This is an optimization exercise on Yosys and OpenROAD, whose aim is a short achievable clock period and few clock cycles, not a production implementation.
Where RTL was checked, it was by simulation tests only, not by an equivalence proof against the original.
The series may have gaps, and a smaller design here may also do less where the tests do not look.
No functional check of the RTL was part of runs 2 and 5.

[flow/constraint.sdc]
create_clock -name core_clock -period 20.0 [get_ports {clk}]
set_input_delay 4.0000 -clock core_clock [delete_from_list [all_inputs] [get_ports {clk}]]
set_output_delay 4.0000 -clock core_clock [all_outputs]
set_load 0.01 [all_outputs]
[flow/standard.sh]
#!/bin/bash
# synth_recipe.tcl (not shown) runs the flow's synth.tcl, then flattens the netlist and writes it again
# the make line also repeats each setting of config.mk as NAME=value (left out here)
make -C /OpenROAD-flow-scripts/flow DESIGN_CONFIG=/design/flow/config.mk WORK_HOME=/design/flow/orfs CLKGATE_MAP_FILE= SYNTH_SCRIPT=/design/flow/synth_recipe.tcl "${@:-finish}"
[flow/design.v]
`timescale 1ns / 1ps
module mips(
    input clk,
    input reset,
    output [31:0] i_addr,
    input  [31:0] i_data,
    output [31:0] d_addr,
    output        d_we,
    output [3:0]  d_be,
    output [31:0] d_wdata,
    input  [31:0] d_rdata,
    output        wb_en,
    output [4:0]  wb_reg,
    output [31:0] wb_data,
    output [31:0] wb_pc
    );
    reg  [31:0] pcF;             
    reg  [31:0] pcFn;            
    reg         rst_q;           
    reg  [31:0] instrD, pcD, pc4D;
    reg  [31:0] rsOH, rtOH;      
    reg  [31:0] gpr [1:31];
    reg  [31:0] hi, lo;
    reg  [31:0] pcE, aE_r, bE_r, immE, linkE;
    reg  [4:0]  shE, rdE;
    reg         wrE, loadE, storeE;
    reg         fAM, fAW, fBM, fBW;
    reg         e_add, e_subm, e_sum, e_and, e_or, e_xor, e_nor, e_slt, e_sltu;
    reg         e_sll, e_srl, e_sra, e_shv, e_lui, e_link, e_mfhi, e_mflo, e_bimm;
    reg         e_lb, e_lh, e_lw, e_lbu, e_lhu, e_sb, e_sh, e_sw;
    reg         e_mult, e_div, e_msgn, e_mthi, e_mtlo;
    reg         e_lbr, e_beq, e_bne, e_blez, e_bgtz, e_bltz, e_bgez;
    reg  [31:0] resM, addrM, wdataM, pcM;
    reg  [1:0]  lnM;             
    reg  [3:0]  beM;
    reg  [4:0]  rdM;
    reg         wrM, loadM, weM;
    reg         m_lb, m_lh, m_lw, m_lbu, m_lhu;
    reg  [31:0] wdW, pcW, wbD;
    reg  [4:0]  rdW, wbR;
    reg         nwrW, wbE;       
    wire        wrW = ~nwrW;
    wire [31:0] pcFi = ~pcFn;
    wire [31:0] pc4F = pcFi + 32'd4;
    assign i_addr = pcF;
    wire [5:0]  op  = instrD[31:26];
    wire [5:0]  fn  = instrD[5:0];
    wire [4:0]  rsD = instrD[25:21];
    wire [4:0]  rtD = instrD[20:16];
    wire [4:0]  rdD = instrD[15:11];
    wire [15:0] immD = instrD[15:0];
    wire        isR = (op == 6'd0);
    wire d_sll   = isR & (fn == 6'h00);
    wire d_srl   = isR & (fn == 6'h02);
    wire d_sra   = isR & (fn == 6'h03);
    wire d_sllv  = isR & (fn == 6'h04);
    wire d_srlv  = isR & (fn == 6'h06);
    wire d_srav  = isR & (fn == 6'h07);
    wire d_jr    = isR & (fn == 6'h08);
    wire d_jalr  = isR & (fn == 6'h09);
    wire d_mfhi  = isR & (fn == 6'h10);
    wire d_mthi  = isR & (fn == 6'h11);
    wire d_mflo  = isR & (fn == 6'h12);
    wire d_mtlo  = isR & (fn == 6'h13);
    wire d_mult  = isR & (fn == 6'h18);
    wire d_multu = isR & (fn == 6'h19);
    wire d_div   = isR & (fn == 6'h1a);
    wire d_divu  = isR & (fn == 6'h1b);
    wire d_add   = isR & ((fn == 6'h20) | (fn == 6'h21));
    wire d_sub   = isR & ((fn == 6'h22) | (fn == 6'h23));
    wire d_and   = isR & (fn == 6'h24);
    wire d_or    = isR & (fn == 6'h25);
    wire d_xor   = isR & (fn == 6'h26);
    wire d_nor   = isR & (fn == 6'h27);
    wire d_slt   = isR & (fn == 6'h2a);
    wire d_sltu  = isR & (fn == 6'h2b);
    wire d_bltz  = (op == 6'h01) & ~rtD[0];
    wire d_bgez  = (op == 6'h01) &  rtD[0];
    wire d_j     = (op == 6'h02);
    wire d_jal   = (op == 6'h03);
    wire d_beq   = (op == 6'h04);
    wire d_bne   = (op == 6'h05);
    wire d_blez  = (op == 6'h06);
    wire d_bgtz  = (op == 6'h07);
    wire d_addi  = (op == 6'h08) | (op == 6'h09);
    wire d_slti  = (op == 6'h0a);
    wire d_sltiu = (op == 6'h0b);
    wire d_andi  = (op == 6'h0c);
    wire d_ori   = (op == 6'h0d);
    wire d_xori  = (op == 6'h0e);
    wire d_lui   = (op == 6'h0f);
    wire d_lb    = (op == 6'h20);
    wire d_lh    = (op == 6'h21);
    wire d_lw    = (op == 6'h23);
    wire d_lbu   = (op == 6'h24);
    wire d_lhu   = (op == 6'h25);
    wire d_sb    = (op == 6'h28);
    wire d_sh    = (op == 6'h29);
    wire d_sw    = (op == 6'h2b);
    wire d_load   = d_lb | d_lh | d_lw | d_lbu | d_lhu;
    wire d_store  = d_sb | d_sh | d_sw;
    wire d_shimm  = d_sll | d_srl | d_sra;
    wire d_shv    = d_sllv | d_srlv | d_srav;
    wire d_ralu   = d_add | d_sub | d_and | d_or | d_xor | d_nor | d_slt | d_sltu | d_shimm | d_shv;
    wire d_ialu   = d_addi | d_slti | d_sltiu | d_andi | d_ori | d_xori | d_lui;
    wire d_branch = d_beq | d_bne | d_blez | d_bgtz | d_bltz | d_bgez;
    wire d_mdstart = d_mult | d_multu | d_div | d_divu;
    wire d_mdop   = d_mdstart | d_mfhi | d_mflo | d_mthi | d_mtlo;
    wire use_rs = (d_ralu & ~d_shimm) | d_jr | d_jalr | d_mdstart | d_mthi | d_mtlo |
                  (d_ialu & ~d_lui) | d_load | d_store | d_branch;
    wire use_rt = d_ralu | d_mdstart | d_store | d_beq | d_bne;
    wire [4:0] dstD = d_jal ? 5'd31 :
                      (d_ralu | d_jalr | d_mfhi | d_mflo) ? rdD :
                      (d_ialu | d_load) ? rtD : 5'd0;
    wire wrD = (dstD != 5'd0);
    reg  [31:0] rfA, rfB;
    integer r;
    always @* begin
        rfA = 32'd0;
        rfB = 32'd0;
        for (r = 1; r < 32; r = r + 1) begin
            rfA = rfA | ({32{rsOH[r]}} & gpr[r]);
            rfB = rfB | ({32{rtOH[r]}} & gpr[r]);
        end
    end
    wire aM = wrM & ~loadM & (rdM == rsD);
    wire bM = wrM & ~loadM & (rdM == rtD);
    wire aW = wrW & (rdW == rsD);
    wire bW = wrW & (rdW == rtD);
    wire [31:0] aD = aM ? resM : aW ? wdW : rfA;
    wire [31:0] bD = bM ? resM : bW ? wdW : rfB;
    wire hitEa = wrE & (rdE == rsD);
    wire hitEb = wrE & (rdE == rtD);
    wire hitE  = (use_rs & hitEa) | (use_rt & hitEb);
    wire hitML = wrM & loadM & ((use_rs & (rdM == rsD)) | (use_rt & (rdM == rtD)));
    reg         m1v;             
    reg  [2:0]  dvst;            
    wire md_block = e_mult | e_div | m1v | m2v | (dvst == 3'd1) | (dvst == 3'd2) | (dvst == 3'd3);
    wire needJ   = d_jr | d_jalr;
    wire stall   = (loadE & hitE) | (needJ & (hitE | hitML)) | (d_mdop & md_block);
    wire lateD   = d_branch & (hitE | hitML);
    wire a_eq_b = (aD == bD);
    wire a_zero = (aD == 32'd0);
    wire taken  = (d_beq & a_eq_b) | (d_bne & ~a_eq_b) |
                  (d_blez & (aD[31] | a_zero)) | (d_bgtz & ~aD[31] & ~a_zero) |
                  (d_bltz & aD[31]) | (d_bgez & ~aD[31]);
    wire [31:0] btarget = pc4D + {{14{immD[15]}}, immD, 2'b00};
    wire [31:0] jtarget = {pc4D[31:28], instrD[25:0], 2'b00};
    wire [31:0] npc = (taken | lateD) ? btarget :
                      (d_j | d_jal) ? jtarget :
                      (d_jr | d_jalr) ? aD : pc4F;
    wire [31:0] immExt = d_lui ? {immD, 16'd0} :
                         (d_andi | d_ori | d_xori) ? {16'd0, immD} :
                         {{16{immD[15]}}, immD};
    always @(posedge clk) begin
        rst_q <= reset;
        if (reset) begin
            pcF    <= 32'h0000_3000;
            pcFn   <= ~32'h0000_3000;
            instrD <= 32'd0;
            rsOH   <= 32'd1;
            rtOH   <= 32'd1;
        end else begin
            if (mispE) begin
                pcF    <= linkE;
                pcFn   <= ~linkE;
            end else if (!stall) begin
                pcF    <= npc;
                pcFn   <= ~npc;
            end
            if (!stall) begin
                rsOH   <= mispE ? 32'd1 : (32'd1 << i_data[25:21]);
                rtOH   <= mispE ? 32'd1 : (32'd1 << i_data[20:16]);
                instrD <= mispE ? 32'd0 : i_data;
                pcD    <= pcFi;
                pc4D   <= pc4F;
            end
        end
    end
    always @(posedge clk) begin
        pcE   <= pcD;
        aE_r  <= aD;
        bE_r  <= bD;
        immE  <= immExt;
        linkE <= pc4D + 32'd4;
        shE   <= instrD[10:6];
        rdE   <= dstD;
        fAM   <= hitEa;
        fBM   <= hitEb;
        fAW   <= ~hitEa & wrM & loadM & (rdM == rsD);
        fBW   <= ~hitEb & wrM & loadM & (rdM == rtD);
        e_subm <= d_sub | d_slt | d_sltu | d_slti | d_sltiu;
        e_sum  <= d_add | d_addi | d_sub;
        e_and  <= d_and | d_andi;
        e_or   <= d_or | d_ori;
        e_xor  <= d_xor | d_xori;
        e_nor  <= d_nor;
        e_slt  <= d_slt | d_slti;
        e_sltu <= d_sltu | d_sltiu;
        e_sll  <= d_sll | d_sllv;
        e_srl  <= d_srl | d_srlv;
        e_sra  <= d_sra | d_srav;
        e_shv  <= d_shv;
        e_lui  <= d_lui;
        e_link <= d_jal | d_jalr;
        e_mfhi <= d_mfhi;
        e_mflo <= d_mflo;
        e_bimm <= d_ialu | d_load | d_store;
        e_lb   <= d_lb;
        e_lh   <= d_lh;
        e_lw   <= d_lw;
        e_lbu  <= d_lbu;
        e_lhu  <= d_lhu;
        e_sb   <= d_sb;
        e_sh   <= d_sh;
        e_sw   <= d_sw;
        e_msgn <= d_mult | d_div;
        e_beq  <= d_beq;
        e_bne  <= d_bne;
        e_blez <= d_blez;
        e_bgtz <= d_bgtz;
        e_bltz <= d_bltz;
        e_bgez <= d_bgez;
        if (reset | stall) begin
            wrE    <= 1'b0;
            loadE  <= 1'b0;
            storeE <= 1'b0;
            e_mult <= 1'b0;
            e_div  <= 1'b0;
            e_mthi <= 1'b0;
            e_mtlo <= 1'b0;
            e_lbr  <= 1'b0;
        end else begin
            e_lbr  <= lateD;
            wrE    <= wrD;
            loadE  <= d_load;
            storeE <= d_store;
            e_mult <= d_mult | d_multu;
            e_div  <= d_div | d_divu;
            e_mthi <= d_mthi;
            e_mtlo <= d_mtlo;
        end
    end
    wire [31:0] aE = fAM ? resM : fAW ? wdW : aE_r;
    wire [31:0] bE = fBM ? resM : fBW ? wdW : bE_r;
    wire [31:0] opB = e_bimm ? immE : bE;
    wire eqE   = (aE == bE);
    wire zE    = (aE == 32'd0);
    wire tkE   = (e_beq & eqE) | (e_bne & ~eqE) | (e_blez & (aE[31] | zE)) |
                 (e_bgtz & ~aE[31] & ~zE) | (e_bltz & aE[31]) | (e_bgez & ~aE[31]);
    wire mispE = e_lbr & ~tkE;
    wire [32:0] addsub = {1'b0, aE} + {1'b0, opB ^ {32{e_subm}}} + {32'd0, e_subm};
    wire        slt_r  = (aE[31] ^ opB[31]) ? aE[31] : addsub[31];
    wire        sltu_r = ~addsub[32];
    wire [4:0]  sa     = e_shv ? aE[4:0] : shE;
    wire [31:0] sll_r  = bE << sa;
    wire [32:0] sr_in  = {e_sra & bE[31], bE};
    wire [32:0] sr_o   = $signed(sr_in) >>> sa;
    wire [31:0] resE = ({32{e_sum}}  & addsub[31:0]) |
                       ({32{e_and}}  & (aE & opB)) |
                       ({32{e_or}}   & (aE | opB)) |
                       ({32{e_xor}}  & (aE ^ opB)) |
                       ({32{e_nor}}  & ~(aE | opB)) |
                       {31'd0, (e_slt & slt_r) | (e_sltu & sltu_r)} |
                       ({32{e_sll}}  & sll_r) |
                       ({32{e_srl | e_sra}} & sr_o[31:0]) |
                       ({32{e_lui}}  & immE) |
                       ({32{e_link}} & linkE) |
                       ({32{e_mfhi}} & hi) |
                       ({32{e_mflo}} & lo);
    wire [31:0] addrE = aE + immE;
    wire [3:0]  beE   = e_sw ? 4'b1111 :
                        e_sh ? (addrE[1] ? 4'b1100 : 4'b0011) :
                        (4'b0001 << addrE[1:0]);
    wire [31:0] wdE   = e_sw ? bE : e_sh ? {2{bE[15:0]}} : {4{bE[7:0]}};
    always @(posedge clk) begin
        resM   <= resE;
        if (loadE | storeE) addrM <= addrE;
        lnM    <= addrE[1:0];
        wdataM <= wdE;
        beM    <= beE;
        pcM    <= pcE;
        rdM    <= rdE;
        m_lb   <= e_lb;
        m_lh   <= e_lh;
        m_lw   <= e_lw;
        m_lbu  <= e_lbu;
        m_lhu  <= e_lhu;
        if (reset) begin
            wrM   <= 1'b0;
            loadM <= 1'b0;
            weM   <= 1'b0;
        end else begin
            wrM   <= wrE;
            loadM <= loadE;
            weM   <= storeE;
        end
    end
    assign d_addr  = addrM;
    assign d_we    = weM;
    assign d_be    = beM;
    assign d_wdata = wdataM;
    wire [15:0] ld_h = lnM[1] ? d_rdata[31:16] : d_rdata[15:0];
    wire [7:0]  ld_b = lnM[0] ? ld_h[15:8] : ld_h[7:0];
    wire [31:0] ldv  = m_lw ? d_rdata :
                       (m_lh | m_lhu) ? {{16{m_lh & ld_h[15]}}, ld_h} :
                       {{24{m_lb & ld_b[7]}}, ld_b};
    always @(posedge clk) begin
        wdW <= loadM ? ldv : resM;
        rdW <= rdM;
        if (wrM) begin
            wbD <= loadM ? ldv : resM;
            wbR <= rdM;
            pcW <= pcM;
        end
        if (reset) begin
            nwrW <= 1'b1;
            wbE  <= 1'b0;
        end else begin
            nwrW <= ~wrM;
            wbE  <= wrM;
        end
    end
    assign wb_en   = wbE;
    assign wb_reg  = wbR;
    assign wb_data = wbD;
    assign wb_pc   = pcW;
    integer i;
    always @(posedge clk) begin
        if (rst_q) begin
            for (i = 1; i < 32; i = i + 1) gpr[i] <= 32'd0;
        end else if (wrW) begin
            gpr[rdW] <= wdW;
        end
    end
    reg  [31:0] mA, mB;
    reg         mS, m2v, m3v;
    wire [33:0] xA  = {{2{mS & mA[31]}}, mA};           
    wire [34:0] yP  = {{2{mS & mB[31]}}, mB, 1'b0};     
    reg  [63:0] pp [0:17];
    reg  [63:0] negs;
    reg  [2:0]  bt;
    reg  [33:0] bx;
    integer k;
    always @* begin
        negs = 64'd0;
        for (k = 0; k < 17; k = k + 1) begin
            bt = yP[2*k +: 3];
            case (bt)
                3'b001, 3'b010: bx = xA;
                3'b101, 3'b110: bx = ~xA;
                3'b011:         bx = {xA[32:0], 1'b0};
                3'b100:         bx = ~{xA[32:0], 1'b0};
                default:        bx = 34'd0;
            endcase
            pp[k] = {{30{bx[33]}}, bx} << (2 * k);
            negs[2*k] = bt[2] & ~(bt[1] & bt[0]);
        end
        pp[17] = negs;
    end
    function [127:0] csa(input [63:0] a, input [63:0] b, input [63:0] c);
        csa = {((a & b) | (a & c) | (b & c)) << 1, a ^ b ^ c};
    endfunction
    wire [127:0] c1a = csa(pp[0],  pp[1],  pp[2]);
    wire [127:0] c1b = csa(pp[3],  pp[4],  pp[5]);
    wire [127:0] c1c = csa(pp[6],  pp[7],  pp[8]);
    wire [127:0] c1d = csa(pp[9],  pp[10], pp[11]);
    wire [127:0] c1e = csa(pp[12], pp[13], pp[14]);
    wire [127:0] c1f = csa(pp[15], pp[16], pp[17]);
    wire [127:0] c2a = csa(c1a[63:0], c1a[127:64], c1b[63:0]);
    wire [127:0] c2b = csa(c1b[127:64], c1c[63:0], c1c[127:64]);
    wire [127:0] c2c = csa(c1d[63:0], c1d[127:64], c1e[63:0]);
    wire [127:0] c2d = csa(c1e[127:64], c1f[63:0], c1f[127:64]);
    wire [127:0] c3a = csa(c2a[63:0], c2a[127:64], c2b[63:0]);
    wire [127:0] c3b = csa(c2b[127:64], c2c[63:0], c2c[127:64]);
    wire [127:0] c4a = csa(c3a[63:0], c3a[127:64], c3b[63:0]);
    wire [127:0] c4b = csa(c3b[127:64], c2d[63:0], c2d[127:64]);
    reg  [63:0] s1a, s1b, s1c, s1d;
    wire [127:0] c5a = csa(s1a, s1b, s1c);
    wire [127:0] c6a = csa(c5a[63:0], c5a[127:64], s1d);
    wire [32:0]  lo2 = {1'b0, c6a[31:0]} + {1'b0, c6a[95:64]};
    reg  [31:0]  s2lo, s2a, s2b;
    reg          s2c;
    always @(posedge clk) begin
        if (e_mult) begin
            mA <= aE;
            mB <= bE;
            mS <= e_msgn;
        end
        s1a  <= c4a[63:0];
        s1b  <= c4a[127:64];
        s1c  <= c4b[63:0];
        s1d  <= c4b[127:64];
        s2lo <= lo2[31:0];
        s2c  <= lo2[32];
        s2a  <= c6a[63:32];
        s2b  <= c6a[127:96];
        if (reset) begin
            m1v <= 1'b0;
            m2v <= 1'b0;
            m3v <= 1'b0;
        end else begin
            m1v <= e_mult;
            m2v <= m1v;
            m3v <= m2v;
        end
    end
    wire [31:0] prod_hi = s2a + s2b + {31'd0, s2c};
    function [5:0] clz32(input [31:0] x);
        reg [31:0] v;
        reg [4:0]  n;
        begin
            v = x;
            n = 5'd0;
            if (v[31:16] == 16'd0) begin n[4] = 1'b1; v = {v[15:0], 16'd0}; end
            if (v[31:24] == 8'd0)  begin n[3] = 1'b1; v = {v[23:0], 8'd0};  end
            if (v[31:28] == 4'd0)  begin n[2] = 1'b1; v = {v[27:0], 4'd0};  end
            if (v[31:30] == 2'd0)  begin n[1] = 1'b1; v = {v[29:0], 2'd0};  end
            n[0] = ~v[31];
            clz32 = (x == 32'd0) ? 6'd32 : {1'b0, n};
        end
    endfunction
    reg  [31:0] dvA, dvB;        
    reg         dvNq, dvNr;      
    reg  [5:0]  dvZA, dvZB;      
    reg  [33:0] dvB3;            
    reg  [31:0] dvR, dvQ;
    reg  [33:0] dvD1, dvD2, dvD3;    
    reg  [4:0]  dvCnt;           
    wire        aNeg = e_msgn & aE[31];
    wire        bNeg = e_msgn & bE[31];
    wire [5:0]  dvS  = dvZB - dvZA;
    wire [4:0]  dvP  = {dvS[4:1], 1'b0};      
    wire [34:0] dt1 = {3'd0, dvR} - {1'b0, dvD1};
    wire [34:0] dt2 = {3'd0, dvR} - {1'b0, dvD2};
    wire [34:0] dt3 = {3'd0, dvR} - {1'b0, dvD3};
    wire        g1  = ~dt1[34];
    wire        g2  = ~dt2[34];
    wire        g3  = ~dt3[34];
    always @(posedge clk) begin
        if (e_div) begin
            dvA  <= aNeg ? (~aE + 32'd1) : aE;
            dvB  <= bNeg ? (~bE + 32'd1) : bE;
            dvNq <= aNeg ^ bNeg;
            dvNr <= aNeg;
        end
        dvZA <= clz32(dvA);
        dvZB <= clz32(dvB);
        dvB3 <= {2'b00, dvB} + {1'b0, dvB, 1'b0};
        if (reset) begin
            dvst <= 3'd0;
        end else begin
            case (dvst)
                3'd0: if (e_div) dvst <= 3'd1;
                3'd1: dvst <= 3'd2;
                3'd2: begin
                    dvR   <= dvA;
                    dvQ   <= 32'd0;
                    dvD1  <= {2'b00, dvB} << dvP;
                    dvD2  <= {1'b0, dvB, 1'b0} << dvP;
                    dvD3  <= dvB3 << dvP;
                    dvCnt <= {1'b0, dvP[4:1]};
                    if (dvZB < dvZA) dvst <= 3'd4;
                    else             dvst <= 3'd3;
                end
                3'd3: begin
                    dvR   <= g3 ? dt3[31:0] : g2 ? dt2[31:0] : g1 ? dt1[31:0] : dvR;
                    dvQ   <= {dvQ[29:0], g2 | g3, g3 | (g1 & ~g2)};
                    dvD1  <= {2'b00, dvD1[33:2]};
                    dvD2  <= {2'b00, dvD2[33:2]};
                    dvD3  <= {2'b00, dvD3[33:2]};
                    dvCnt <= dvCnt - 5'd1;
                    if (dvCnt == 5'd0) dvst <= 3'd4;
                end
                default: dvst <= 3'd0;
            endcase
        end
    end
    always @(posedge clk) begin
        if (rst_q) begin
            hi <= 32'd0;
            lo <= 32'd0;
        end else if (m3v) begin
            hi <= prod_hi;
            lo <= s2lo;
        end else if (dvst == 3'd4) begin
            hi <= dvNr ? (~dvR + 32'd1) : dvR;
            lo <= dvNq ? (~dvQ + 32'd1) : dvQ;
        end else if (e_mthi) begin
            hi <= aE;
        end else if (e_mtlo) begin
            lo <= aE;
        end
    end
endmodule
[flow/flow/run.sh]
#!/bin/bash
# Standard layout, with timing repair asked to leave extra setup slack so that the
# optimiser works on the real critical paths (the SDC and clock period are unchanged).
set -euo pipefail
export SETUP_SLACK_MARGIN=14.5
bash standard.sh > standard.log 2>&1
[flow/config.mk]
export PLATFORM = sky130hd
export DESIGN_NAME = mips
export DESIGN_NICKNAME = mips
export VERILOG_FILES = /design/flow/design.v
export SDC_FILE = /design/flow/constraint.sdc
export NUM_CORES = 4
export LEC_CHECK = 0
export ABC_CLOCK_PERIOD_IN_PS = 3000
export CAP_MARGIN = 20
export CORE_MARGIN = 2
export CORE_UTILIZATION = 40
export PLACE_DENSITY = 0.6
export SLEW_MARGIN = 20
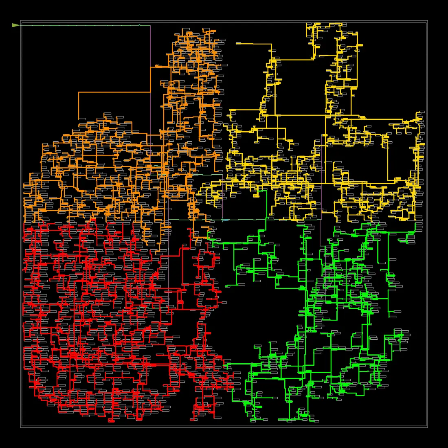
(run_1/clock_tree.png)
Root Buffer: clkbuf_16
clock sinks: 2,391
sequential cell count: 2,391
CTS buffer count: 282
H-tree depth: 5

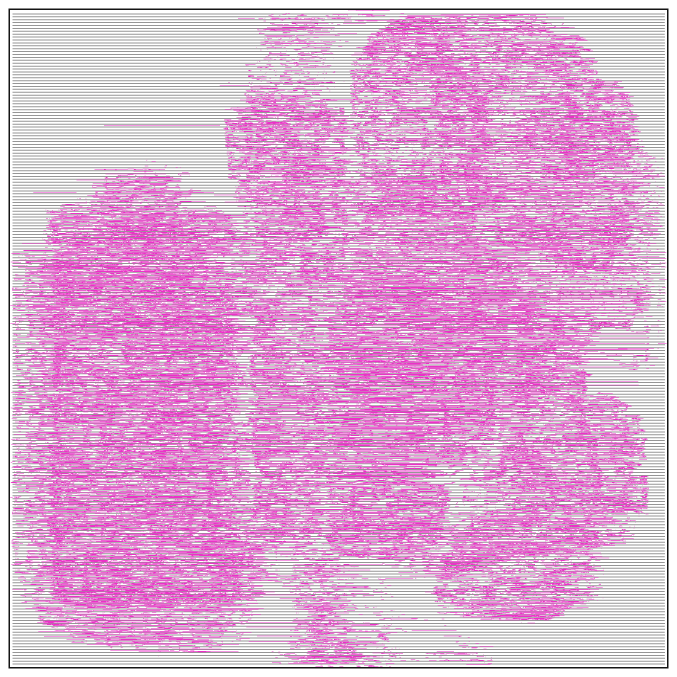
(run_1/layer_met1.png)
Supply wires on this layer in grey.
nets with wire on the layer = 15,254
longest straight run = 129 um
main direction = horizontal
share of all routed wire = 34%
drt total wl: 738,000 um
Via Count: 133,000
M1 GR Usage: 43.4%

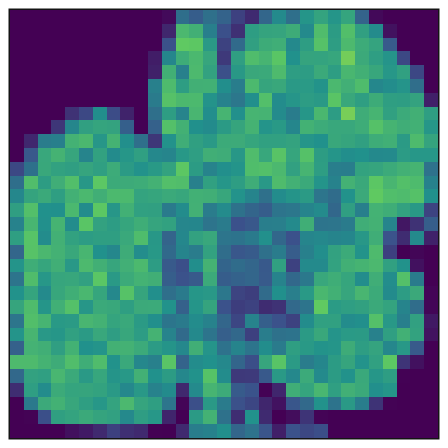
(run_1/cell_density.png)
The die is cut into 31 by 31 equal tiles; dark purple is low, yellow is high, 0 to 100% covered.
mean over tiles = 43%
emptiest ninth of the die = north-west
nearly empty tiles = 15%
tiles over 75% full = 0.50%
Core Area: 372,000 sq um
final core utilization: 45.0%

==> reports/qor.csv, run 1 <==
metric,value,unit
relSlewSlack,19.4,%
endpoint,wb_reg[4],
ys_ff_latch,2391,
crit_chain,buf_2,
fin_crit,6.03,ns
cp.buffers_inverters,1,
max_freq,166,MHz
synth-xor-area-share,6.08,%
antenna_left,1,
min_to,pcW[8]$_DFFE_PP_,
cts_max_path_buffers,4,
synth-compound-area-share,18.8,%
io_pins,237,
clock_latency,1.03,ns
syn_area,150000,sq um
wl_met2,311000,um
critPathLaunchType,register,
layout.nets,16100,
gp_congestion,1.02,
yosysMostFrequentCell,edfxtp_1,
finalSetupViolations,0,
cts_resized,865,
tns,0,ns
top_usage_layer,met2,
synth-simple-area-share,14.0,%
top_layer_used,met5,
dpl.hpwl,494000,um
final_cell_mix,"edfxtp_1, nor2_1, and2_1",
synth_top_family_by_area,compound AO/OA/AOI/OAI gates,
drv_slew,0,
io_buffers,236,
yosys.area.top_type_share,28.9,%
rsz0062_at_grt,true,
wl_met3,93000,um
grt_overflow_total,0,
regToRegSetupSlack,14.31,ns
rows,224,
worst_hold_path_type,reg -> reg,
worstPathArrival,2.03,ns
hold_depth,0,
cts-hold-fix-buffers,0,
synthTopCellsByCount,"edfxtp_1, nor2_1, clkbuf_1",
fin_worst_skew,0.152,ns
yosys.area.top_type,edfxtp_1,
ys_seq_area_share,41.6,%
dr.first_iter.drc_count,23200,
yosysUniqueCellTypes,103,
cp.depth,1,
maxCapViolCount,0,
die_h,616,um
grtUsageTotal,37.6,%
synth_edf_count,1440,
areaGrowthSynthToFinish,11.9,%
r2r_end,pcFn[18]$_SDFFE_PP1P_,
critical-path-top-delay-family,flip-flops,
placed_cell_area,157000,sq um
critPathKind,reg -> out,
grt_pass1_vias,124000,
synth_area_per_cell,9.81,sq um
final_common_cell,edfxtp_1,
reg2reg_depth,15,
critPathMaxFanout,7,
initial_core_util,40.2,%
end_kind,primary output,
yosys_warnings,2,
fin_area,167000,sq um
worst_hold_startpoint,pcM[8]$_DFF_P_,
grt_max_degree,86,
so.violations,antenna violations,
die-area,379000,sq um
max_stage_delay,0.80,ns
synthTopCellsByArea,"edfxtp_1, dfxtp_1, fa_1, a22oi_1, and2_1",
synthFlopType,edfxtp_1,
grt_pass1_wl,1010000,um
required,16.00,ns
first_pass_iters,11,
met3_usage,12.7,%
post_cts_buffers,7,
timing.rr.start,rtOH[4]$_SDFFE_PP0N_,
synth_cells,15300,
cts_tree,done,
wl_per_cell,36.4,um
die_w,616,um
critPathSlowestCell,edfxtp_1,
synth_fa_ha_area_share,11.7,%
drive_gt1_share,9.83,%
drc_errors,0,
async_flop_share,0,%
synthMuxAreaShare,2.08,%
clkSlewWorstSetupHoldPaths,0.06,ns
worstSetupStartpoint,wbR[4]$_DFFE_PP_,
worst_slew_pin_slew,1.21,ns
post-route-period-util,30.1,%
wl_met1,252000,um
whs,0.280,ns
status,"complete, but fails checks",
grt_use_met2,55.7,%
hold_viol,0,
routed_via_density,6.56,
antenna_found_initial,98,
Testbench counts for the RTL of run 1, summed over its fixed seeds: cycles 53,569.
-- run 1: area by class of cell --
cell class | instances | area (sq um)
flip-flops and latches | 2391 | 62500
inverters | 900 | 3390
clock buffers | 357 | 7600
diodes | 137 | 343
multi-input cells | 10700 | 80100
well taps | 4972 | 6220
repair inverters | 1 | 5.00
repair buffers | 688 | 5480
fillers | 35200 | 205000
clock inverters | 157 | 1810
-- run 1: registers in the layout, indices dropped and copies added, names as in the netlist, 34 cells and up --
register and flops:
gpr 992, s1a 63, s1b 58, s1c 55, s1d 40, dvB3 34, dvD3 34
-- run 1: through the flow --
stage,std cells,worst slack (ns)
detailed placement,19600,13.50
CTS,20100,14.04
global placement,19600,13.43
floorplan,15300,13.51
global route,20200,14.07
finish,20300,13.97
==> run_1/layer_met2.png <==
The bar under the picture is 200 um long.
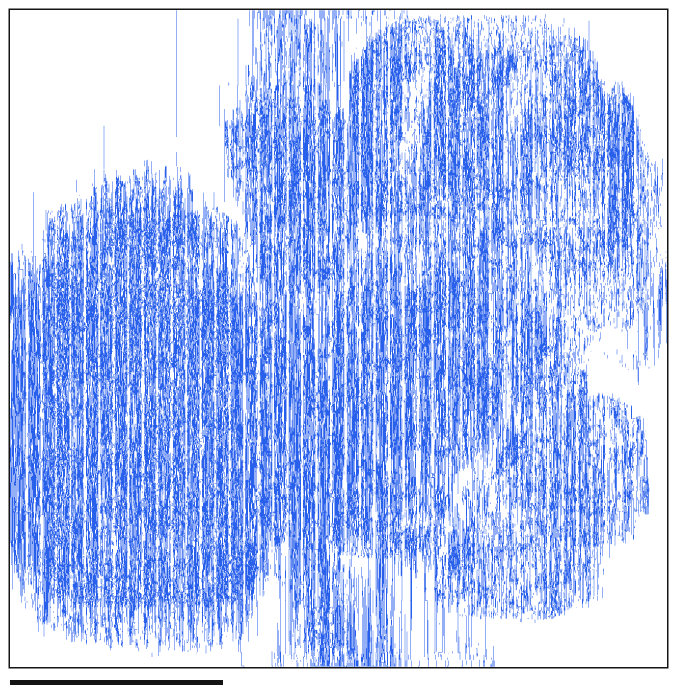

==> run 2: a larger rewrite; changed files in full <==
removed: flow/flow/run.sh
removed: flow/standard.sh
==> flow/design.v <==
`timescale 1ns / 1ps
module mips(
    input clk,
    input reset,
    output [31:0] i_addr,
    input  [31:0] i_data,
    output [31:0] d_addr,
    output        d_we,
    output [3:0]  d_be,
    output [31:0] d_wdata,
    input  [31:0] d_rdata,
    output        wb_en,
    output [4:0]  wb_reg,
    output [31:0] wb_data,
    output [31:0] wb_pc
    );
    reg  [31:0] pcF;
    reg  [31:0] instrD, pcD, pc4D;
    reg  [31:0] gpr [1:31];
    reg  [31:0] hi, lo;
    reg  [31:0] pcE, aE_r, bE_r, immE, linkE;
    reg  [4:0]  shE, rdE;
    reg         wrE, loadE, storeE;
    reg         fAM, fAW, fBM, fBW;
    reg         e_add, e_subm, e_sum, e_and, e_or, e_xor, e_nor, e_slt, e_sltu;
    reg         e_sll, e_srl, e_sra, e_shv, e_lui, e_link, e_mfhi, e_mflo, e_bimm;
    reg         e_lb, e_lh, e_lw, e_lbu, e_lhu, e_sb, e_sh, e_sw;
    reg         e_mult, e_div, e_msgn, e_mthi, e_mtlo;
    reg  [31:0] resM, addrM, wdataM, pcM;
    reg  [3:0]  beM;
    reg  [4:0]  rdM;
    reg         wrM, loadM, weM;
    reg         m_lb, m_lh, m_lw, m_lbu, m_lhu;
    reg  [31:0] wdW, pcW;
    reg  [4:0]  rdW;
    reg         wrW;
    wire [31:0] pc4F = pcF + 32'd4;
    assign i_addr = pcF;
    wire [5:0]  op  = instrD[31:26];
    wire [5:0]  fn  = instrD[5:0];
    wire [4:0]  rsD = instrD[25:21];
    wire [4:0]  rtD = instrD[20:16];
    wire [4:0]  rdD = instrD[15:11];
    wire [15:0] immD = instrD[15:0];
    wire        isR = (op == 6'd0);
    wire d_sll   = isR & (fn == 6'h00);
    wire d_srl   = isR & (fn == 6'h02);
    wire d_sra   = isR & (fn == 6'h03);
    wire d_sllv  = isR & (fn == 6'h04);
    wire d_srlv  = isR & (fn == 6'h06);
    wire d_srav  = isR & (fn == 6'h07);
    wire d_jr    = isR & (fn == 6'h08);
    wire d_jalr  = isR & (fn == 6'h09);
    wire d_mfhi  = isR & (fn == 6'h10);
    wire d_mthi  = isR & (fn == 6'h11);
    wire d_mflo  = isR & (fn == 6'h12);
    wire d_mtlo  = isR & (fn == 6'h13);
    wire d_mult  = isR & (fn == 6'h18);
    wire d_multu = isR & (fn == 6'h19);
    wire d_div   = isR & (fn == 6'h1a);
    wire d_divu  = isR & (fn == 6'h1b);
    wire d_add   = isR & ((fn == 6'h20) | (fn == 6'h21));
    wire d_sub   = isR & ((fn == 6'h22) | (fn == 6'h23));
    wire d_and   = isR & (fn == 6'h24);
    wire d_or    = isR & (fn == 6'h25);
    wire d_xor   = isR & (fn == 6'h26);
    wire d_nor   = isR & (fn == 6'h27);
    wire d_slt   = isR & (fn == 6'h2a);
    wire d_sltu  = isR & (fn == 6'h2b);
    wire d_bltz  = (op == 6'h01) & ~rtD[0];
    wire d_bgez  = (op == 6'h01) &  rtD[0];
    wire d_j     = (op == 6'h02);
    wire d_jal   = (op == 6'h03);
    wire d_beq   = (op == 6'h04);
    wire d_bne   = (op == 6'h05);
    wire d_blez  = (op == 6'h06);
    wire d_bgtz  = (op == 6'h07);
    wire d_addi  = (op == 6'h08) | (op == 6'h09);
    wire d_slti  = (op == 6'h0a);
    wire d_sltiu = (op == 6'h0b);
    wire d_andi  = (op == 6'h0c);
    wire d_ori   = (op == 6'h0d);
    wire d_xori  = (op == 6'h0e);
    wire d_lui   = (op == 6'h0f);
    wire d_lb    = (op == 6'h20);
    wire d_lh    = (op == 6'h21);
    wire d_lw    = (op == 6'h23);
    wire d_lbu   = (op == 6'h24);
    wire d_lhu   = (op == 6'h25);
    wire d_sb    = (op == 6'h28);
    wire d_sh    = (op == 6'h29);
    wire d_sw    = (op == 6'h2b);
    wire d_load   = d_lb | d_lh | d_lw | d_lbu | d_lhu;
    wire d_store  = d_sb | d_sh | d_sw;
    wire d_shimm  = d_sll | d_srl | d_sra;
    wire d_shv    = d_sllv | d_srlv | d_srav;
    wire d_ralu   = d_add | d_sub | d_and | d_or | d_xor | d_nor | d_slt | d_sltu | d_shimm | d_shv;
    wire d_ialu   = d_addi | d_slti | d_sltiu | d_andi | d_ori | d_xori | d_lui;
    wire d_branch = d_beq | d_bne | d_blez | d_bgtz | d_bltz | d_bgez;
    wire d_mdstart = d_mult | d_multu | d_div | d_divu;
    wire d_mdop   = d_mdstart | d_mfhi | d_mflo | d_mthi | d_mtlo;
    wire use_rs = (d_ralu & ~d_shimm) | d_jr | d_jalr | d_mdstart | d_mthi | d_mtlo |
                  (d_ialu & ~d_lui) | d_load | d_store | d_branch;
    wire use_rt = d_ralu | d_mdstart | d_store | d_beq | d_bne;
    wire [4:0] dstD = d_jal ? 5'd31 :
                      (d_ralu | d_jalr | d_mfhi | d_mflo) ? rdD :
                      (d_ialu | d_load) ? rtD : 5'd0;
    wire wrD = (dstD != 5'd0);
    wire [31:0] rfA = (rsD == 5'd0) ? 32'd0 : gpr[rsD];
    wire [31:0] rfB = (rtD == 5'd0) ? 32'd0 : gpr[rtD];
    wire aM = wrM & ~loadM & (rdM == rsD);
    wire bM = wrM & ~loadM & (rdM == rtD);
    wire aW = wrW & (rdW == rsD);
    wire bW = wrW & (rdW == rtD);
    wire [31:0] aD = aM ? resM : aW ? wdW : rfA;
    wire [31:0] bD = bM ? resM : bW ? wdW : rfB;
    wire hitEa = wrE & (rdE == rsD);
    wire hitEb = wrE & (rdE == rtD);
    wire hitE  = (use_rs & hitEa) | (use_rt & hitEb);
    wire hitML = wrM & loadM & ((use_rs & (rdM == rsD)) | (use_rt & (rdM == rtD)));
    reg         m1v;             
    reg  [1:0]  dvst;            
    wire md_block = e_mult | e_div | m1v | (dvst == 2'd1) | (dvst == 2'd2);
    wire needD   = d_branch | d_jr | d_jalr;
    wire stall   = (loadE & hitE) | (needD & (hitE | hitML)) | (d_mdop & md_block);
    wire a_eq_b = (aD == bD);
    wire a_zero = (aD == 32'd0);
    wire taken  = (d_beq & a_eq_b) | (d_bne & ~a_eq_b) |
                  (d_blez & (aD[31] | a_zero)) | (d_bgtz & ~aD[31] & ~a_zero) |
                  (d_bltz & aD[31]) | (d_bgez & ~aD[31]);
    wire [31:0] btarget = pc4D + {{14{immD[15]}}, immD, 2'b00};
    wire [31:0] jtarget = {pc4D[31:28], instrD[25:0], 2'b00};
    wire [31:0] npc = taken ? btarget :
                      (d_j | d_jal) ? jtarget :
                      (d_jr | d_jalr) ? aD : pc4F;
    wire [31:0] immExt = d_lui ? {immD, 16'd0} :
                         (d_andi | d_ori | d_xori) ? {16'd0, immD} :
                         {{16{immD[15]}}, immD};
    always @(posedge clk) begin
        if (reset) begin
            pcF    <= 32'h0000_3000;
            instrD <= 32'd0;
        end else if (!stall) begin
            pcF    <= npc;
            instrD <= i_data;
            pcD    <= pcF;
            pc4D   <= pc4F;
        end
    end
    always @(posedge clk) begin
        pcE   <= pcD;
        aE_r  <= aD;
        bE_r  <= bD;
        immE  <= immExt;
        linkE <= pc4D + 32'd4;
        shE   <= instrD[10:6];
        rdE   <= dstD;
        fAM   <= hitEa;
        fBM   <= hitEb;
        fAW   <= ~hitEa & wrM & loadM & (rdM == rsD);
        fBW   <= ~hitEb & wrM & loadM & (rdM == rtD);
        e_subm <= d_sub | d_slt | d_sltu | d_slti | d_sltiu;
        e_sum  <= d_add | d_addi | d_sub;
        e_and  <= d_and | d_andi;
        e_or   <= d_or | d_ori;
        e_xor  <= d_xor | d_xori;
        e_nor  <= d_nor;
        e_slt  <= d_slt | d_slti;
        e_sltu <= d_sltu | d_sltiu;
        e_sll  <= d_sll | d_sllv;
        e_srl  <= d_srl | d_srlv;
        e_sra  <= d_sra | d_srav;
        e_shv  <= d_shv;
        e_lui  <= d_lui;
        e_link <= d_jal | d_jalr;
        e_mfhi <= d_mfhi;
        e_mflo <= d_mflo;
        e_bimm <= d_ialu | d_load | d_store;
        e_lb   <= d_lb;
        e_lh   <= d_lh;
        e_lw   <= d_lw;
        e_lbu  <= d_lbu;
        e_lhu  <= d_lhu;
        e_sb   <= d_sb;
        e_sh   <= d_sh;
        e_sw   <= d_sw;
        e_msgn <= d_mult | d_div;
        if (reset | stall) begin
            wrE    <= 1'b0;
            loadE  <= 1'b0;
            storeE <= 1'b0;
            e_mult <= 1'b0;
            e_div  <= 1'b0;
            e_mthi <= 1'b0;
            e_mtlo <= 1'b0;
        end else begin
            wrE    <= wrD;
            loadE  <= d_load;
            storeE <= d_store;
            e_mult <= d_mult | d_multu;
            e_div  <= d_div | d_divu;
            e_mthi <= d_mthi;
            e_mtlo <= d_mtlo;
        end
    end
    wire [31:0] aE = fAM ? resM : fAW ? wdW : aE_r;
    wire [31:0] bE = fBM ? resM : fBW ? wdW : bE_r;
    wire [31:0] opB = e_bimm ? immE : bE;
    wire [32:0] addsub = {1'b0, aE} + {1'b0, opB ^ {32{e_subm}}} + {32'd0, e_subm};
    wire        slt_r  = (aE[31] ^ opB[31]) ? aE[31] : addsub[31];
    wire        sltu_r = ~addsub[32];
    wire [4:0]  sa     = e_shv ? aE[4:0] : shE;
    wire [31:0] sll_r  = bE << sa;
    wire [32:0] sr_in  = {e_sra & bE[31], bE};
    wire [32:0] sr_o   = $signed(sr_in) >>> sa;
    wire [31:0] resE = ({32{e_sum}}  & addsub[31:0]) |
                       ({32{e_and}}  & (aE & opB)) |
                       ({32{e_or}}   & (aE | opB)) |
                       ({32{e_xor}}  & (aE ^ opB)) |
                       ({32{e_nor}}  & ~(aE | opB)) |
                       {31'd0, (e_slt & slt_r) | (e_sltu & sltu_r)} |
                       ({32{e_sll}}  & sll_r) |
                       ({32{e_srl | e_sra}} & sr_o[31:0]) |
                       ({32{e_lui}}  & immE) |
                       ({32{e_link}} & linkE) |
                       ({32{e_mfhi}} & hi) |
                       ({32{e_mflo}} & lo);
    wire [31:0] addrE = aE + immE;
    wire [3:0]  beE   = e_sw ? 4'b1111 :
                        e_sh ? (addrE[1] ? 4'b1100 : 4'b0011) :
                        (4'b0001 << addrE[1:0]);
    wire [31:0] wdE   = e_sw ? bE : e_sh ? {2{bE[15:0]}} : {4{bE[7:0]}};
    always @(posedge clk) begin
        resM   <= resE;
        addrM  <= addrE;
        wdataM <= wdE;
        beM    <= beE;
        pcM    <= pcE;
        rdM    <= rdE;
        m_lb   <= e_lb;
        m_lh   <= e_lh;
        m_lw   <= e_lw;
        m_lbu  <= e_lbu;
        m_lhu  <= e_lhu;
        if (reset) begin
            wrM   <= 1'b0;
            loadM <= 1'b0;
            weM   <= 1'b0;
        end else begin
            wrM   <= wrE;
            loadM <= loadE;
            weM   <= storeE;
        end
    end
    assign d_addr  = addrM;
    assign d_we    = weM;
    assign d_be    = beM;
    assign d_wdata = wdataM;
    wire [15:0] ld_h = addrM[1] ? d_rdata[31:16] : d_rdata[15:0];
    wire [7:0]  ld_b = addrM[0] ? ld_h[15:8] : ld_h[7:0];
    wire [31:0] ldv  = m_lw ? d_rdata :
                       (m_lh | m_lhu) ? {{16{m_lh & ld_h[15]}}, ld_h} :
                       {{24{m_lb & ld_b[7]}}, ld_b};
    always @(posedge clk) begin
        wdW <= loadM ? ldv : resM;
        pcW <= pcM;
        rdW <= rdM;
        if (reset) wrW <= 1'b0;
        else       wrW <= wrM;
    end
    assign wb_en   = wrW;
    assign wb_reg  = rdW;
    assign wb_data = wdW;
    assign wb_pc   = pcW;
    integer i;
    always @(posedge clk) begin
        if (reset) begin
            for (i = 1; i < 32; i = i + 1) gpr[i] <= 32'd0;
        end else if (wrW) begin
            gpr[rdW] <= wdW;
        end
    end
    reg  [31:0] mA, mB;
    reg         mS, m2v;
    reg  [31:0] pLL;
    reg  [33:0] pLH, pHL, pHH;
    wire signed [16:0] mAh = {mS & mA[31], mA[31:16]};
    wire signed [16:0] mBh = {mS & mB[31], mB[31:16]};
    wire signed [16:0] mAl = {1'b0, mA[15:0]};
    wire signed [16:0] mBl = {1'b0, mB[15:0]};
    wire [63:0] prod = {32'd0, pLL} +
                       {{14{pLH[33]}}, pLH, 16'd0} +
                       {{14{pHL[33]}}, pHL, 16'd0} +
                       {pHH[31:0], 32'd0};
    always @(posedge clk) begin
        if (e_mult) begin
            mA <= aE;
            mB <= bE;
            mS <= e_msgn;
        end
        pLL <= mA[15:0] * mB[15:0];
        pLH <= mAl * mBh;
        pHL <= mAh * mBl;
        pHH <= mAh * mBh;
        if (reset) begin
            m1v <= 1'b0;
            m2v <= 1'b0;
        end else begin
            m1v <= e_mult;
            m2v <= m1v;
        end
    end
    function [5:0] clz32(input [31:0] x);
        reg [31:0] v;
        reg [4:0]  n;
        begin
            v = x;
            n = 5'd0;
            if (v[31:16] == 16'd0) begin n[4] = 1'b1; v = {v[15:0], 16'd0}; end
            if (v[31:24] == 8'd0)  begin n[3] = 1'b1; v = {v[23:0], 8'd0};  end
            if (v[31:28] == 4'd0)  begin n[2] = 1'b1; v = {v[27:0], 4'd0};  end
            if (v[31:30] == 2'd0)  begin n[1] = 1'b1; v = {v[29:0], 2'd0};  end
            n[0] = ~v[31];
            clz32 = (x == 32'd0) ? 6'd32 : {1'b0, n};
        end
    endfunction
    reg  [31:0] dvA, dvB;        
    reg         dvNq, dvNr;      
    reg  [31:0] dvR, dvQ, dvD;
    reg  [5:0]  dvCnt;           
    wire        aNeg = e_msgn & aE[31];
    wire        bNeg = e_msgn & bE[31];
    wire [5:0]  clzA = clz32(dvA);
    wire [5:0]  clzB = clz32(dvB);
    wire [5:0]  dvS  = clzB - clzA;
    wire [32:0] dt1 = {1'b0, dvR} - {1'b0, dvD};
    wire        g1  = ~dt1[32];
    wire [31:0] r1  = g1 ? dt1[31:0] : dvR;
    wire [31:0] d1  = {1'b0, dvD[31:1]};
    wire [32:0] dt2 = {1'b0, r1} - {1'b0, d1};
    wire        g2  = ~dt2[32];
    wire [31:0] r2  = g2 ? dt2[31:0] : r1;
    always @(posedge clk) begin
        if (e_div) begin
            dvA  <= aNeg ? (~aE + 32'd1) : aE;
            dvB  <= bNeg ? (~bE + 32'd1) : bE;
            dvNq <= aNeg ^ bNeg;
            dvNr <= aNeg;
        end
        if (reset) begin
            dvst <= 2'd0;
        end else begin
            case (dvst)
                2'd0: if (e_div) dvst <= 2'd1;
                2'd1: begin
                    dvR <= dvA;
                    dvQ <= 32'd0;
                    dvD <= dvB << dvS[4:0];
                    dvCnt <= dvS + 6'd1;
                    if (clzB < clzA) dvst <= 2'd3;
                    else             dvst <= 2'd2;
                end
                2'd2: begin
                    if (dvCnt == 6'd1) begin
                        dvR   <= r1;
                        dvQ   <= {dvQ[30:0], g1};
                        dvst  <= 2'd3;
                    end else begin
                        dvR   <= r2;
                        dvQ   <= {dvQ[29:0], g1, g2};
                        dvD   <= {2'b00, dvD[31:2]};
                        dvCnt <= dvCnt - 6'd2;
                        if (dvCnt == 6'd2) dvst <= 2'd3;
                    end
                end
                2'd3: dvst <= 2'd0;
            endcase
        end
    end
    always @(posedge clk) begin
        if (reset) begin
            hi <= 32'd0;
            lo <= 32'd0;
        end else if (m2v) begin
            hi <= prod[63:32];
            lo <= prod[31:0];
        end else if (dvst == 2'd3) begin
            hi <= dvNr ? (~dvR + 32'd1) : dvR;
            lo <= dvNq ? (~dvQ + 32'd1) : dvQ;
        end else if (e_mthi) begin
            hi <= aE;
        end else if (e_mtlo) begin
            lo <= aE;
        end
    end
endmodule
==> flow/run.sh <==
#!/bin/bash
# synth_recipe.tcl (not shown) runs the flow's synth.tcl, then flattens the netlist and writes it again
# the make line also repeats each setting of config.mk as NAME=value (left out here)
make -C /OpenROAD-flow-scripts/flow DESIGN_CONFIG=/design/flow/config.mk WORK_HOME=/design/flow/orfs CLKGATE_MAP_FILE= SYNTH_SCRIPT=/design/flow/synth_recipe.tcl finish
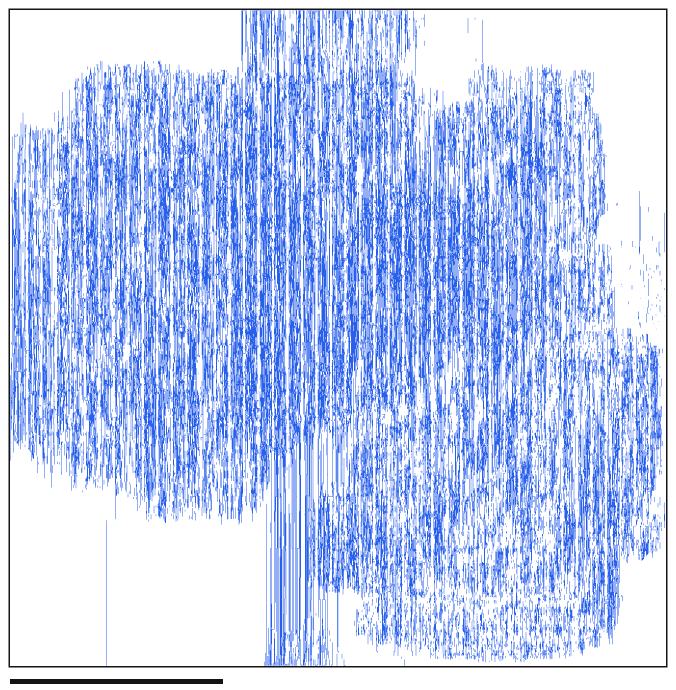
(run_2/layer_met2.png)
The bar under the picture is 200 um long.
share of all routed wire = 47%
nets with wire on the layer = 12,860

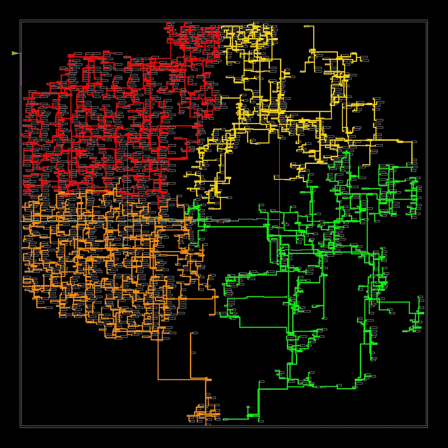
(run_2/clock_tree.png)
sequential cell count: 2,010
clock sinks: 2,010
CTS buffer count: 230

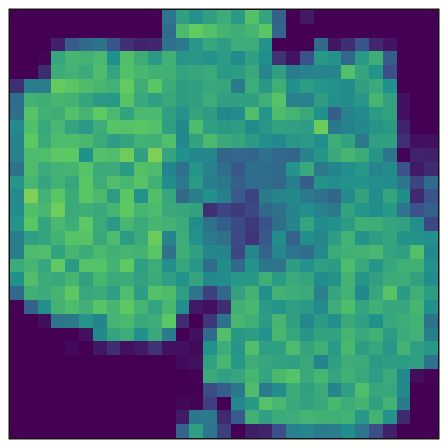
(run_2/cell_density.png)
The die is cut into 31 by 31 equal tiles; dark purple is low, yellow is high, 0 to 100% covered.
densest ninth of the die = west
nearly empty tiles = 18%
fullest tile = 80%
tiles over 75% full = 1.0%
Core Area: 372,000 sq um
Starting Density: 40.1%
final core utilization: 44.5%

==> run 2 against run 1 <==
Against the previous run: now clean on timing, DRC and antenna; first-iteration DRC count decreased by 50%; via count decreased by 16%; area after synthesis decreased by 0.22%.
==> reports/qor.csv, run 2 <==
metric,value,unit
wl_met3,46300,um
critPathKind,reg -> reg,
io_buffers,236,
cts_max_path_buffers,4,
syn_area,149000,sq um
wl_per_cell,28.5,um
met3_usage,5.18,%
worst_hold_path_type,reg -> reg,
r2r_end,dvR[12]$_DFFE_PP_,
cts_resized,0,
grt_overflow_total,0,
cp.buffers_inverters,5,
placedCellCount,18700,
clkSlewWorstSetupHoldPaths,0.06,ns
relSlewSlack,16.5,%
grt_pass1_vias,110000,
first_pass_iters,6,
clock_latency,1.00,ns
ctsHtreeMaxLevel,4,
largest_reg_flops,1024,
critPathLaunchType,register,
antenna_found_initial,49,
synth_area_per_cell,10.6,sq um
min_to,m_lb$_DFF_P_,
io_pins,237,
die_w,615,um
whs,0.309,ns
async_flop_share,0,%
setup_ws,11.06,ns
routed_via_density,5.81,
synth_cells,14100,
critical-path-top-delay-family,compound AO/OA/AOI/OAI gates,
post-route-period-util,44.7,%
grt_use_met1,35.3,%
grt_use_met2,46.7,%
max_freq,112,MHz
wl_met1,207000,um
num_vias,111000,
cts-hold-fix-buffers,0,
worst_slew_pin_slew,1.25,ns
reg2reg_depth,33,
required,20.62,ns
drc_errors,0,
worstPathArrival,9.56,ns
fin_area,165000,sq um
synthFlopType,edfxtp_1,
yosys.area.top_type_share,26.5,%
fin_worst_skew,0.137,ns
routed_wirelength,546000,um
worstSetupStartpoint,dvR[0]$_DFFE_PP_,
fillers,34900,
synthTopCellsByArea,"edfxtp_1, fa_1, dfxtp_1, mux4_2, ha_1",
regToRegSetupSlack,11.06,ns
status,no timing/DRC/antenna violations,
wl_met2,256000,um
die-area,378000,sq um
drv_slew,0,
hold_depth,0,
grtUsageTotal,28.4,%
cts_tree,done,
drive_gt1_share,11.1,%
ys_ff_latch,2010,
critPathMaxFanout,33,
end_kind,register,
placed_cell_area,158000,sq um
yosysUniqueCellTypes,90,
layout.nets,15700,
worst_hold_startpoint,e_lb$_DFF_P_,
synth_edf_count,1319,
final_common_cell,and2_1,
regMostFlops,gpr,
ys_seq_area_share,35.8,%
top_usage_layer,met2,
worst_path_most_repeated_cell,a21oi_1,
finalSetupViolations,0,
endpoint,dvR[12]$_DFFE_PP_,
largest_registers,"gpr: 1024 flops, pHL: 34 flops, pLH: 34 flops",
hold_viol,0,
fin_crit,8.94,ns
yosys.area.top_type,edfxtp_1,
pre_cts_slack,11.15,ns
post_cts_buffers,0,
root_buffer,clkbuf_16,
final_cell_mix,"and2_1, inv_1, edfxtp_1",
dr.first_iter.drc_count,11600,
synthTopCellsByCount,"and2_1, inv_1, edfxtp_1",
stdcell_count,19100,
timing.rr.start,dvR[0]$_DFFE_PP_,
gp_congestion,1.01,
==> run 2: kinds of logic (layout without fill, tap and decap cells) <==
kind of cell,Yosys count,count (layout),synth area share (%)
AND/OR/NAND/NOR,4225,4225,14.2
AO/OA/AOI/OAI,2328,2328,10.2
buffers and inverters,2284,2338,5.94
flip-flops,2010,2010,35.8
adder cells (fa/ha/maj),1709,1709,19.3
multiplexers,966,966,11.3
XOR/XNOR,574,574,3.37
other,0,21,0
==> run 2: layout make-up <==
type | instances | area [sq um] | share of cell area (%)
Inverter | 1331 | 5000 | 3.02
Timing Repair Buffer | 577 | 5050 | 3.05
Tap cell | 4972 | 6220 | 3.76
Clock buffer | 278 | 6150 | 3.72
Clock inverter | 152 | 1640 | 0.992
Sequential cell | 2010 | 53500 | 32.3
Multi-Input combinational cell | 9802 | 87800 | 53.1
Antenna cell | 21 | 52.6 | 0.0318
==> run_2/layer_met1.png <==
Supply wires on this layer in grey.
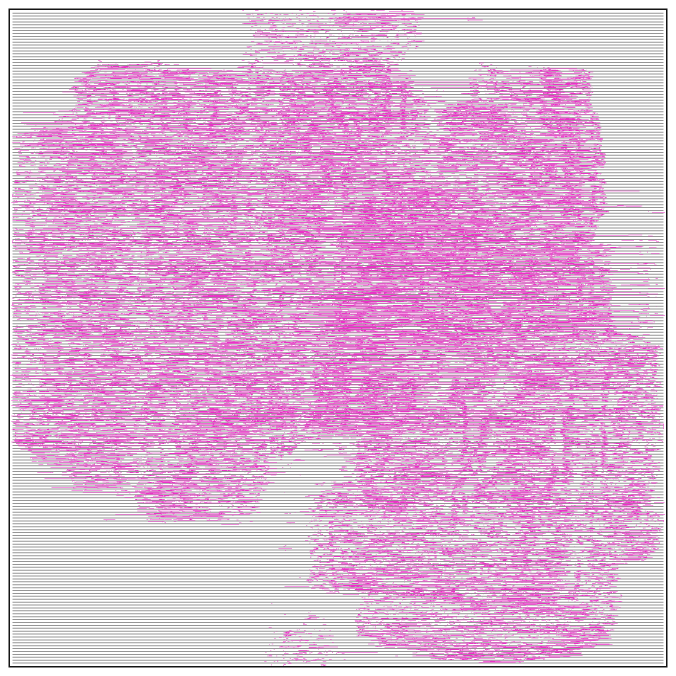

## Run 3: files that changed since run 2, shown whole
removed: flow/run.sh
==> flow/design.v <==
`timescale 1ns / 1ps
module mips(
    input clk,
    input reset,
    output [31:0] i_addr,
    input  [31:0] i_data,
    output [31:0] d_addr,
    output        d_we,
    output [3:0]  d_be,
    output [31:0] d_wdata,
    input  [31:0] d_rdata,
    output        wb_en,
    output [4:0]  wb_reg,
    output [31:0] wb_data,
    output [31:0] wb_pc
    );
    reg  [31:0] pcF;             
    reg  [31:0] pcFn;            
    reg         rst_q;
    reg  [31:0] instrD, pcD, pc4D;
    reg  [31:0] rsOH, rtOH;      
    reg         vD;              
    reg         hEa, hEb, hMa, hMb, hWa, hWb;
    reg  [31:0] gpr [1:31];
    reg  [31:0] hi, lo;
    reg  [31:0] pcE, aE_r, bE_r, immE, linkE;
    reg  [4:0]  shE, rdE;
    reg         wrE, loadE, storeE;
    reg         fAM, fAW, fBM, fBW;
    reg         e_add, e_subm, e_sum, e_and, e_or, e_xor, e_nor, e_slt, e_sltu;
    reg         e_sll, e_srl, e_sra, e_shv, e_lui, e_link, e_mfhi, e_mflo, e_bimm;
    reg         e_lb, e_lh, e_lw, e_lbu, e_lhu, e_sb, e_sh, e_sw;
    reg         e_mult, e_div, e_msgn, e_mthi, e_mtlo;
    reg         e_lbr, e_beq, e_bne, e_blez, e_bgtz, e_bltz, e_bgez;
    reg         e_fast;          
    reg  [31:0] resM, addrM, wdataM, pcM;
    reg  [3:0]  ldB0;            
    reg  [1:0]  ldB1;            
    reg         ldW;             
    reg  [3:0]  ldSg;            
    reg         ldX8, ldX16;     
    reg         nldM;            
    reg  [3:0]  beM;
    reg  [4:0]  rdM;
    reg         wrM, loadM, weM;
    reg  [31:0] pcW, wbD, nwdW;
    reg  [4:0]  wbR, nrdW;
    reg         nwrW, wbE;
    wire        wrW = ~nwrW;
    wire [31:0] wdW = ~nwdW;
    wire [4:0]  rdW = ~nrdW;
    wire [31:0] pcFi = ~pcFn;
    wire [31:0] pc4F = pcFi + 32'd4;
    assign i_addr = pcF;
    wire [5:0]  op  = instrD[31:26];
    wire [5:0]  fn  = instrD[5:0];
    wire [4:0]  rsD = instrD[25:21];
    wire [4:0]  rtD = instrD[20:16];
    wire [4:0]  rdD = instrD[15:11];
    wire [15:0] immD = instrD[15:0];
    wire        isR = vD & (op == 6'd0);
    wire d_sll   = isR & (fn == 6'h00);
    wire d_srl   = isR & (fn == 6'h02);
    wire d_sra   = isR & (fn == 6'h03);
    wire d_sllv  = isR & (fn == 6'h04);
    wire d_srlv  = isR & (fn == 6'h06);
    wire d_srav  = isR & (fn == 6'h07);
    wire d_jr    = isR & (fn == 6'h08);
    wire d_jalr  = isR & (fn == 6'h09);
    wire d_mfhi  = isR & (fn == 6'h10);
    wire d_mthi  = isR & (fn == 6'h11);
    wire d_mflo  = isR & (fn == 6'h12);
    wire d_mtlo  = isR & (fn == 6'h13);
    wire d_mult  = isR & (fn == 6'h18);
    wire d_multu = isR & (fn == 6'h19);
    wire d_div   = isR & (fn == 6'h1a);
    wire d_divu  = isR & (fn == 6'h1b);
    wire d_add   = isR & ((fn == 6'h20) | (fn == 6'h21));
    wire d_sub   = isR & ((fn == 6'h22) | (fn == 6'h23));
    wire d_and   = isR & (fn == 6'h24);
    wire d_or    = isR & (fn == 6'h25);
    wire d_xor   = isR & (fn == 6'h26);
    wire d_nor   = isR & (fn == 6'h27);
    wire d_slt   = isR & (fn == 6'h2a);
    wire d_sltu  = isR & (fn == 6'h2b);
    wire d_bltz  = vD & (op == 6'h01) & ~rtD[0];
    wire d_bgez  = vD & (op == 6'h01) &  rtD[0];
    wire d_j = vD & ((op == 6'h02));
    wire d_jal = vD & ((op == 6'h03));
    wire d_beq = vD & ((op == 6'h04));
    wire d_bne = vD & ((op == 6'h05));
    wire d_blez = vD & ((op == 6'h06));
    wire d_bgtz = vD & ((op == 6'h07));
    wire d_addi = vD & ((op == 6'h08) | (op == 6'h09));
    wire d_slti = vD & ((op == 6'h0a));
    wire d_sltiu = vD & ((op == 6'h0b));
    wire d_andi = vD & ((op == 6'h0c));
    wire d_ori = vD & ((op == 6'h0d));
    wire d_xori = vD & ((op == 6'h0e));
    wire d_lui = vD & ((op == 6'h0f));
    wire d_lb = vD & ((op == 6'h20));
    wire d_lh = vD & ((op == 6'h21));
    wire d_lw = vD & ((op == 6'h23));
    wire d_lbu = vD & ((op == 6'h24));
    wire d_lhu = vD & ((op == 6'h25));
    wire d_sb = vD & ((op == 6'h28));
    wire d_sh = vD & ((op == 6'h29));
    wire d_sw = vD & ((op == 6'h2b));
    wire d_load   = d_lb | d_lh | d_lw | d_lbu | d_lhu;
    wire d_store  = d_sb | d_sh | d_sw;
    wire d_shimm  = d_sll | d_srl | d_sra;
    wire d_shv    = d_sllv | d_srlv | d_srav;
    wire d_ralu   = d_add | d_sub | d_and | d_or | d_xor | d_nor | d_slt | d_sltu | d_shimm | d_shv;
    wire d_ialu   = d_addi | d_slti | d_sltiu | d_andi | d_ori | d_xori | d_lui;
    wire d_branch = d_beq | d_bne | d_blez | d_bgtz | d_bltz | d_bgez;
    wire d_mdstart = d_mult | d_multu | d_div | d_divu;
    wire d_mdop   = d_mdstart | d_mfhi | d_mflo | d_mthi | d_mtlo;
    wire use_rs = (d_ralu & ~d_shimm) | d_jr | d_jalr | d_mdstart | d_mthi | d_mtlo |
                  (d_ialu & ~d_lui) | d_load | d_store | d_branch;
    wire use_rt = d_ralu | d_mdstart | d_store | d_beq | d_bne;
    wire [4:0] dstD = d_jal ? 5'd31 :
                      (d_ralu | d_jalr | d_mfhi | d_mflo) ? rdD :
                      (d_ialu | d_load) ? rtD : 5'd0;
    wire wrD = (dstD != 5'd0);
    reg  [31:0] rfA, rfB;
    integer r;
    always @* begin
        rfA = 32'd0;
        rfB = 32'd0;
        for (r = 1; r < 32; r = r + 1) begin
            rfA = rfA | ({32{rsOH[r]}} & gpr[r]);
            rfB = rfB | ({32{rtOH[r]}} & gpr[r]);
        end
    end
    wire aM = hMa & ~loadM;
    wire bM = hMb & ~loadM;
    wire aW = hWa;
    wire bW = hWb;
    wire [31:0] aD = aM ? resM : aW ? wdW : rfA;
    wire [31:0] bD = bM ? resM : bW ? wdW : rfB;
    wire hitEa = hEa;
    wire hitEb = hEb;
    wire hitE  = (use_rs & hitEa) | (use_rt & hitEb);
    wire hitML = loadM & ((use_rs & hMa) | (use_rt & hMb));
    reg         m1v, m2v, m3v;           
    reg         m1h, m2h, m3h, m1l, m2l, m3l;    
    reg  [2:0]  dvst;            
    reg         dvh, dvl;        
    wire dvRun  = (dvst == 3'd1) | (dvst == 3'd2) | (dvst == 3'd3);
    wire hiPend = e_mult | e_div | (m1v & m1h) | (m2v & m2h) | (dvRun & dvh);
    wire loPend = e_mult | e_div | (m1v & m1l) | (m2v & m2l) | (dvRun & dvl);
    wire needJ   = d_jr | d_jalr;
    wire jfast   = e_fast & hitEa;
    wire stall   = (loadE & hitE) | (needJ & ((hitE & ~e_fast) | hitML)) |
                   (d_mfhi & hiPend) | (d_mflo & loPend);
    wire lateD   = d_branch & (hitE | hitML);
    wire a_eq_b = (aD == bD);
    wire a_zero = (aD == 32'd0);
    wire taken  = (d_beq & a_eq_b) | (d_bne & ~a_eq_b) |
                  (d_blez & (aD[31] | a_zero)) | (d_bgtz & ~aD[31] & ~a_zero) |
                  (d_bltz & aD[31]) | (d_bgez & ~aD[31]);
    wire [31:0] btarget = pc4D + {{14{immD[15]}}, immD, 2'b00};
    wire [31:0] jtarget = {pc4D[31:28], instrD[25:0], 2'b00};
    wire [31:0] npc = (taken | lateD) ? btarget :
                      (d_j | d_jal) ? jtarget :
                      (d_jr | d_jalr) ? (jfast ? fastE : aD) : pc4F;
    wire [31:0] immExt = d_lui ? {immD, 16'd0} :
                         (d_andi | d_ori | d_xori) ? {16'd0, immD} :
                         {{16{immD[15]}}, immD};
    always @(posedge clk) begin
        rst_q <= reset;
        if (rst_q) begin
            pcF    <= 32'h0000_3000;
            pcFn   <= ~32'h0000_3000;
            instrD <= 32'd0;
            rsOH   <= 32'd1;
            rtOH   <= 32'd1;
            vD     <= 1'b0;
            hEa    <= 1'b0;
            hEb    <= 1'b0;
            hMa    <= 1'b0;
            hMb    <= 1'b0;
            hWa    <= 1'b0;
            hWb    <= 1'b0;
        end else begin
            if (stall) begin
                hEa <= 1'b0;
                hEb <= 1'b0;
                hMa <= hEa;
                hMb <= hEb;
                hWa <= hMa;
                hWb <= hMb;
            end else begin
                hEa <= wrD & (dstD == i_data[25:21]);
                hEb <= wrD & (dstD == i_data[20:16]);
                hMa <= wrE & (rdE == i_data[25:21]);
                hMb <= wrE & (rdE == i_data[20:16]);
                hWa <= wrM & (rdM == i_data[25:21]);
                hWb <= wrM & (rdM == i_data[20:16]);
                vD  <= ~mispE;
            end
            if (mispE) begin
                pcF    <= linkE;
                pcFn   <= ~linkE;
            end else if (!stall) begin
                pcF    <= npc;
                pcFn   <= ~npc;
            end
            if (!stall) begin
                rsOH   <= 32'd1 << i_data[25:21];
                rtOH   <= 32'd1 << i_data[20:16];
                instrD <= i_data;
                pcD    <= pcFi;
                pc4D   <= pc4F;
            end
        end
    end
    always @(posedge clk) begin
        pcE   <= pcD;
        aE_r  <= aD;
        bE_r  <= bD;
        immE  <= immExt;
        linkE <= pc4D + 32'd4;
        shE   <= instrD[10:6];
        rdE   <= dstD;
        fAM   <= hitEa;
        fBM   <= hitEb;
        fAW   <= ~hitEa & hMa & loadM;
        fBW   <= ~hitEb & hMb & loadM;
        e_subm <= d_sub | d_slt | d_sltu | d_slti | d_sltiu;
        e_sum  <= d_add | d_addi | d_sub;
        e_and  <= d_and | d_andi;
        e_or   <= d_or | d_ori;
        e_xor  <= d_xor | d_xori;
        e_nor  <= d_nor;
        e_slt  <= d_slt | d_slti;
        e_sltu <= d_sltu | d_sltiu;
        e_sll  <= d_sll | d_sllv;
        e_srl  <= d_srl | d_srlv;
        e_sra  <= d_sra | d_srav;
        e_shv  <= d_shv;
        e_lui  <= d_lui;
        e_link <= d_jal | d_jalr;
        e_mfhi <= d_mfhi;
        e_mflo <= d_mflo;
        e_bimm <= d_ialu | d_load | d_store;
        e_lb   <= d_lb;
        e_lh   <= d_lh;
        e_lw   <= d_lw;
        e_lbu  <= d_lbu;
        e_lhu  <= d_lhu;
        e_sb   <= d_sb;
        e_sh   <= d_sh;
        e_sw   <= d_sw;
        e_msgn <= d_mult | d_div;
        e_fast <= d_and | d_andi | d_or | d_ori | d_xor | d_xori | d_nor | d_lui;
        e_beq  <= d_beq;
        e_bne  <= d_bne;
        e_blez <= d_blez;
        e_bgtz <= d_bgtz;
        e_bltz <= d_bltz;
        e_bgez <= d_bgez;
        if (rst_q | stall) begin
            wrE    <= 1'b0;
            loadE  <= 1'b0;
            storeE <= 1'b0;
            e_mult <= 1'b0;
            e_div  <= 1'b0;
            e_mthi <= 1'b0;
            e_mtlo <= 1'b0;
            e_lbr  <= 1'b0;
        end else begin
            e_lbr  <= lateD;
            wrE    <= wrD;
            loadE  <= d_load;
            storeE <= d_store;
            e_mult <= d_mult | d_multu;
            e_div  <= d_div | d_divu;
            e_mthi <= d_mthi;
            e_mtlo <= d_mtlo;
        end
    end
    wire [31:0] aE = fAM ? resM : fAW ? wdW : aE_r;
    wire [31:0] bE = fBM ? resM : fBW ? wdW : bE_r;
    wire [31:0] opB = e_bimm ? immE : bE;
    wire [31:0] fastE = ({32{e_and}}  & (aE & opB)) |
                        ({32{e_or}}   & (aE | opB)) |
                        ({32{e_xor}}  & (aE ^ opB)) |
                        ({32{e_nor}}  & ~(aE | opB)) |
                        ({32{e_lui}}  & immE);
    wire eqE   = (aE == bE);
    wire zE    = (aE == 32'd0);
    wire tkE   = (e_beq & eqE) | (e_bne & ~eqE) | (e_blez & (aE[31] | zE)) |
                 (e_bgtz & ~aE[31] & ~zE) | (e_bltz & aE[31]) | (e_bgez & ~aE[31]);
    wire mispE = e_lbr & ~tkE;
    wire [32:0] addsub = {1'b0, aE} + {1'b0, opB ^ {32{e_subm}}} + {32'd0, e_subm};
    wire        slt_r  = (aE[31] ^ opB[31]) ? aE[31] : addsub[31];
    wire        sltu_r = ~addsub[32];
    wire [4:0]  sa     = e_shv ? aE[4:0] : shE;
    wire [31:0] sll_r  = bE << sa;
    wire [32:0] sr_in  = {e_sra & bE[31], bE};
    wire [32:0] sr_o   = $signed(sr_in) >>> sa;
    wire [31:0] resE = ({32{e_sum}}  & addsub[31:0]) |
                       ({32{e_and}}  & (aE & opB)) |
                       ({32{e_or}}   & (aE | opB)) |
                       ({32{e_xor}}  & (aE ^ opB)) |
                       ({32{e_nor}}  & ~(aE | opB)) |
                       {31'd0, (e_slt & slt_r) | (e_sltu & sltu_r)} |
                       ({32{e_sll}}  & sll_r) |
                       ({32{e_srl | e_sra}} & sr_o[31:0]) |
                       ({32{e_lui}}  & immE) |
                       ({32{e_link}} & linkE) |
                       ({32{e_mfhi}} & hi) |
                       ({32{e_mflo}} & lo);
    wire [31:0] addrE = aE + immE;
    wire [3:0]  beE   = e_sw ? 4'b1111 :
                        e_sh ? (addrE[1] ? 4'b1100 : 4'b0011) :
                        (4'b0001 << addrE[1:0]);
    wire [31:0] wdE   = e_sw ? bE : e_sh ? {2{bE[15:0]}} : {4{bE[7:0]}};
    always @(posedge clk) begin
        resM   <= resE;
        addrM  <= addrE;
        ldB0   <= {4{e_lw}} & 4'b0001 |
                  {4{e_lh | e_lhu}} & (addrE[1] ? 4'b0100 : 4'b0001) |
                  {4{e_lb | e_lbu}} & (4'b0001 << addrE[1:0]);
        ldB1   <= {2{e_lw}} & 2'b01 |
                  {2{e_lh | e_lhu}} & (addrE[1] ? 2'b10 : 2'b01);
        ldW    <= e_lw;
        ldSg   <= {4{e_lh}} & (addrE[1] ? 4'b1000 : 4'b0010) |
                  {4{e_lb}} & (4'b0001 << addrE[1:0]);
        ldX8   <= e_lb;
        ldX16  <= e_lb | e_lh;
        nldM   <= ~loadE;
        wdataM <= wdE;
        beM    <= beE;
        pcM    <= pcE;
        rdM    <= rdE;
        if (rst_q) begin
            wrM   <= 1'b0;
            loadM <= 1'b0;
        end else begin
            wrM   <= wrE;
            loadM <= loadE;
        end
        if (reset | rst_q) weM <= 1'b0;
        else               weM <= storeE;
    end
    assign d_addr  = addrM;
    assign d_we    = weM;
    assign d_be    = beM;
    assign d_wdata = wdataM;
    wire        ld_s  = |(ldSg & {d_rdata[31], d_rdata[23], d_rdata[15], d_rdata[7]});
    wire [7:0]  ld_b0 = ({8{ldB0[0]}} & d_rdata[7:0])   | ({8{ldB0[1]}} & d_rdata[15:8]) |
                        ({8{ldB0[2]}} & d_rdata[23:16]) | ({8{ldB0[3]}} & d_rdata[31:24]);
    wire [7:0]  ld_b1 = ({8{ldB1[0]}} & d_rdata[15:8])  | ({8{ldB1[1]}} & d_rdata[31:24]) |
                        {8{ldX8 & ld_s}};
    wire [15:0] ld_hi = ({16{ldW}} & d_rdata[31:16]) | {16{ldX16 & ld_s}};
    wire [31:0] wbv   = ({32{nldM}} & resM) | {ld_hi, ld_b1, ld_b0};
    always @(posedge clk) begin
        nwdW <= ~wbv;
        nrdW <= ~rdM;
        wbD  <= wbv;
        wbR  <= rdM;
        pcW  <= pcM;
        if (reset | rst_q) begin
            nwrW <= 1'b1;
            wbE  <= 1'b0;
        end else begin
            nwrW <= ~wrM;
            wbE  <= wrM;
        end
    end
    assign wb_en   = wbE;
    assign wb_reg  = wbR;
    assign wb_data = wbD;
    assign wb_pc   = pcW;
    integer i;
    always @(posedge clk) begin
        if (rst_q) begin
            for (i = 1; i < 32; i = i + 1) gpr[i] <= 32'd0;
        end else if (wrW) begin
            gpr[rdW] <= wdW;
        end
    end
    reg  [31:0] mA, mB;
    reg         mS;
    wire [33:0] xA  = {{2{mS & mA[31]}}, mA};           
    wire [34:0] yP  = {{2{mS & mB[31]}}, mB, 1'b0};     
    reg  [63:0] pp [0:17];
    reg  [63:0] negs;
    reg  [2:0]  bt;
    reg  [33:0] bx;
    integer k;
    always @* begin
        negs = 64'd0;
        for (k = 0; k < 17; k = k + 1) begin
            bt = yP[2*k +: 3];
            case (bt)
                3'b001, 3'b010: bx = xA;
                3'b101, 3'b110: bx = ~xA;
                3'b011:         bx = {xA[32:0], 1'b0};
                3'b100:         bx = ~{xA[32:0], 1'b0};
                default:        bx = 34'd0;
            endcase
            pp[k] = {{30{bx[33]}}, bx} << (2 * k);
            negs[2*k] = bt[2] & ~(bt[1] & bt[0]);
        end
        pp[17] = negs;
    end
    function [127:0] csa(input [63:0] a, input [63:0] b, input [63:0] c);
        csa = {((a & b) | (a & c) | (b & c)) << 1, a ^ b ^ c};
    endfunction
    wire [127:0] c1a = csa(pp[0],  pp[1],  pp[2]);
    wire [127:0] c1b = csa(pp[3],  pp[4],  pp[5]);
    wire [127:0] c1c = csa(pp[6],  pp[7],  pp[8]);
    wire [127:0] c1d = csa(pp[9],  pp[10], pp[11]);
    wire [127:0] c1e = csa(pp[12], pp[13], pp[14]);
    wire [127:0] c1f = csa(pp[15], pp[16], pp[17]);
    wire [127:0] c2a = csa(c1a[63:0], c1a[127:64], c1b[63:0]);
    wire [127:0] c2b = csa(c1b[127:64], c1c[63:0], c1c[127:64]);
    wire [127:0] c2c = csa(c1d[63:0], c1d[127:64], c1e[63:0]);
    wire [127:0] c2d = csa(c1e[127:64], c1f[63:0], c1f[127:64]);
    wire [127:0] c3a = csa(c2a[63:0], c2a[127:64], c2b[63:0]);
    wire [127:0] c3b = csa(c2b[127:64], c2c[63:0], c2c[127:64]);
    wire [127:0] c4a = csa(c3a[63:0], c3a[127:64], c3b[63:0]);
    wire [127:0] c4b = csa(c3b[127:64], c2d[63:0], c2d[127:64]);
    reg  [63:0] s1a, s1b, s1c, s1d;
    wire [127:0] c5a = csa(s1a, s1b, s1c);
    wire [127:0] c6a = csa(c5a[63:0], c5a[127:64], s1d);
    wire [32:0]  lo2 = {1'b0, c6a[31:0]} + {1'b0, c6a[95:64]};
    reg  [31:0]  s2lo, s2a, s2b;
    reg          s2c;
    always @(posedge clk) begin
        mA <= aE;
        mB <= bE;
        mS <= e_msgn;
        s1a  <= c4a[63:0];
        s1b  <= c4a[127:64];
        s1c  <= c4b[63:0];
        s1d  <= c4b[127:64];
        s2lo <= lo2[31:0];
        s2c  <= lo2[32];
        s2a  <= c6a[63:32];
        s2b  <= c6a[127:96];
        m1h <= 1'b1;
        m1l <= 1'b1;
        m2h <= m1h & ~e_mthi;
        m2l <= m1l & ~e_mtlo;
        m3h <= m2h & ~e_mthi;
        m3l <= m2l & ~e_mtlo;
        if (rst_q) begin
            m1v <= 1'b0;
            m2v <= 1'b0;
            m3v <= 1'b0;
        end else begin
            m1v <= e_mult;
            m2v <= m1v;
            m3v <= m2v;
        end
    end
    wire [31:0] prod_hi = s2a + s2b + {31'd0, s2c};
    function [5:0] clz32(input [31:0] x);
        reg [31:0] v;
        reg [4:0]  n;
        begin
            v = x;
            n = 5'd0;
            if (v[31:16] == 16'd0) begin n[4] = 1'b1; v = {v[15:0], 16'd0}; end
            if (v[31:24] == 8'd0)  begin n[3] = 1'b1; v = {v[23:0], 8'd0};  end
            if (v[31:28] == 4'd0)  begin n[2] = 1'b1; v = {v[27:0], 4'd0};  end
            if (v[31:30] == 2'd0)  begin n[1] = 1'b1; v = {v[29:0], 2'd0};  end
            n[0] = ~v[31];
            clz32 = (x == 32'd0) ? 6'd32 : {1'b0, n};
        end
    endfunction
    reg  [31:0] dvA, dvB;        
    reg         dvNq, dvNr;      
    reg  [5:0]  dvZA, dvZB;      
    reg  [33:0] dvB3;            
    reg  [31:0] dvR, dvQ;
    reg  [33:0] dvD1, dvD2, dvD3;    
    reg  [4:0]  dvCnt;           
    wire        aNeg = e_msgn & aE[31];
    wire        bNeg = e_msgn & bE[31];
    wire [5:0]  dvS  = dvZB - dvZA;
    wire [4:0]  dvP  = {dvS[4:1], 1'b0};      
    wire [34:0] dt1 = {3'd0, dvR} - {1'b0, dvD1};
    wire [34:0] dt2 = {3'd0, dvR} - {1'b0, dvD2};
    wire [34:0] dt3 = {3'd0, dvR} - {1'b0, dvD3};
    wire        g1  = ~dt1[34];
    wire        g2  = ~dt2[34];
    wire        g3  = ~dt3[34];
    always @(posedge clk) begin
        if (e_div) begin
            dvA  <= aNeg ? (~aE + 32'd1) : aE;
            dvB  <= bNeg ? (~bE + 32'd1) : bE;
            dvNq <= aNeg ^ bNeg;
            dvNr <= aNeg;
        end
        dvZA <= clz32(dvA);
        dvZB <= clz32(dvB);
        dvB3 <= {2'b00, dvB} + {1'b0, dvB, 1'b0};
        if (e_div) begin
            dvh <= 1'b1;
            dvl <= 1'b1;
        end else begin
            if (e_mthi) dvh <= 1'b0;
            if (e_mtlo) dvl <= 1'b0;
        end
        case (dvst)
            3'd2: begin
                dvR   <= dvA;
                dvQ   <= 32'd0;
                dvD1  <= {2'b00, dvB} << dvP;
                dvD2  <= {1'b0, dvB, 1'b0} << dvP;
                dvD3  <= dvB3 << dvP;
                dvCnt <= {1'b0, dvP[4:1]};
            end
            3'd3: begin
                dvR   <= g3 ? dt3[31:0] : g2 ? dt2[31:0] : g1 ? dt1[31:0] : dvR;
                dvQ   <= {dvQ[29:0], g2 | g3, g3 | (g1 & ~g2)};
                dvD1  <= {2'b00, dvD1[33:2]};
                dvD2  <= {2'b00, dvD2[33:2]};
                dvD3  <= {2'b00, dvD3[33:2]};
                dvCnt <= dvCnt - 5'd1;
            end
            default: ;
        endcase
        if (rst_q | e_mult) begin
            dvst <= 3'd0;
        end else if (e_div) begin
            dvst <= 3'd1;
        end else begin
            case (dvst)
                3'd0: dvst <= 3'd0;
                3'd1: dvst <= 3'd2;
                3'd2: dvst <= (dvZB < dvZA) ? 3'd4 : 3'd3;
                3'd3: if (dvCnt == 5'd0) dvst <= 3'd4;
                default: dvst <= 3'd0;
            endcase
        end
    end
    always @(posedge clk) begin
        if (rst_q) begin
            hi <= 32'd0;
            lo <= 32'd0;
        end else begin
            if (e_mthi)
                hi <= aE;
            else if (m3v & m3h)
                hi <= prod_hi;
            else if ((dvst == 3'd4) & dvh)
                hi <= dvNr ? (~dvR + 32'd1) : dvR;
            if (e_mtlo)
                lo <= aE;
            else if (m3v & m3l)
                lo <= s2lo;
            else if ((dvst == 3'd4) & dvl)
                lo <= dvNq ? (~dvQ + 32'd1) : dvQ;
        end
    end
endmodule
==> flow/flow/run.sh <==
#!/bin/bash
# Standard layout, with timing repair asked to leave extra setup slack so that the
# optimiser works on the real critical paths (the SDC and clock period are unchanged).
set -euo pipefail
export SETUP_SLACK_MARGIN=14.5
bash standard.sh > standard.log 2>&1
==> flow/standard.sh <==
#!/bin/bash
# synth_recipe.tcl (not shown) runs the flow's synth.tcl, then flattens the netlist and writes it again
# the make line also repeats each setting of config.mk as NAME=value (left out here)
make -C /OpenROAD-flow-scripts/flow DESIGN_CONFIG=/design/flow/config.mk WORK_HOME=/design/flow/orfs CLKGATE_MAP_FILE= SYNTH_SCRIPT=/design/flow/synth_recipe.tcl "${@:-finish}"
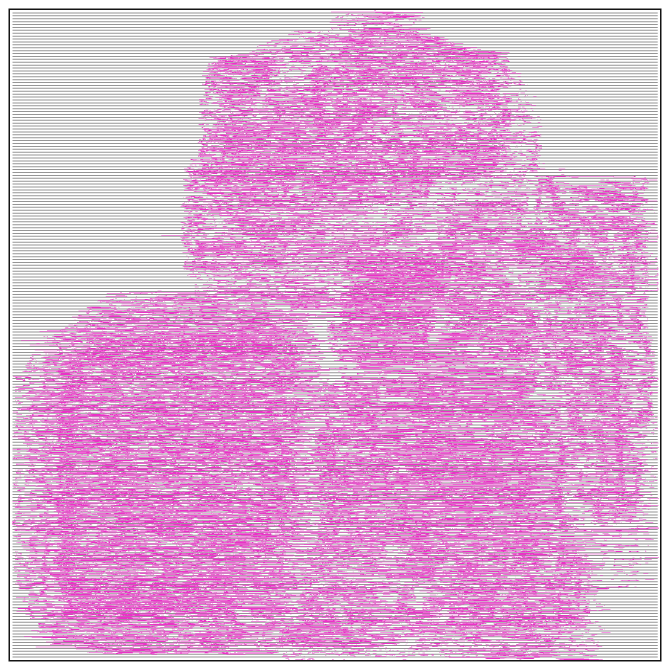
(run_3/layer_met1.png)
Supply wires on this layer in grey.
share of all routed wire = 35%
nets with wire on the layer = 15,311
main direction = horizontal
longest straight run = 116 um
wire length on this layer = 255 mm
M1 GR Usage: 45.7%
drt total wl: 719,000 um
Via Count: 134,000

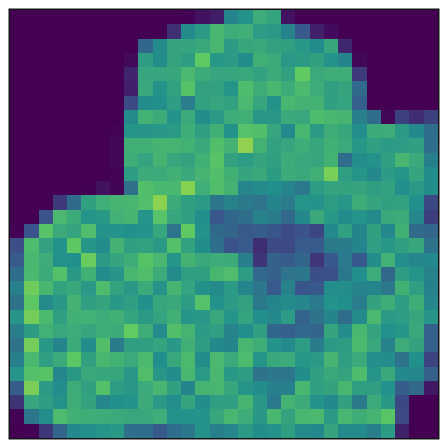
(run_3/cell_density.png)
The die is cut into 30 by 30 equal tiles; dark purple is low, yellow is high, 0 to 100% covered.
tiles over 75% full = 1.2%
emptiest ninth of the die = north-west
fullest tile = 83%
nearly empty tiles = 19%
mean over tiles = 43%

==> run 3 against run 2 <==
Against the previous run: via count grew 20%; still clean on timing, DRC and antenna; critical path depth shrank 18; cell count grew 4.9%; fmax grew 55%; cell area shrank 0.97%; critical path type unchanged; non-clock buffer count grew 107; utilization grew 0.37 points; highest routed layer unchanged; flip-flop and latch count grew 396; largest cell class unchanged; global-route usage grew 8.9 points; die area shrank 1.8%.
==> reports/qor.csv, run 3 <==
metric,value,unit
yosys_warnings,2,
grt_use_met2,52.3,%
synth-xor-area-share,6.32,%
coreArea,365000,sq um
final_cell_mix,"nor2_1, edfxtp_1, nand2_1",
yosys.area.top_type_share,26.1,%
die_h,609,um
areaGrowthSynthToFinish,11.8,%
root_buffer,clkbuf_16,
die-area,371000,sq um
multi_input_area,77900,sq um
top_layer_used,met5,
grt_pass1_wl,983000,um
max_stage_delay,0.88,ns
io_pins,237,
register_area,61200,sq um
synth-simple-area-share,12.5,%
cp.buffers_inverters,2,
initial_core_util,40.1,%
max_freq,174,MHz
post-route-period-util,28.8,%
drv_slew,0,
critPathSlowestCell,dfxtp_2,
cts_max_path_buffers,4,
io_buffers,236,
synthTopCellsByCount,"nor2_1, edfxtp_1, dfxtp_1",
crit_chain,buf_4 -> a22o_1 -> a221oi_1 -> nand4_1 -> o31a_1 -> nor4_2 -> nand4_1 -> a21oi_1 -> a41oi_1 -> nor2_2 -> a21oi_1 -> and3_2 -> buf_4 -> mux2_4 -> a221o_1,
async_flop_share,0,%
yosysMostFrequentCell,nor2_1,
wl_met3,104000,um
fin_crit,5.76,ns
top_usage_layer,met2,
drive_gt1_share,9.55,%
timing.rr.start,rsOH[29]$_SDFFE_PP0N_,
routed_via_density,6.65,
die_w,609,um
rsz0062_at_grt,true,
reg2reg_depth,15,
final_common_cell,nor2_1,
clkSlewWorstSetupHoldPaths,0.06,ns
cp.depth,15,
worst_hold_path_type,reg -> reg,
syn_area,147000,sq um
maxCapViolCount,0,
cts-hold-fix-buffers,0,
grtUsageTotal,37.3,%
worstSetupStartpoint,rsOH[29]$_SDFFE_PP0N_,
met3_usage,14.6,%
regToRegSetupSlack,14.24,ns
worstPathArrival,6.58,ns
worst_hold_startpoint,pcM[15]$_DFF_P_,
yosysUniqueCellTypes,99,
grt_pass1_vias,123000,
synth-compound-area-share,19.2,%
wl_per_cell,35.8,um
dpl.hpwl,476000,um
wl_met2,286000,um
critical-path-top-delay-family,compound AO/OA/AOI/OAI gates,
hold_viol,0,
drc_errors,0,
grt_max_degree,100,
largest_reg_flops,992,
relSlewSlack,10.2,%
synth_cells,15300,
critPathMaxFanout,20,
endpoint,pcF[9]$_SDFFE_PP0P_,
regMostFlops,gpr,
hold_depth,0,
first_pass_iters,13,
status,no timing/DRC/antenna violations,
critPathKind,reg -> reg,
Testbench counts for the RTL of run 3, summed over its fixed seeds: cycles 51,532.
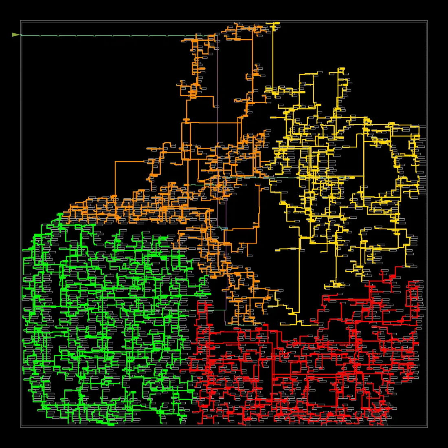
(run_3/clock_tree.png)
sequential cell count: 2,406
CTS buffer count: 278
clock sinks: 2,406

==> run 3: layout make-up <==
class	count	share of cell area (%)
sequential	2406	37.4
tap	4816	3.68
inverter	989	2.27
clock inverter	129	0.929
multi-input combinational	10600	47.5
clock buffer	371	4.75
antenna	79	0.121
timing repair buffer	684	3.36
==> run 3: timing repair <==
action,CTS,global route
endpoints found under the setup margin,286,104
buffers inserted,11,0
gates resized for setup,732,52
pin swaps,1,0
gates cloned,6,0
==> run 3: through the flow <==
stage	hold slack (ns)	util [%]	std cells	cell area, sq um	setup slack [ns]
3_3_place_gp	0.311	42.2	19500	154000	14.02
4_1_cts	0.291	44.8	20000	163000	14.42
6_report	0.296	44.9	20100	164000	14.24
3_5_place_dp	0.312	42.2	19500	154000	14.03
2_1_floorplan	0.310	-	15300	147000	14.89
5_1_grt	0.302	44.8	20000	164000	14.45
==> run 3: kinds of logic after synthesis <==
logic type / count (synthesis)
flip-flops: 2406
adder cells (fa/ha/maj): 1056
multiplexers: 357
XOR/XNOR: 1057
buffers and inverters: 2241
AO/OA/AOI/OAI: 3971
other: 1
AND/OR/NAND/NOR: 4170
==> run_3/layer_met2.png <==
The bar under the picture is 200 um long.
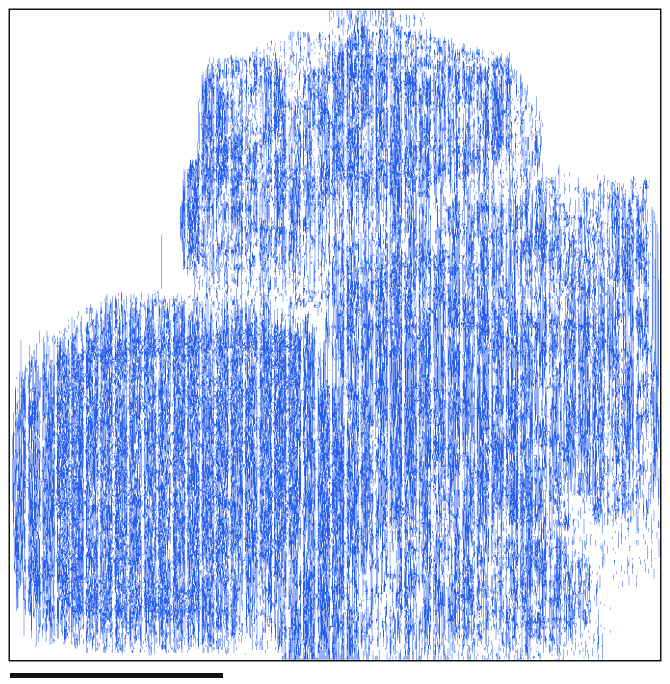

==> run 4, diff against run 3 <==
--- a/flow/design.v
+++ b/flow/design.v
@@ -43,8 +43,8 @@
     reg  [3:0]  beM;
     reg  [4:0]  rdM;
     reg         wrM, loadM, weM;
-    reg  [31:0] pcW, wbD, nwdW;
-    reg  [4:0]  wbR, nrdW;
+    reg  [31:0] pcW, nwdW, pcT, wbD;
+    reg  [4:0]  nrdW, wbR;
     reg         nwrW, wbE;
     wire        wrW = ~nwrW;
     wire [31:0] wdW = ~nwdW;
@@ -146,9 +146,10 @@
     reg         m1h, m2h, m3h, m1l, m2l, m3l;    
     reg  [2:0]  dvst;            
     reg         dvh, dvl;        
-    wire dvRun  = (dvst == 3'd1) | (dvst == 3'd2) | (dvst == 3'd3);
-    wire hiPend = e_mult | e_div | (m1v & m1h) | (m2v & m2h) | (dvRun & dvh);
-    wire loPend = e_mult | e_div | (m1v & m1l) | (m2v & m2l) | (dvRun & dvl);
+    wire dvBlock = (dvst == 3'd1) | ((dvst == 3'd2) & ~(dvZB < dvZA)) |
+                   ((dvst == 3'd3) & (dvCnt != 5'd0));
+    wire hiPend = e_mult | e_div | (m1v & m1h) | (dvBlock & dvh);
+    wire loPend = e_mult | e_div | (m1v & m1l) | (dvBlock & dvl);
     wire needJ   = d_jr | d_jalr;
     wire jfast   = e_fast & hitEa;
     wire stall   = (loadE & hitE) | (needJ & ((hitE & ~e_fast) | hitML)) |
@@ -310,8 +311,8 @@
                        ({32{e_srl | e_sra}} & sr_o[31:0]) |
                        ({32{e_lui}}  & immE) |
                        ({32{e_link}} & linkE) |
-                       ({32{e_mfhi}} & hi) |
-                       ({32{e_mflo}} & lo);
+                       ({32{e_mfhi}} & hiE) |
+                       ({32{e_mflo}} & loE);
     wire [31:0] addrE = aE + immE;
     wire [3:0]  beE   = e_sw ? 4'b1111 :
                         e_sh ? (addrE[1] ? 4'b1100 : 4'b0011) :
@@ -359,21 +360,22 @@
     always @(posedge clk) begin
         nwdW <= ~wbv;
         nrdW <= ~rdM;
-        wbD  <= wbv;
-        wbR  <= rdM;
         pcW  <= pcM;
+        wbD  <= wdW;
+        wbR  <= rdW;
+        pcT  <= pcW;
         if (reset | rst_q) begin
             nwrW <= 1'b1;
             wbE  <= 1'b0;
         end else begin
             nwrW <= ~wrM;
-            wbE  <= wrM;
+            wbE  <= wrW;
         end
     end
     assign wb_en   = wbE;
     assign wb_reg  = wbR;
     assign wb_data = wbD;
-    assign wb_pc   = pcW;
+    assign wb_pc   = pcT;
     integer i;
     always @(posedge clk) begin
         if (rst_q) begin
@@ -459,6 +461,10 @@
         end
     end
     wire [31:0] prod_hi = s2a + s2b + {31'd0, s2c};
+    wire [31:0] dvHi    = dvNr ? (~dvR + 32'd1) : dvR;
+    wire [31:0] dvLo    = dvNq ? (~dvQ + 32'd1) : dvQ;
+    wire [31:0] hiE     = (m3v & m3h) ? prod_hi : ((dvst == 3'd4) & dvh) ? dvHi : hi;
+    wire [31:0] loE     = (m3v & m3l) ? s2lo : ((dvst == 3'd4) & dvl) ? dvLo : lo;
     function [5:0] clz32(input [31:0] x);
         reg [31:0] v;
         reg [4:0]  n;
@@ -550,13 +556,13 @@
             else if (m3v & m3h)
                 hi <= prod_hi;
             else if ((dvst == 3'd4) & dvh)
-                hi <= dvNr ? (~dvR + 32'd1) : dvR;
+                hi <= dvHi;
             if (e_mtlo)
                 lo <= aE;
             else if (m3v & m3l)
                 lo <= s2lo;
             else if ((dvst == 3'd4) & dvl)
-                lo <= dvNq ? (~dvQ + 32'd1) : dvQ;
+                lo <= dvLo;
         end
     end
 endmodule
==> flow/flow/run.sh (replaced) <==
#!/bin/bash
# Standard layout with two changes to how it is optimised (the SDC, clock period and
# constraints are unchanged):
#  - timing repair is asked to leave extra setup slack, so that it works on the real
#    critical paths instead of stopping at the relaxed clock;
#  - the port buffers are buf_4 cells instead of the default delay-buffer cell.
set -euo pipefail
export SETUP_SLACK_MARGIN=15.2
export BUFFER_PORTS_ARGS="-buffer_cell sky130_fd_sc_hd__buf_4"
bash standard.sh > standard.log 2>&1
--- a/flow/config.mk
+++ b/flow/config.mk
@@ -8,6 +8,6 @@
 export ABC_CLOCK_PERIOD_IN_PS = 3000
 export CAP_MARGIN = 20
 export CORE_MARGIN = 2
-export CORE_UTILIZATION = 40
-export PLACE_DENSITY = 0.6
+export CORE_UTILIZATION = 35
+export PLACE_DENSITY = 0.5
 export SLEW_MARGIN = 20
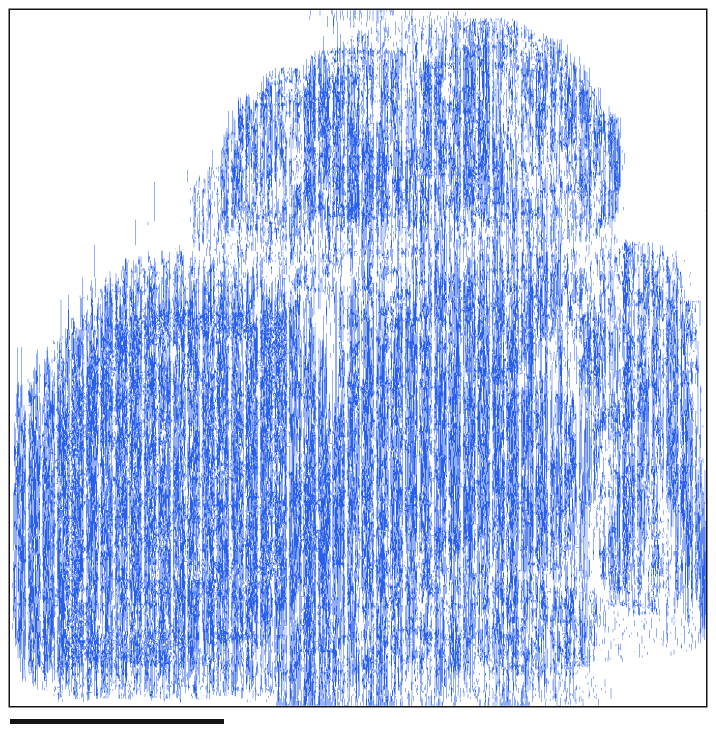
(run_4/layer_met2.png)
The bar under the picture is 200 um long.
main direction = vertical
wire length on this layer = 328 mm
longest straight run = 197 um
nets with wire on the layer = 13,071
share of all routed wire = 41%
Via Count: 134,000
drt total wl: 799,000 um
met2 Use GR: 52.5%

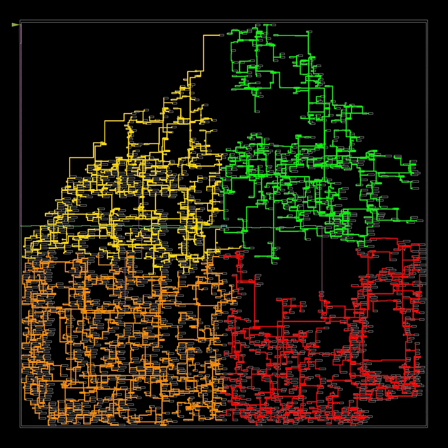
(run_4/clock_tree.png)
clock sinks: 2,438
CTS buffer count: 289

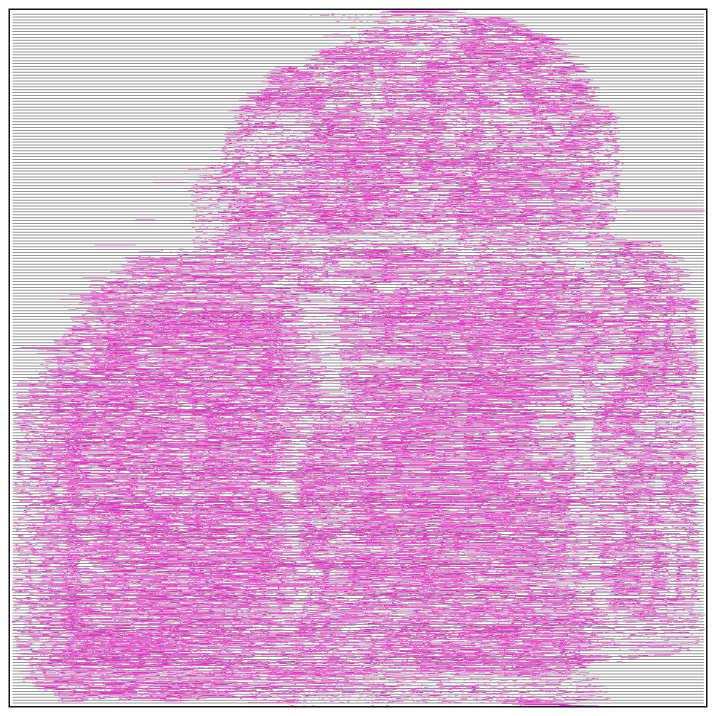
(run_4/layer_met1.png)
Supply wires on this layer in grey.
share of all routed wire = 36%
nets with wire on the layer = 15,468
longest straight run = 167 um
main direction = horizontal
wire length on this layer = 288 mm
M1 GR Usage: 43.6%

==> run 4 against run 3 <==
Against the previous run: synthesized cell count rose by 0.29%; critical endpoint is now d_wdata[1]; still clean; hold slack improved by 0.012 ns; critical path depth fell by 12; largest cell class unchanged; clock skew fell by 0.0014 ns; routed wire length rose by 11%; cell count rose by 4.0%.
==> reports/qor.csv, run 4 <==
metric,value,unit
grt_overflow_total,0,
synth-xor-area-share,6.33,%
root_buffer,clkbuf_16,
regMostFlops,gpr,
wl_met3,98300,um
clockNetworkAreaShare,5.64,%
coreArea,417000,sq um
status,no timing/DRC/antenna violations,
synth_edf_count,1274,
pre_cts_slack,14.13,ns
post-route-period-util,28.2,%
worst_slew_pin_slew,1.35,ns
ctsHtreeMaxLevel,5,
antenna_left,0,
synth_area_per_cell,9.58,sq um
n_clock_buffer,385,
timing.rr.start,rtOH[24]$_SDFFE_PP0N_,
tns,0,ns
cts_resized,641,
max_freq,177,MHz
multi_input_area,78500,sq um
post_cts_buffers,59,
end_kind,primary output,
final_common_cell,nor2_1,
die-area,424000,sq um
drc_errors,0,
first_pass_iters,13,
finalSetupViolations,0,
fillers,41000,
critPathLaunchType,register,
synthTopCellsByCount,"nor2_1, edfxtp_1, nand2_1",
gp_congestion,1.04,
worst_hold_startpoint,e_lw$_DFF_P_,
rsz0062_at_grt,true,
final_cell_mix,"nor2_1, edfxtp_1, nand2_1",
yosysMostFrequentCell,nor2_1,
syn_area,147000,sq um
synth_cells,15300,
r2r_end,pcF[28]$_SDFFE_PP0P_,
wl_met1,288000,um
seq-cell-share,36.8,%
top_layer_used,met5,
synth-simple-area-share,12.2,%
routed_via_density,6.43,
grt_max_degree,128,
rows,237,
synth_top_family_by_area,compound AO/OA/AOI/OAI gates,
endpoint,d_wdata[1],
maxCapViolCount,0,
relSlewSlack,9.41,%
grt_pass1_vias,125000,
dominant_cells,multi-input combinational cells,
worst_hold_path_type,reg -> reg,
inverters,980,
critical-path-top-delay-family,buffers and inverters,
grtUsageTotal,36.2,%
wl_per_cell,38.3,um
clkSlewWorstSetupHoldPaths,0.06,ns
clock_latency,1.02,ns
ys_ff_latch,2438,
required,16.00,ns
synthTopCellsByArea,"edfxtp_1, dfxtp_1, fa_1, nor2_1, ha_1",
crit_chain,buf_12 -> buf_16 -> buf_6,
register_area,62200,sq um
drive_gt1_share,13.0,%
max_stage_delay,0.35,ns
dpl.hpwl,531000,um
die_h,651,um
antenna_cells,37,
synth_fa_ha_area_share,12.0,%
cts_max_path_buffers,4,
worstPathArrival,1.64,ns
hold_viol,0,
critPathKind,reg -> out,
regToRegSetupSlack,14.99,ns
fin_worst_skew,0.121,ns
dr.first_iter.drc_count,21600,
min_to,ldW$_DFF_P_,
areaGrowthSynthToFinish,15.2,%
cp.buffers_inverters,3,
async_flop_share,0,%
grt_pass1_wl,1070000,um
yosys_warnings,2,
synthFlopType,edfxtp_1,
largest_reg_flops,992,
wl_met2,328000,um
die_w,651,um
multi_input_cells,10600,
critPathSlowestCell,dfxtp_4,
worstSetupStartpoint,wdataM[1]$_DFF_P_,
reg2reg_depth,16,
drv_slew,0,
buffers,782,
tap_cells,5497,
critPathMaxFanout,2,
initial_core_util,35.2,%
buf_share,4.71,%
fin_crit,5.64,ns
yosysUniqueCellTypes,105,
whs,0.307,ns
synth-compound-area-share,19.8,%
hold_depth,0,
io_buffers,236,
yosys.area.top_type_share,26.1,%
synthMuxAreaShare,1.90,%
layout.nets,16200,
seq_cells,2438,
cts_tree,done,
ys_seq_area_share,42.0,%
io_pins,237,
largest_registers,"gpr: 992 flops, s1a: 63 flops, s1b: 58 flops",
multi_input_area_share,46.5,%
cts-hold-fix-buffers,0,
antenna_found_initial,55,
setup_ws,14.36,ns
yosys.area.top_type,edfxtp_1,
cp.depth,3,
Testbench counts for the RTL of run 4, summed over its fixed seeds: cycles 51,418.
## run 4: changes by cell type after synthesis, sizes merged, moves of 59 or more
cell | before | now
buf | 309 | 191
a21oi | 769 | 844
mux2i | 337 | 253
o21ai | 579 | 638
clkbuf | 943 | 1071
nor2 | 1943 | 1848
nand2 | 1028 | 1167
a22oi | 534 | 622
## run 4: per-layer routing
layer,up-vias,track usage (%)
li1,54400,-
met2,10800,52.5
met5,-,0.509
met3,3554,12.0
met1,65700,43.6
met4,26,29.3
## run 4: per-stage QoR
| stage | area [sq um] | utilization, % | instances |
|---|---|---|---|
| after floorplan | 147000 | - | 15300 |
| after global placement | 155000 | 37.1 | 20200 |
| after detailed placement | 155000 | 37.1 | 20200 |
| after CTS | 167000 | 40.0 | 20800 |
| after global routing | 169000 | 40.5 | 20900 |
| final | 169000 | 40.5 | 20900 |
==> run_4/cell_density.png <==
The die is cut into 33 by 33 equal tiles; dark purple is low, yellow is high, 0 to 100% covered.
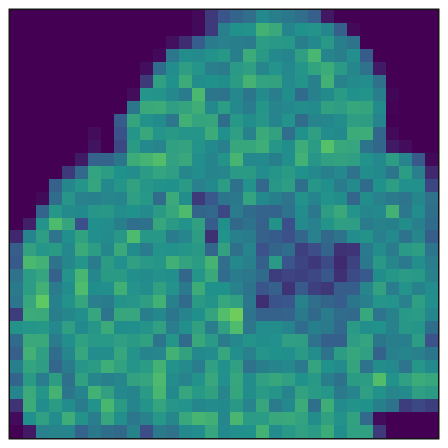

## Run 5: large edit since run 4, in outline
flow/design.v: 568 -> 631 lines; modules unchanged: 0
  ALU: new, 20 lines
  CMP: new, 11 lines
  CONTROL: new, 140 lines
  DMEXT: new, 19 lines
  EXT: new, 9 lines
  GPR: new, 31 lines
  HAZARD: new, 46 lines
  MD: new, 96 lines
  MUX32_2: new, 8 lines
  MUX32_3: new, 11 lines
  NPC: new, 29 lines
  PC: new, 18 lines
  PREG: new, 18 lines
  mips: edited, 567 -> 162 lines
==> module ALU as of run 5 <==
module ALU(
    input [31:0] A,        
    input [31:0] B,        
    input [3:0] ALUOp,
    output [31:0] ALUOut
    );
	 wire signed [31:0]C = A;
	 wire signed [31:0]D = B;
	 assign ALUOut = (ALUOp == 4'b0000) ? A + B :
						  (ALUOp == 4'b0001) ? A - B :
						  (ALUOp == 4'b0010 ) ? A | B : 
						  (ALUOp == 4'b0011) ? A & B :
						  (ALUOp == 4'b0100) ? A ^ B : 
						  (ALUOp == 4'b0101) ? (~(A | B)): 
						  (ALUOp == 4'b0110) ? ((C < D) ? 32'h0000_0001 : 32'b0) :
						  (ALUOp == 4'b0111)? ((A < B) ? 32'h0000_0001 : 32'b0) : 
						  (ALUOp == 4'b1000) ? A <<B :
						  (ALUOp == 4'b1001) ? A >>B :
						  (ALUOp == 4'b1010) ? $signed($signed(A)>>>B) : 32'b0;
endmodule
==> module MUX32_3 as of run 5 <==
module MUX32_3(
	 input [31:0] in0,
	 input [31:0] in1,
	 input [31:0] in2,
	 input [1:0]  sel,
	 output [31:0] out
	 );
	 assign out = (sel == 0) ? in0 :
					  (sel == 1) ? in1 :
					  (sel == 2) ? in2 : 0;
endmodule
==> module GPR as of run 5 <==
module GPR(
    input clk,
    input reset,
	 input WE,
    input [4:0] RA,           
    input [4:0] RB,           
    input [4:0] RW,           
    input [31:0] WD,      	   
	 input [31:0] pc,
    output [31:0] BusA,       
    output [31:0] BusB        
    );
	 reg [31:0] gpr [31:0];
	 assign BusA = gpr[RA];     
	 assign BusB = gpr[RB];
	 integer i;
	 always @(posedge clk) begin
		if (reset) begin
			for(i = 0 ; i < 32 ; i = i + 1) begin
				gpr[i] <= 0;
			end
		end
		else begin
			if (WE) begin
				if (RW != 5'b0) begin
					gpr[RW] <= WD;
				end
			end
		end
	 end
endmodule
==> module MD as of run 5 <==
module MD(
    input [31:0] A,
    input [31:0] B,
	 input [31:0] WD,
	 input mthi,
	 input mtlo,
    input clk,
    input reset,
    input start,
    input [1:0] MDOp,
    output reg busy,
    output reg [31:0] hi,
	 output reg [31:0] lo
    );
	 integer cnt;
	 reg [63:0] prod;
	 reg [31:0] hi_n,lo_n;
	 reg busy_n;
	 reg [31:0] dv_quo,dv_den,dv_rem;
	 reg [32:0] dv_tmp;
	 reg dv_negq,dv_negr,dv_run;
	 always @(posedge clk) begin
		hi_n = hi;
		lo_n = lo;
		busy_n = busy;
		if(reset) begin
			hi_n = 0;
			lo_n = 0;
			cnt = 0;
    		busy_n = 0;
			dv_run = 0;
		end
		else if(dv_run) begin
			dv_tmp = {dv_rem,dv_quo[31]} - {1'b0,dv_den};
			if (!dv_tmp[32]) dv_rem = dv_tmp[31:0];
			else             dv_rem = {dv_rem[30:0],dv_quo[31]};
			dv_quo = {dv_quo[30:0],!dv_tmp[32]};
			if (cnt == 0) begin
				dv_run = 0;
				hi_n = dv_negr ? (~dv_rem + 1) : dv_rem;
				lo_n = dv_negq ? (~dv_quo + 1) : dv_quo;
			end
		end
		else if(start) begin
			case (MDOp)
				2'b00:
					begin
						cnt = 4;
						prod= A * B;
						hi_n  = prod[63:32];
						lo_n  = prod[31:0] ;
					end
				2'b01:
					begin
						cnt = 4;
						prod= $signed(A) * $signed(B);
						hi_n  = prod[63:32];
						lo_n  = prod[31:0] ;
					end
				2'b10,2'b11:
					begin
						cnt = 32;
						dv_negq = MDOp[0] & (A[31] ^ B[31]);
						dv_negr = MDOp[0] & A[31];
						dv_quo = (MDOp[0] & A[31]) ? (~A + 1) : A;
						dv_den = (MDOp[0] & B[31]) ? (~B + 1) : B;
						dv_rem = 0;
						dv_run = 1;
					end
				 default:
					begin
						hi_n = 0;
						lo_n = 0;
						cnt = 0;
						busy_n = 0;
					end
			endcase
			busy_n = 1;
		end
		else if(mthi) begin
			hi_n = WD;
		end
		else if(mtlo) begin
			lo_n = WD;
		end
	   if(cnt > 0) begin
			cnt = cnt - 1;	
		end
		else begin
			busy_n = 0;
		end
		hi   <= hi_n;
		lo   <= lo_n;
		busy <= busy_n;
	 end
endmodule
==> module HAZARD as of run 5 <==
module HAZARD(
    input [4:0] D_Rs,
    input [4:0] D_Rt,
	 input       D_ALUSrc,
    input 		 D_branch,
    input		 D_jump,
    input [4:0] E_Rs,
    input [4:0] E_Rt,
    input 		 E_WriteEnable,
	 input 		 E_MemToReg,
    input [4:0] E_WriteReg,
    input [4:0] M_Rs,
    input [4:0] M_Rt,
    input 		 M_WriteEnable,
    input [4:0] M_WriteReg,
    input 		 M_MemToReg,
    input 		 W_WriteEnable,
    input [4:0] W_WriteReg,
	 input       busy,
	 input       start,
	 input       D_mdop,
	 output [1:0] ForwardAD,
    output [1:0] ForwardBD,
    output [1:0] ForwardAE,
    output [1:0] ForwardBE,
	 output ForwardBM,
    output Stall
    );
	 assign ForwardAD = (M_WriteEnable & (D_Rs != 0) & (M_WriteReg == D_Rs)) ? 2 :
							  (W_WriteEnable & (D_Rs != 0) & (W_WriteReg == D_Rs)) ? 1 : 0;
	 assign ForwardBD = (M_WriteEnable & (D_Rt != 0) & (M_WriteReg == D_Rt)) ? 2 :
							  (W_WriteEnable & (D_Rt != 0) & (W_WriteReg == D_Rt)) ? 1 : 0;
	 assign ForwardAE = (M_WriteEnable & (E_Rs != 0) & (M_WriteReg == E_Rs)) ? 2 :
							  (W_WriteEnable & (E_Rs != 0) & (W_WriteReg == E_Rs)) ? 1 : 0;
	 assign ForwardBE = (M_WriteEnable & (E_Rt != 0) & (M_WriteReg == E_Rt)) ? 2 :
							  (W_WriteEnable & (E_Rt != 0) & (W_WriteReg == E_Rt)) ? 1 : 0; 
	 assign ForwardBM = (W_WriteEnable & (M_Rt != 0) & (W_WriteReg == M_Rt)) ? 1 : 0;
	 wire Stall_load,Stall_branch,Stall_jump,Stall_md;            
	 assign Stall_load = (E_MemToReg & ((E_Rt == D_Rs) | (E_Rt == D_Rt & !D_ALUSrc)));    
	 assign Stall_branch  = (D_branch & E_WriteEnable & (E_WriteReg != 0) & (E_WriteReg == D_Rs | E_WriteReg == D_Rt)) |
									(D_branch & M_MemToReg & (M_WriteReg != 0) & (M_WriteReg == D_Rs | M_WriteReg == D_Rt));
	 assign Stall_jump    = (D_jump  & E_WriteEnable & (E_WriteReg != 0) & (E_WriteReg == D_Rs)) |
								   (D_jump  & M_MemToReg & (M_WriteReg != 0) & (M_WriteReg == D_Rs));
	 assign Stall_md      = (busy|start & D_mdop) ;
	 assign Stall = Stall_load | Stall_branch | Stall_jump | Stall_md;
endmodule
==> module PREG as of run 5 <==
module PREG(
	 input [31:0] in,
	 input clk,
	 input reset,
	 input en,
	 output reg [31:0] out
    );
	 always @(posedge clk) begin
		if (reset) begin
			out <= 0;
		end
		else begin
			if(en) begin
				out <= in;
			end
		end
	 end
endmodule
==> module NPC as of run 5 <==
module NPC(
    input [31:0] pc4,
    output [31:0] npc,
    input if_beq,              
	 input if_bgez,
	 input if_bgtz,
	 input if_blez,
	 input if_bltz,
	 input if_bne,
    input if_jal,
    input if_jr,
	 input if_j,
	 input if_jalr,
	 input zero,                 
	 input great,
	 input less,
    input [31:0] jr_pc,         
	 input [31:0] offset,        
	 input [31:0] instr
    );
	 wire [31:0] b_pc,j_pc;   
	 assign b_pc = pc4 + (offset << 2);
	 assign j_pc = {pc4[31:28],instr[25:0],2'b0};
	 assign npc = (  (if_beq && zero) | (if_bgez && (zero || great)) 
					  |  (if_bgtz&& great)| (if_blez && (zero || less ))
					  |  (if_bltz&& less) | (if_bne  && !zero)         ) ? b_pc :
					  (if_jal | if_j) ? j_pc :
					  (if_jr  | if_jalr) ? jr_pc : pc4;
endmodule
==> flow/run.sh (new file) <==
#!/bin/bash
# synth_recipe.tcl (not shown) runs the flow's synth.tcl, then flattens the netlist and writes it again
# the make line also repeats each setting of config.mk as NAME=value (left out here)
make -C /OpenROAD-flow-scripts/flow DESIGN_CONFIG=/design/flow/config.mk WORK_HOME=/design/flow/orfs CLKGATE_MAP_FILE= SYNTH_SCRIPT=/design/flow/synth_recipe.tcl finish
--- a/flow/config.mk
+++ b/flow/config.mk
@@ -6,8 +6,7 @@
 export NUM_CORES = 4
 export LEC_CHECK = 0
-export ABC_CLOCK_PERIOD_IN_PS = 3000
 export CAP_MARGIN = 20
 export CORE_MARGIN = 2
-export CORE_UTILIZATION = 35
-export PLACE_DENSITY = 0.5
+export CORE_UTILIZATION = 40
+export PLACE_DENSITY = 0.6
 export SLEW_MARGIN = 20
removed: flow/flow/run.sh
removed: flow/standard.sh
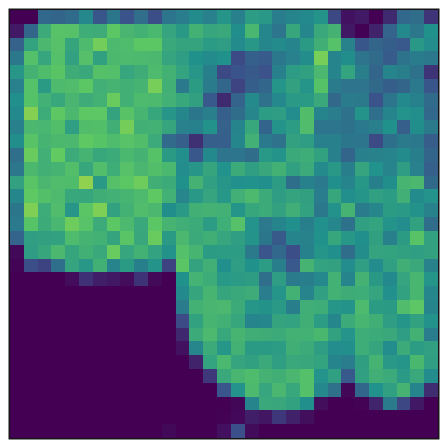
(run_5/cell_density.png)
The die is cut into 31 by 31 equal tiles; dark purple is low, yellow is high, 0 to 100% covered.
densest ninth of the die = north-west
tiles over 75% full = 1.7%
fullest tile = 83%
emptiest ninth of the die = south-west
mean over tiles = 42%
nearly empty tiles = 19%

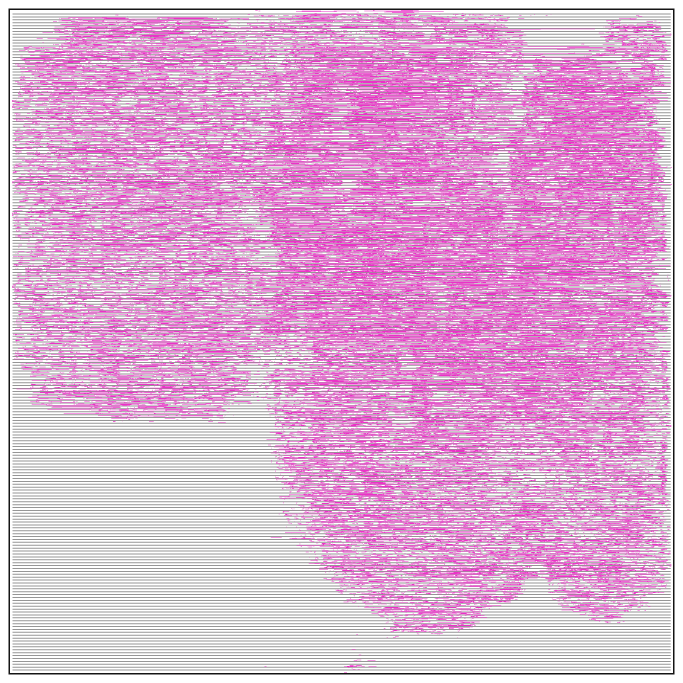
(run_5/layer_met1.png)
Supply wires on this layer in grey.
longest straight run = 131 um
main direction = horizontal
wire length on this layer = 245 mm

==> run 5 against run 4 <==
Against the previous run: still clean on timing, DRC and antenna; flip-flop and latch count decreased by 716; die area decreased by 9.0%; count of clock-buffer cells in the layout decreased by 148; routed wire length decreased by 14%.
==> reports/qor.csv, run 5 <==
metric,value,unit
status,no timing/DRC/antenna violations,
relSlewSlack,11.7,%
tns,0,ns
grt_pass1_wl,951000,um
met3_usage,9.75,%
root_buffer,clkbuf_16,
critPathLaunchType,register,
wl_met2,296000,um
r2r_end,E_md.hi[28]$_SDFFE_PP0P_,
cts-hold-fix-buffers,0,
top_layer_used,met5,
wl_met1,245000,um
synthFlopType,edfxtp_1,
worst_path_most_repeated_cell,fa_1,
num_vias,126000,
coreArea,379000,sq um
synth_edf_count,1122,
antenna_left,0,
grtUsageTotal,34.8,%
initial_core_util,40.2,%
grt_max_degree,127,
synthMuxAreaShare,13.6,%
fin_area,168000,sq um
max_stage_delay,1.16,ns
ctsHtreeMaxLevel,4,
top_usage_layer,met2,
die_w,621,um
gp_congestion,1.06,
regToRegSetupSlack,4.91,ns
drv_slew,0,
synth_cells,15200,
cts_max_path_buffers,4,
cts_tree,done,
synth_fa_ha_area_share,24.2,%
grt_overflow_total,0,
maxCapViolCount,0,
wl_met3,85700,um
worstPathArrival,15.80,ns
wl_per_cell,34.0,um
critPathMaxFanout,35,
critPathSlowestCell,mux2_2,
multi_input_area,97100,sq um
required,20.71,ns
die-area,386000,sq um
synth_top_family_by_area,adder cells,
synth-simple-area-share,13.3,%
clock_latency,0.92,ns
routed_via_density,6.25,
end_kind,register,
rows,226,
yosysUniqueCellTypes,113,
placed_cell_area,162000,sq um
yosys.area.top_type_share,22.1,%
ys_ff_latch,1722,
synth-xor-area-share,2.44,%
timing.rr.start,E_M_IR.out[0]$_SDFF_PP0_,
fin_worst_skew,0.105,ns
cts-buffers-inserted,182,
worst_slew_pin_slew,1.32,ns
rsz0062_at_grt,false,
post-route-period-util,75.5,%
whs,0.426,ns
regMostFlops,D_gpr.gpr,
io_buffers,236,
synth-compound-area-share,9.31,%
final_core_util,44.2,%
routed_wirelength,688000,um
pre_cts_slack,5.38,ns
fin_crit,15.09,ns
setup_ws,4.91,ns
largest_reg_flops,1024,
yosys_warnings,5,
post_cts_buffers,0,
register_area,45700,sq um
hold_viol,0,
yosysMostFrequentCell,nor2_1,
hold_depth,1,
grt_use_met2,51.9,%
synthTopCellsByArea,"edfxtp_1, fa_1, mux4_2, dfxtp_1, nor2_1",
worst_hold_startpoint,E_M_PC.out[21]$_SDFF_PP0_,
syn_area,152000,sq um
antenna_found_initial,47,
cts_resized,0,
stdcell_count,20200,
dpl.hpwl,487000,um
grt_pass1_vias,123000,
final_cell_mix,"nor2_1, inv_1, fa_1",
finalSetupViolations,0,
placedCellCount,19900,
worstSetupStartpoint,E_M_IR.out[0]$_SDFF_PP0_,
fillers,36100,
layout.nets,17200,
synth_area_per_cell,10.1,sq um
drive_gt1_share,11.6,%
yosys.area.top_type,edfxtp_1,
die_h,621,um
critPathKind,reg -> reg,
async_flop_share,0,%
worst_hold_path_type,reg -> reg,
grt_use_met1,43.4,%
endpoint,E_md.hi[28]$_SDFFE_PP0P_,
synthTopCellsByCount,"nor2_1, inv_1, fa_1",
areaGrowthSynthToFinish,10.1,%
first_pass_iters,6,
io_pins,237,
reg2reg_depth,38,
drc_errors,0,
min_to,M_W_PC.out[21]$_SDFF_PP0_,
cts_sinks,1722,
max_freq,66.3,MHz
dr.first_iter.drc_count,18100,
final_common_cell,nor2_1,
ys_seq_area_share,30.0,%
clkSlewWorstSetupHoldPaths,0.09,ns
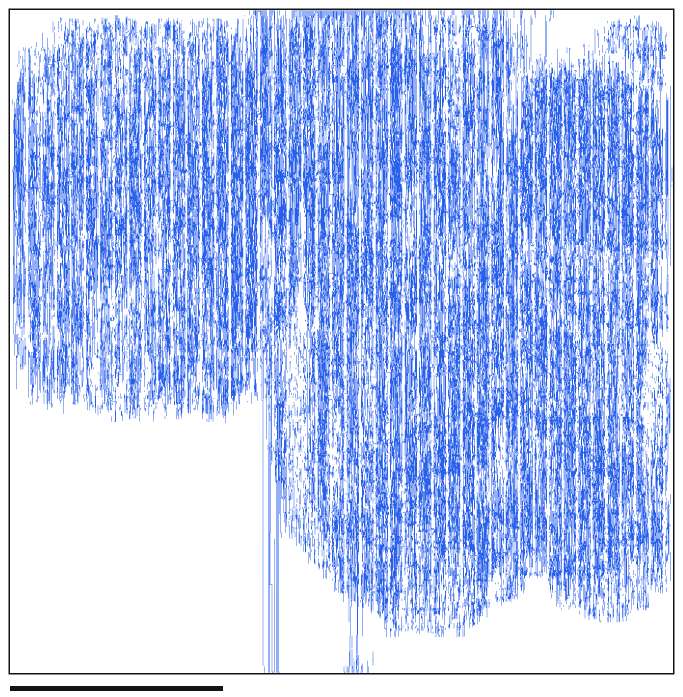
(run_5/layer_met2.png)
The bar under the picture is 200 um long.
share of all routed wire = 43%
main direction = vertical
nets with wire on the layer = 14,381
longest straight run = 248 um
wire length on this layer = 296 mm

run 5: cell count changes in the layout (fill, tap and decap cells not counted), sizes merged, moves of 232 or more:
cell / change
fa: +896
inv: +854
mux4: +648
a22oi: -581
dfxtp: -564
nor2: +416
xor2: -403
a221oi: -396
buf: -325
a21oi: -318
a22o: -289
clkdlybuf4s50: +235
xnor2: -233
mux2i: +232
run 5: area by class of cell:
cell class	count	area share, %
antenna	45	0.0671
clock inverter	88	0.560
sequential	1722	27.3
inverter	1846	4.13
tap	5016	3.74
timing repair buffer	676	3.42
clock buffer	237	2.97
multi-input combinational	10600	57.8
run 5: worst max-delay path: cells and delay by family, from the launching register on:
| family | cells | cell delay [ns] |
|---|---|---|
| simple gates | 9 | 2.40 |
| fa+ha+maj | 9 | 4.45 |
| mux | 2 | 2.01 |
| xor+xnor | 2 | 0.36 |
| buf+inv | 5 | 0.79 |
| flops | 1 | 0.33 |
| compound gates | 11 | 4.52 |

## what the ideal ports hide
The flow's constraints put no driver on any port. The routed layouts listed below were extracted and timed again, unchanged, in two steps.
Step 1 (the two cells are an assumption about what drives the block):
set clk [get_ports {clk}]
set_driving_cell -lib_cell sky130_fd_sc_hd__clkbuf_16 $clk
set_driving_cell -lib_cell sky130_fd_sc_hd__buf_2 [delete_from_list [all_inputs] $clk]
Step 2 moves the port delays by t, midway between the first and last clock arrival at a register: inputs arrive t later, outputs are due t later. That takes back most of the time a late clock gives input paths.
Slacks: ideal ports / drivers / drivers and shift; pairs: ideal ports / drivers.
run	t, ns	setup WS [ns]	worst hold slack (ns)	worst slew at a driven data input, ns
run 1	1.089	13.974 / 13.863 / 13.604	0.280 / 0.280 / 0.280	0.17
run 2	1.048	11.057 / 11.057 / 11.057	0.309 / 0.309 / 0.309	0.28
run 3	1.050	14.237 / 14.237 / 13.989	0.296 / 0.296 / 0.296	0.07
run 4	1.077	14.357 / 14.243 / 14.273	0.307 / 0.307 / 0.307	0.06
run 5	0.967	4.909 / 4.909 / 4.909	0.426 / 0.426 / 0.426	0.08
For run 1, which loses most, drivers alone change the setup slack by -0.111 ns; drivers and shift together by -0.370 ns.
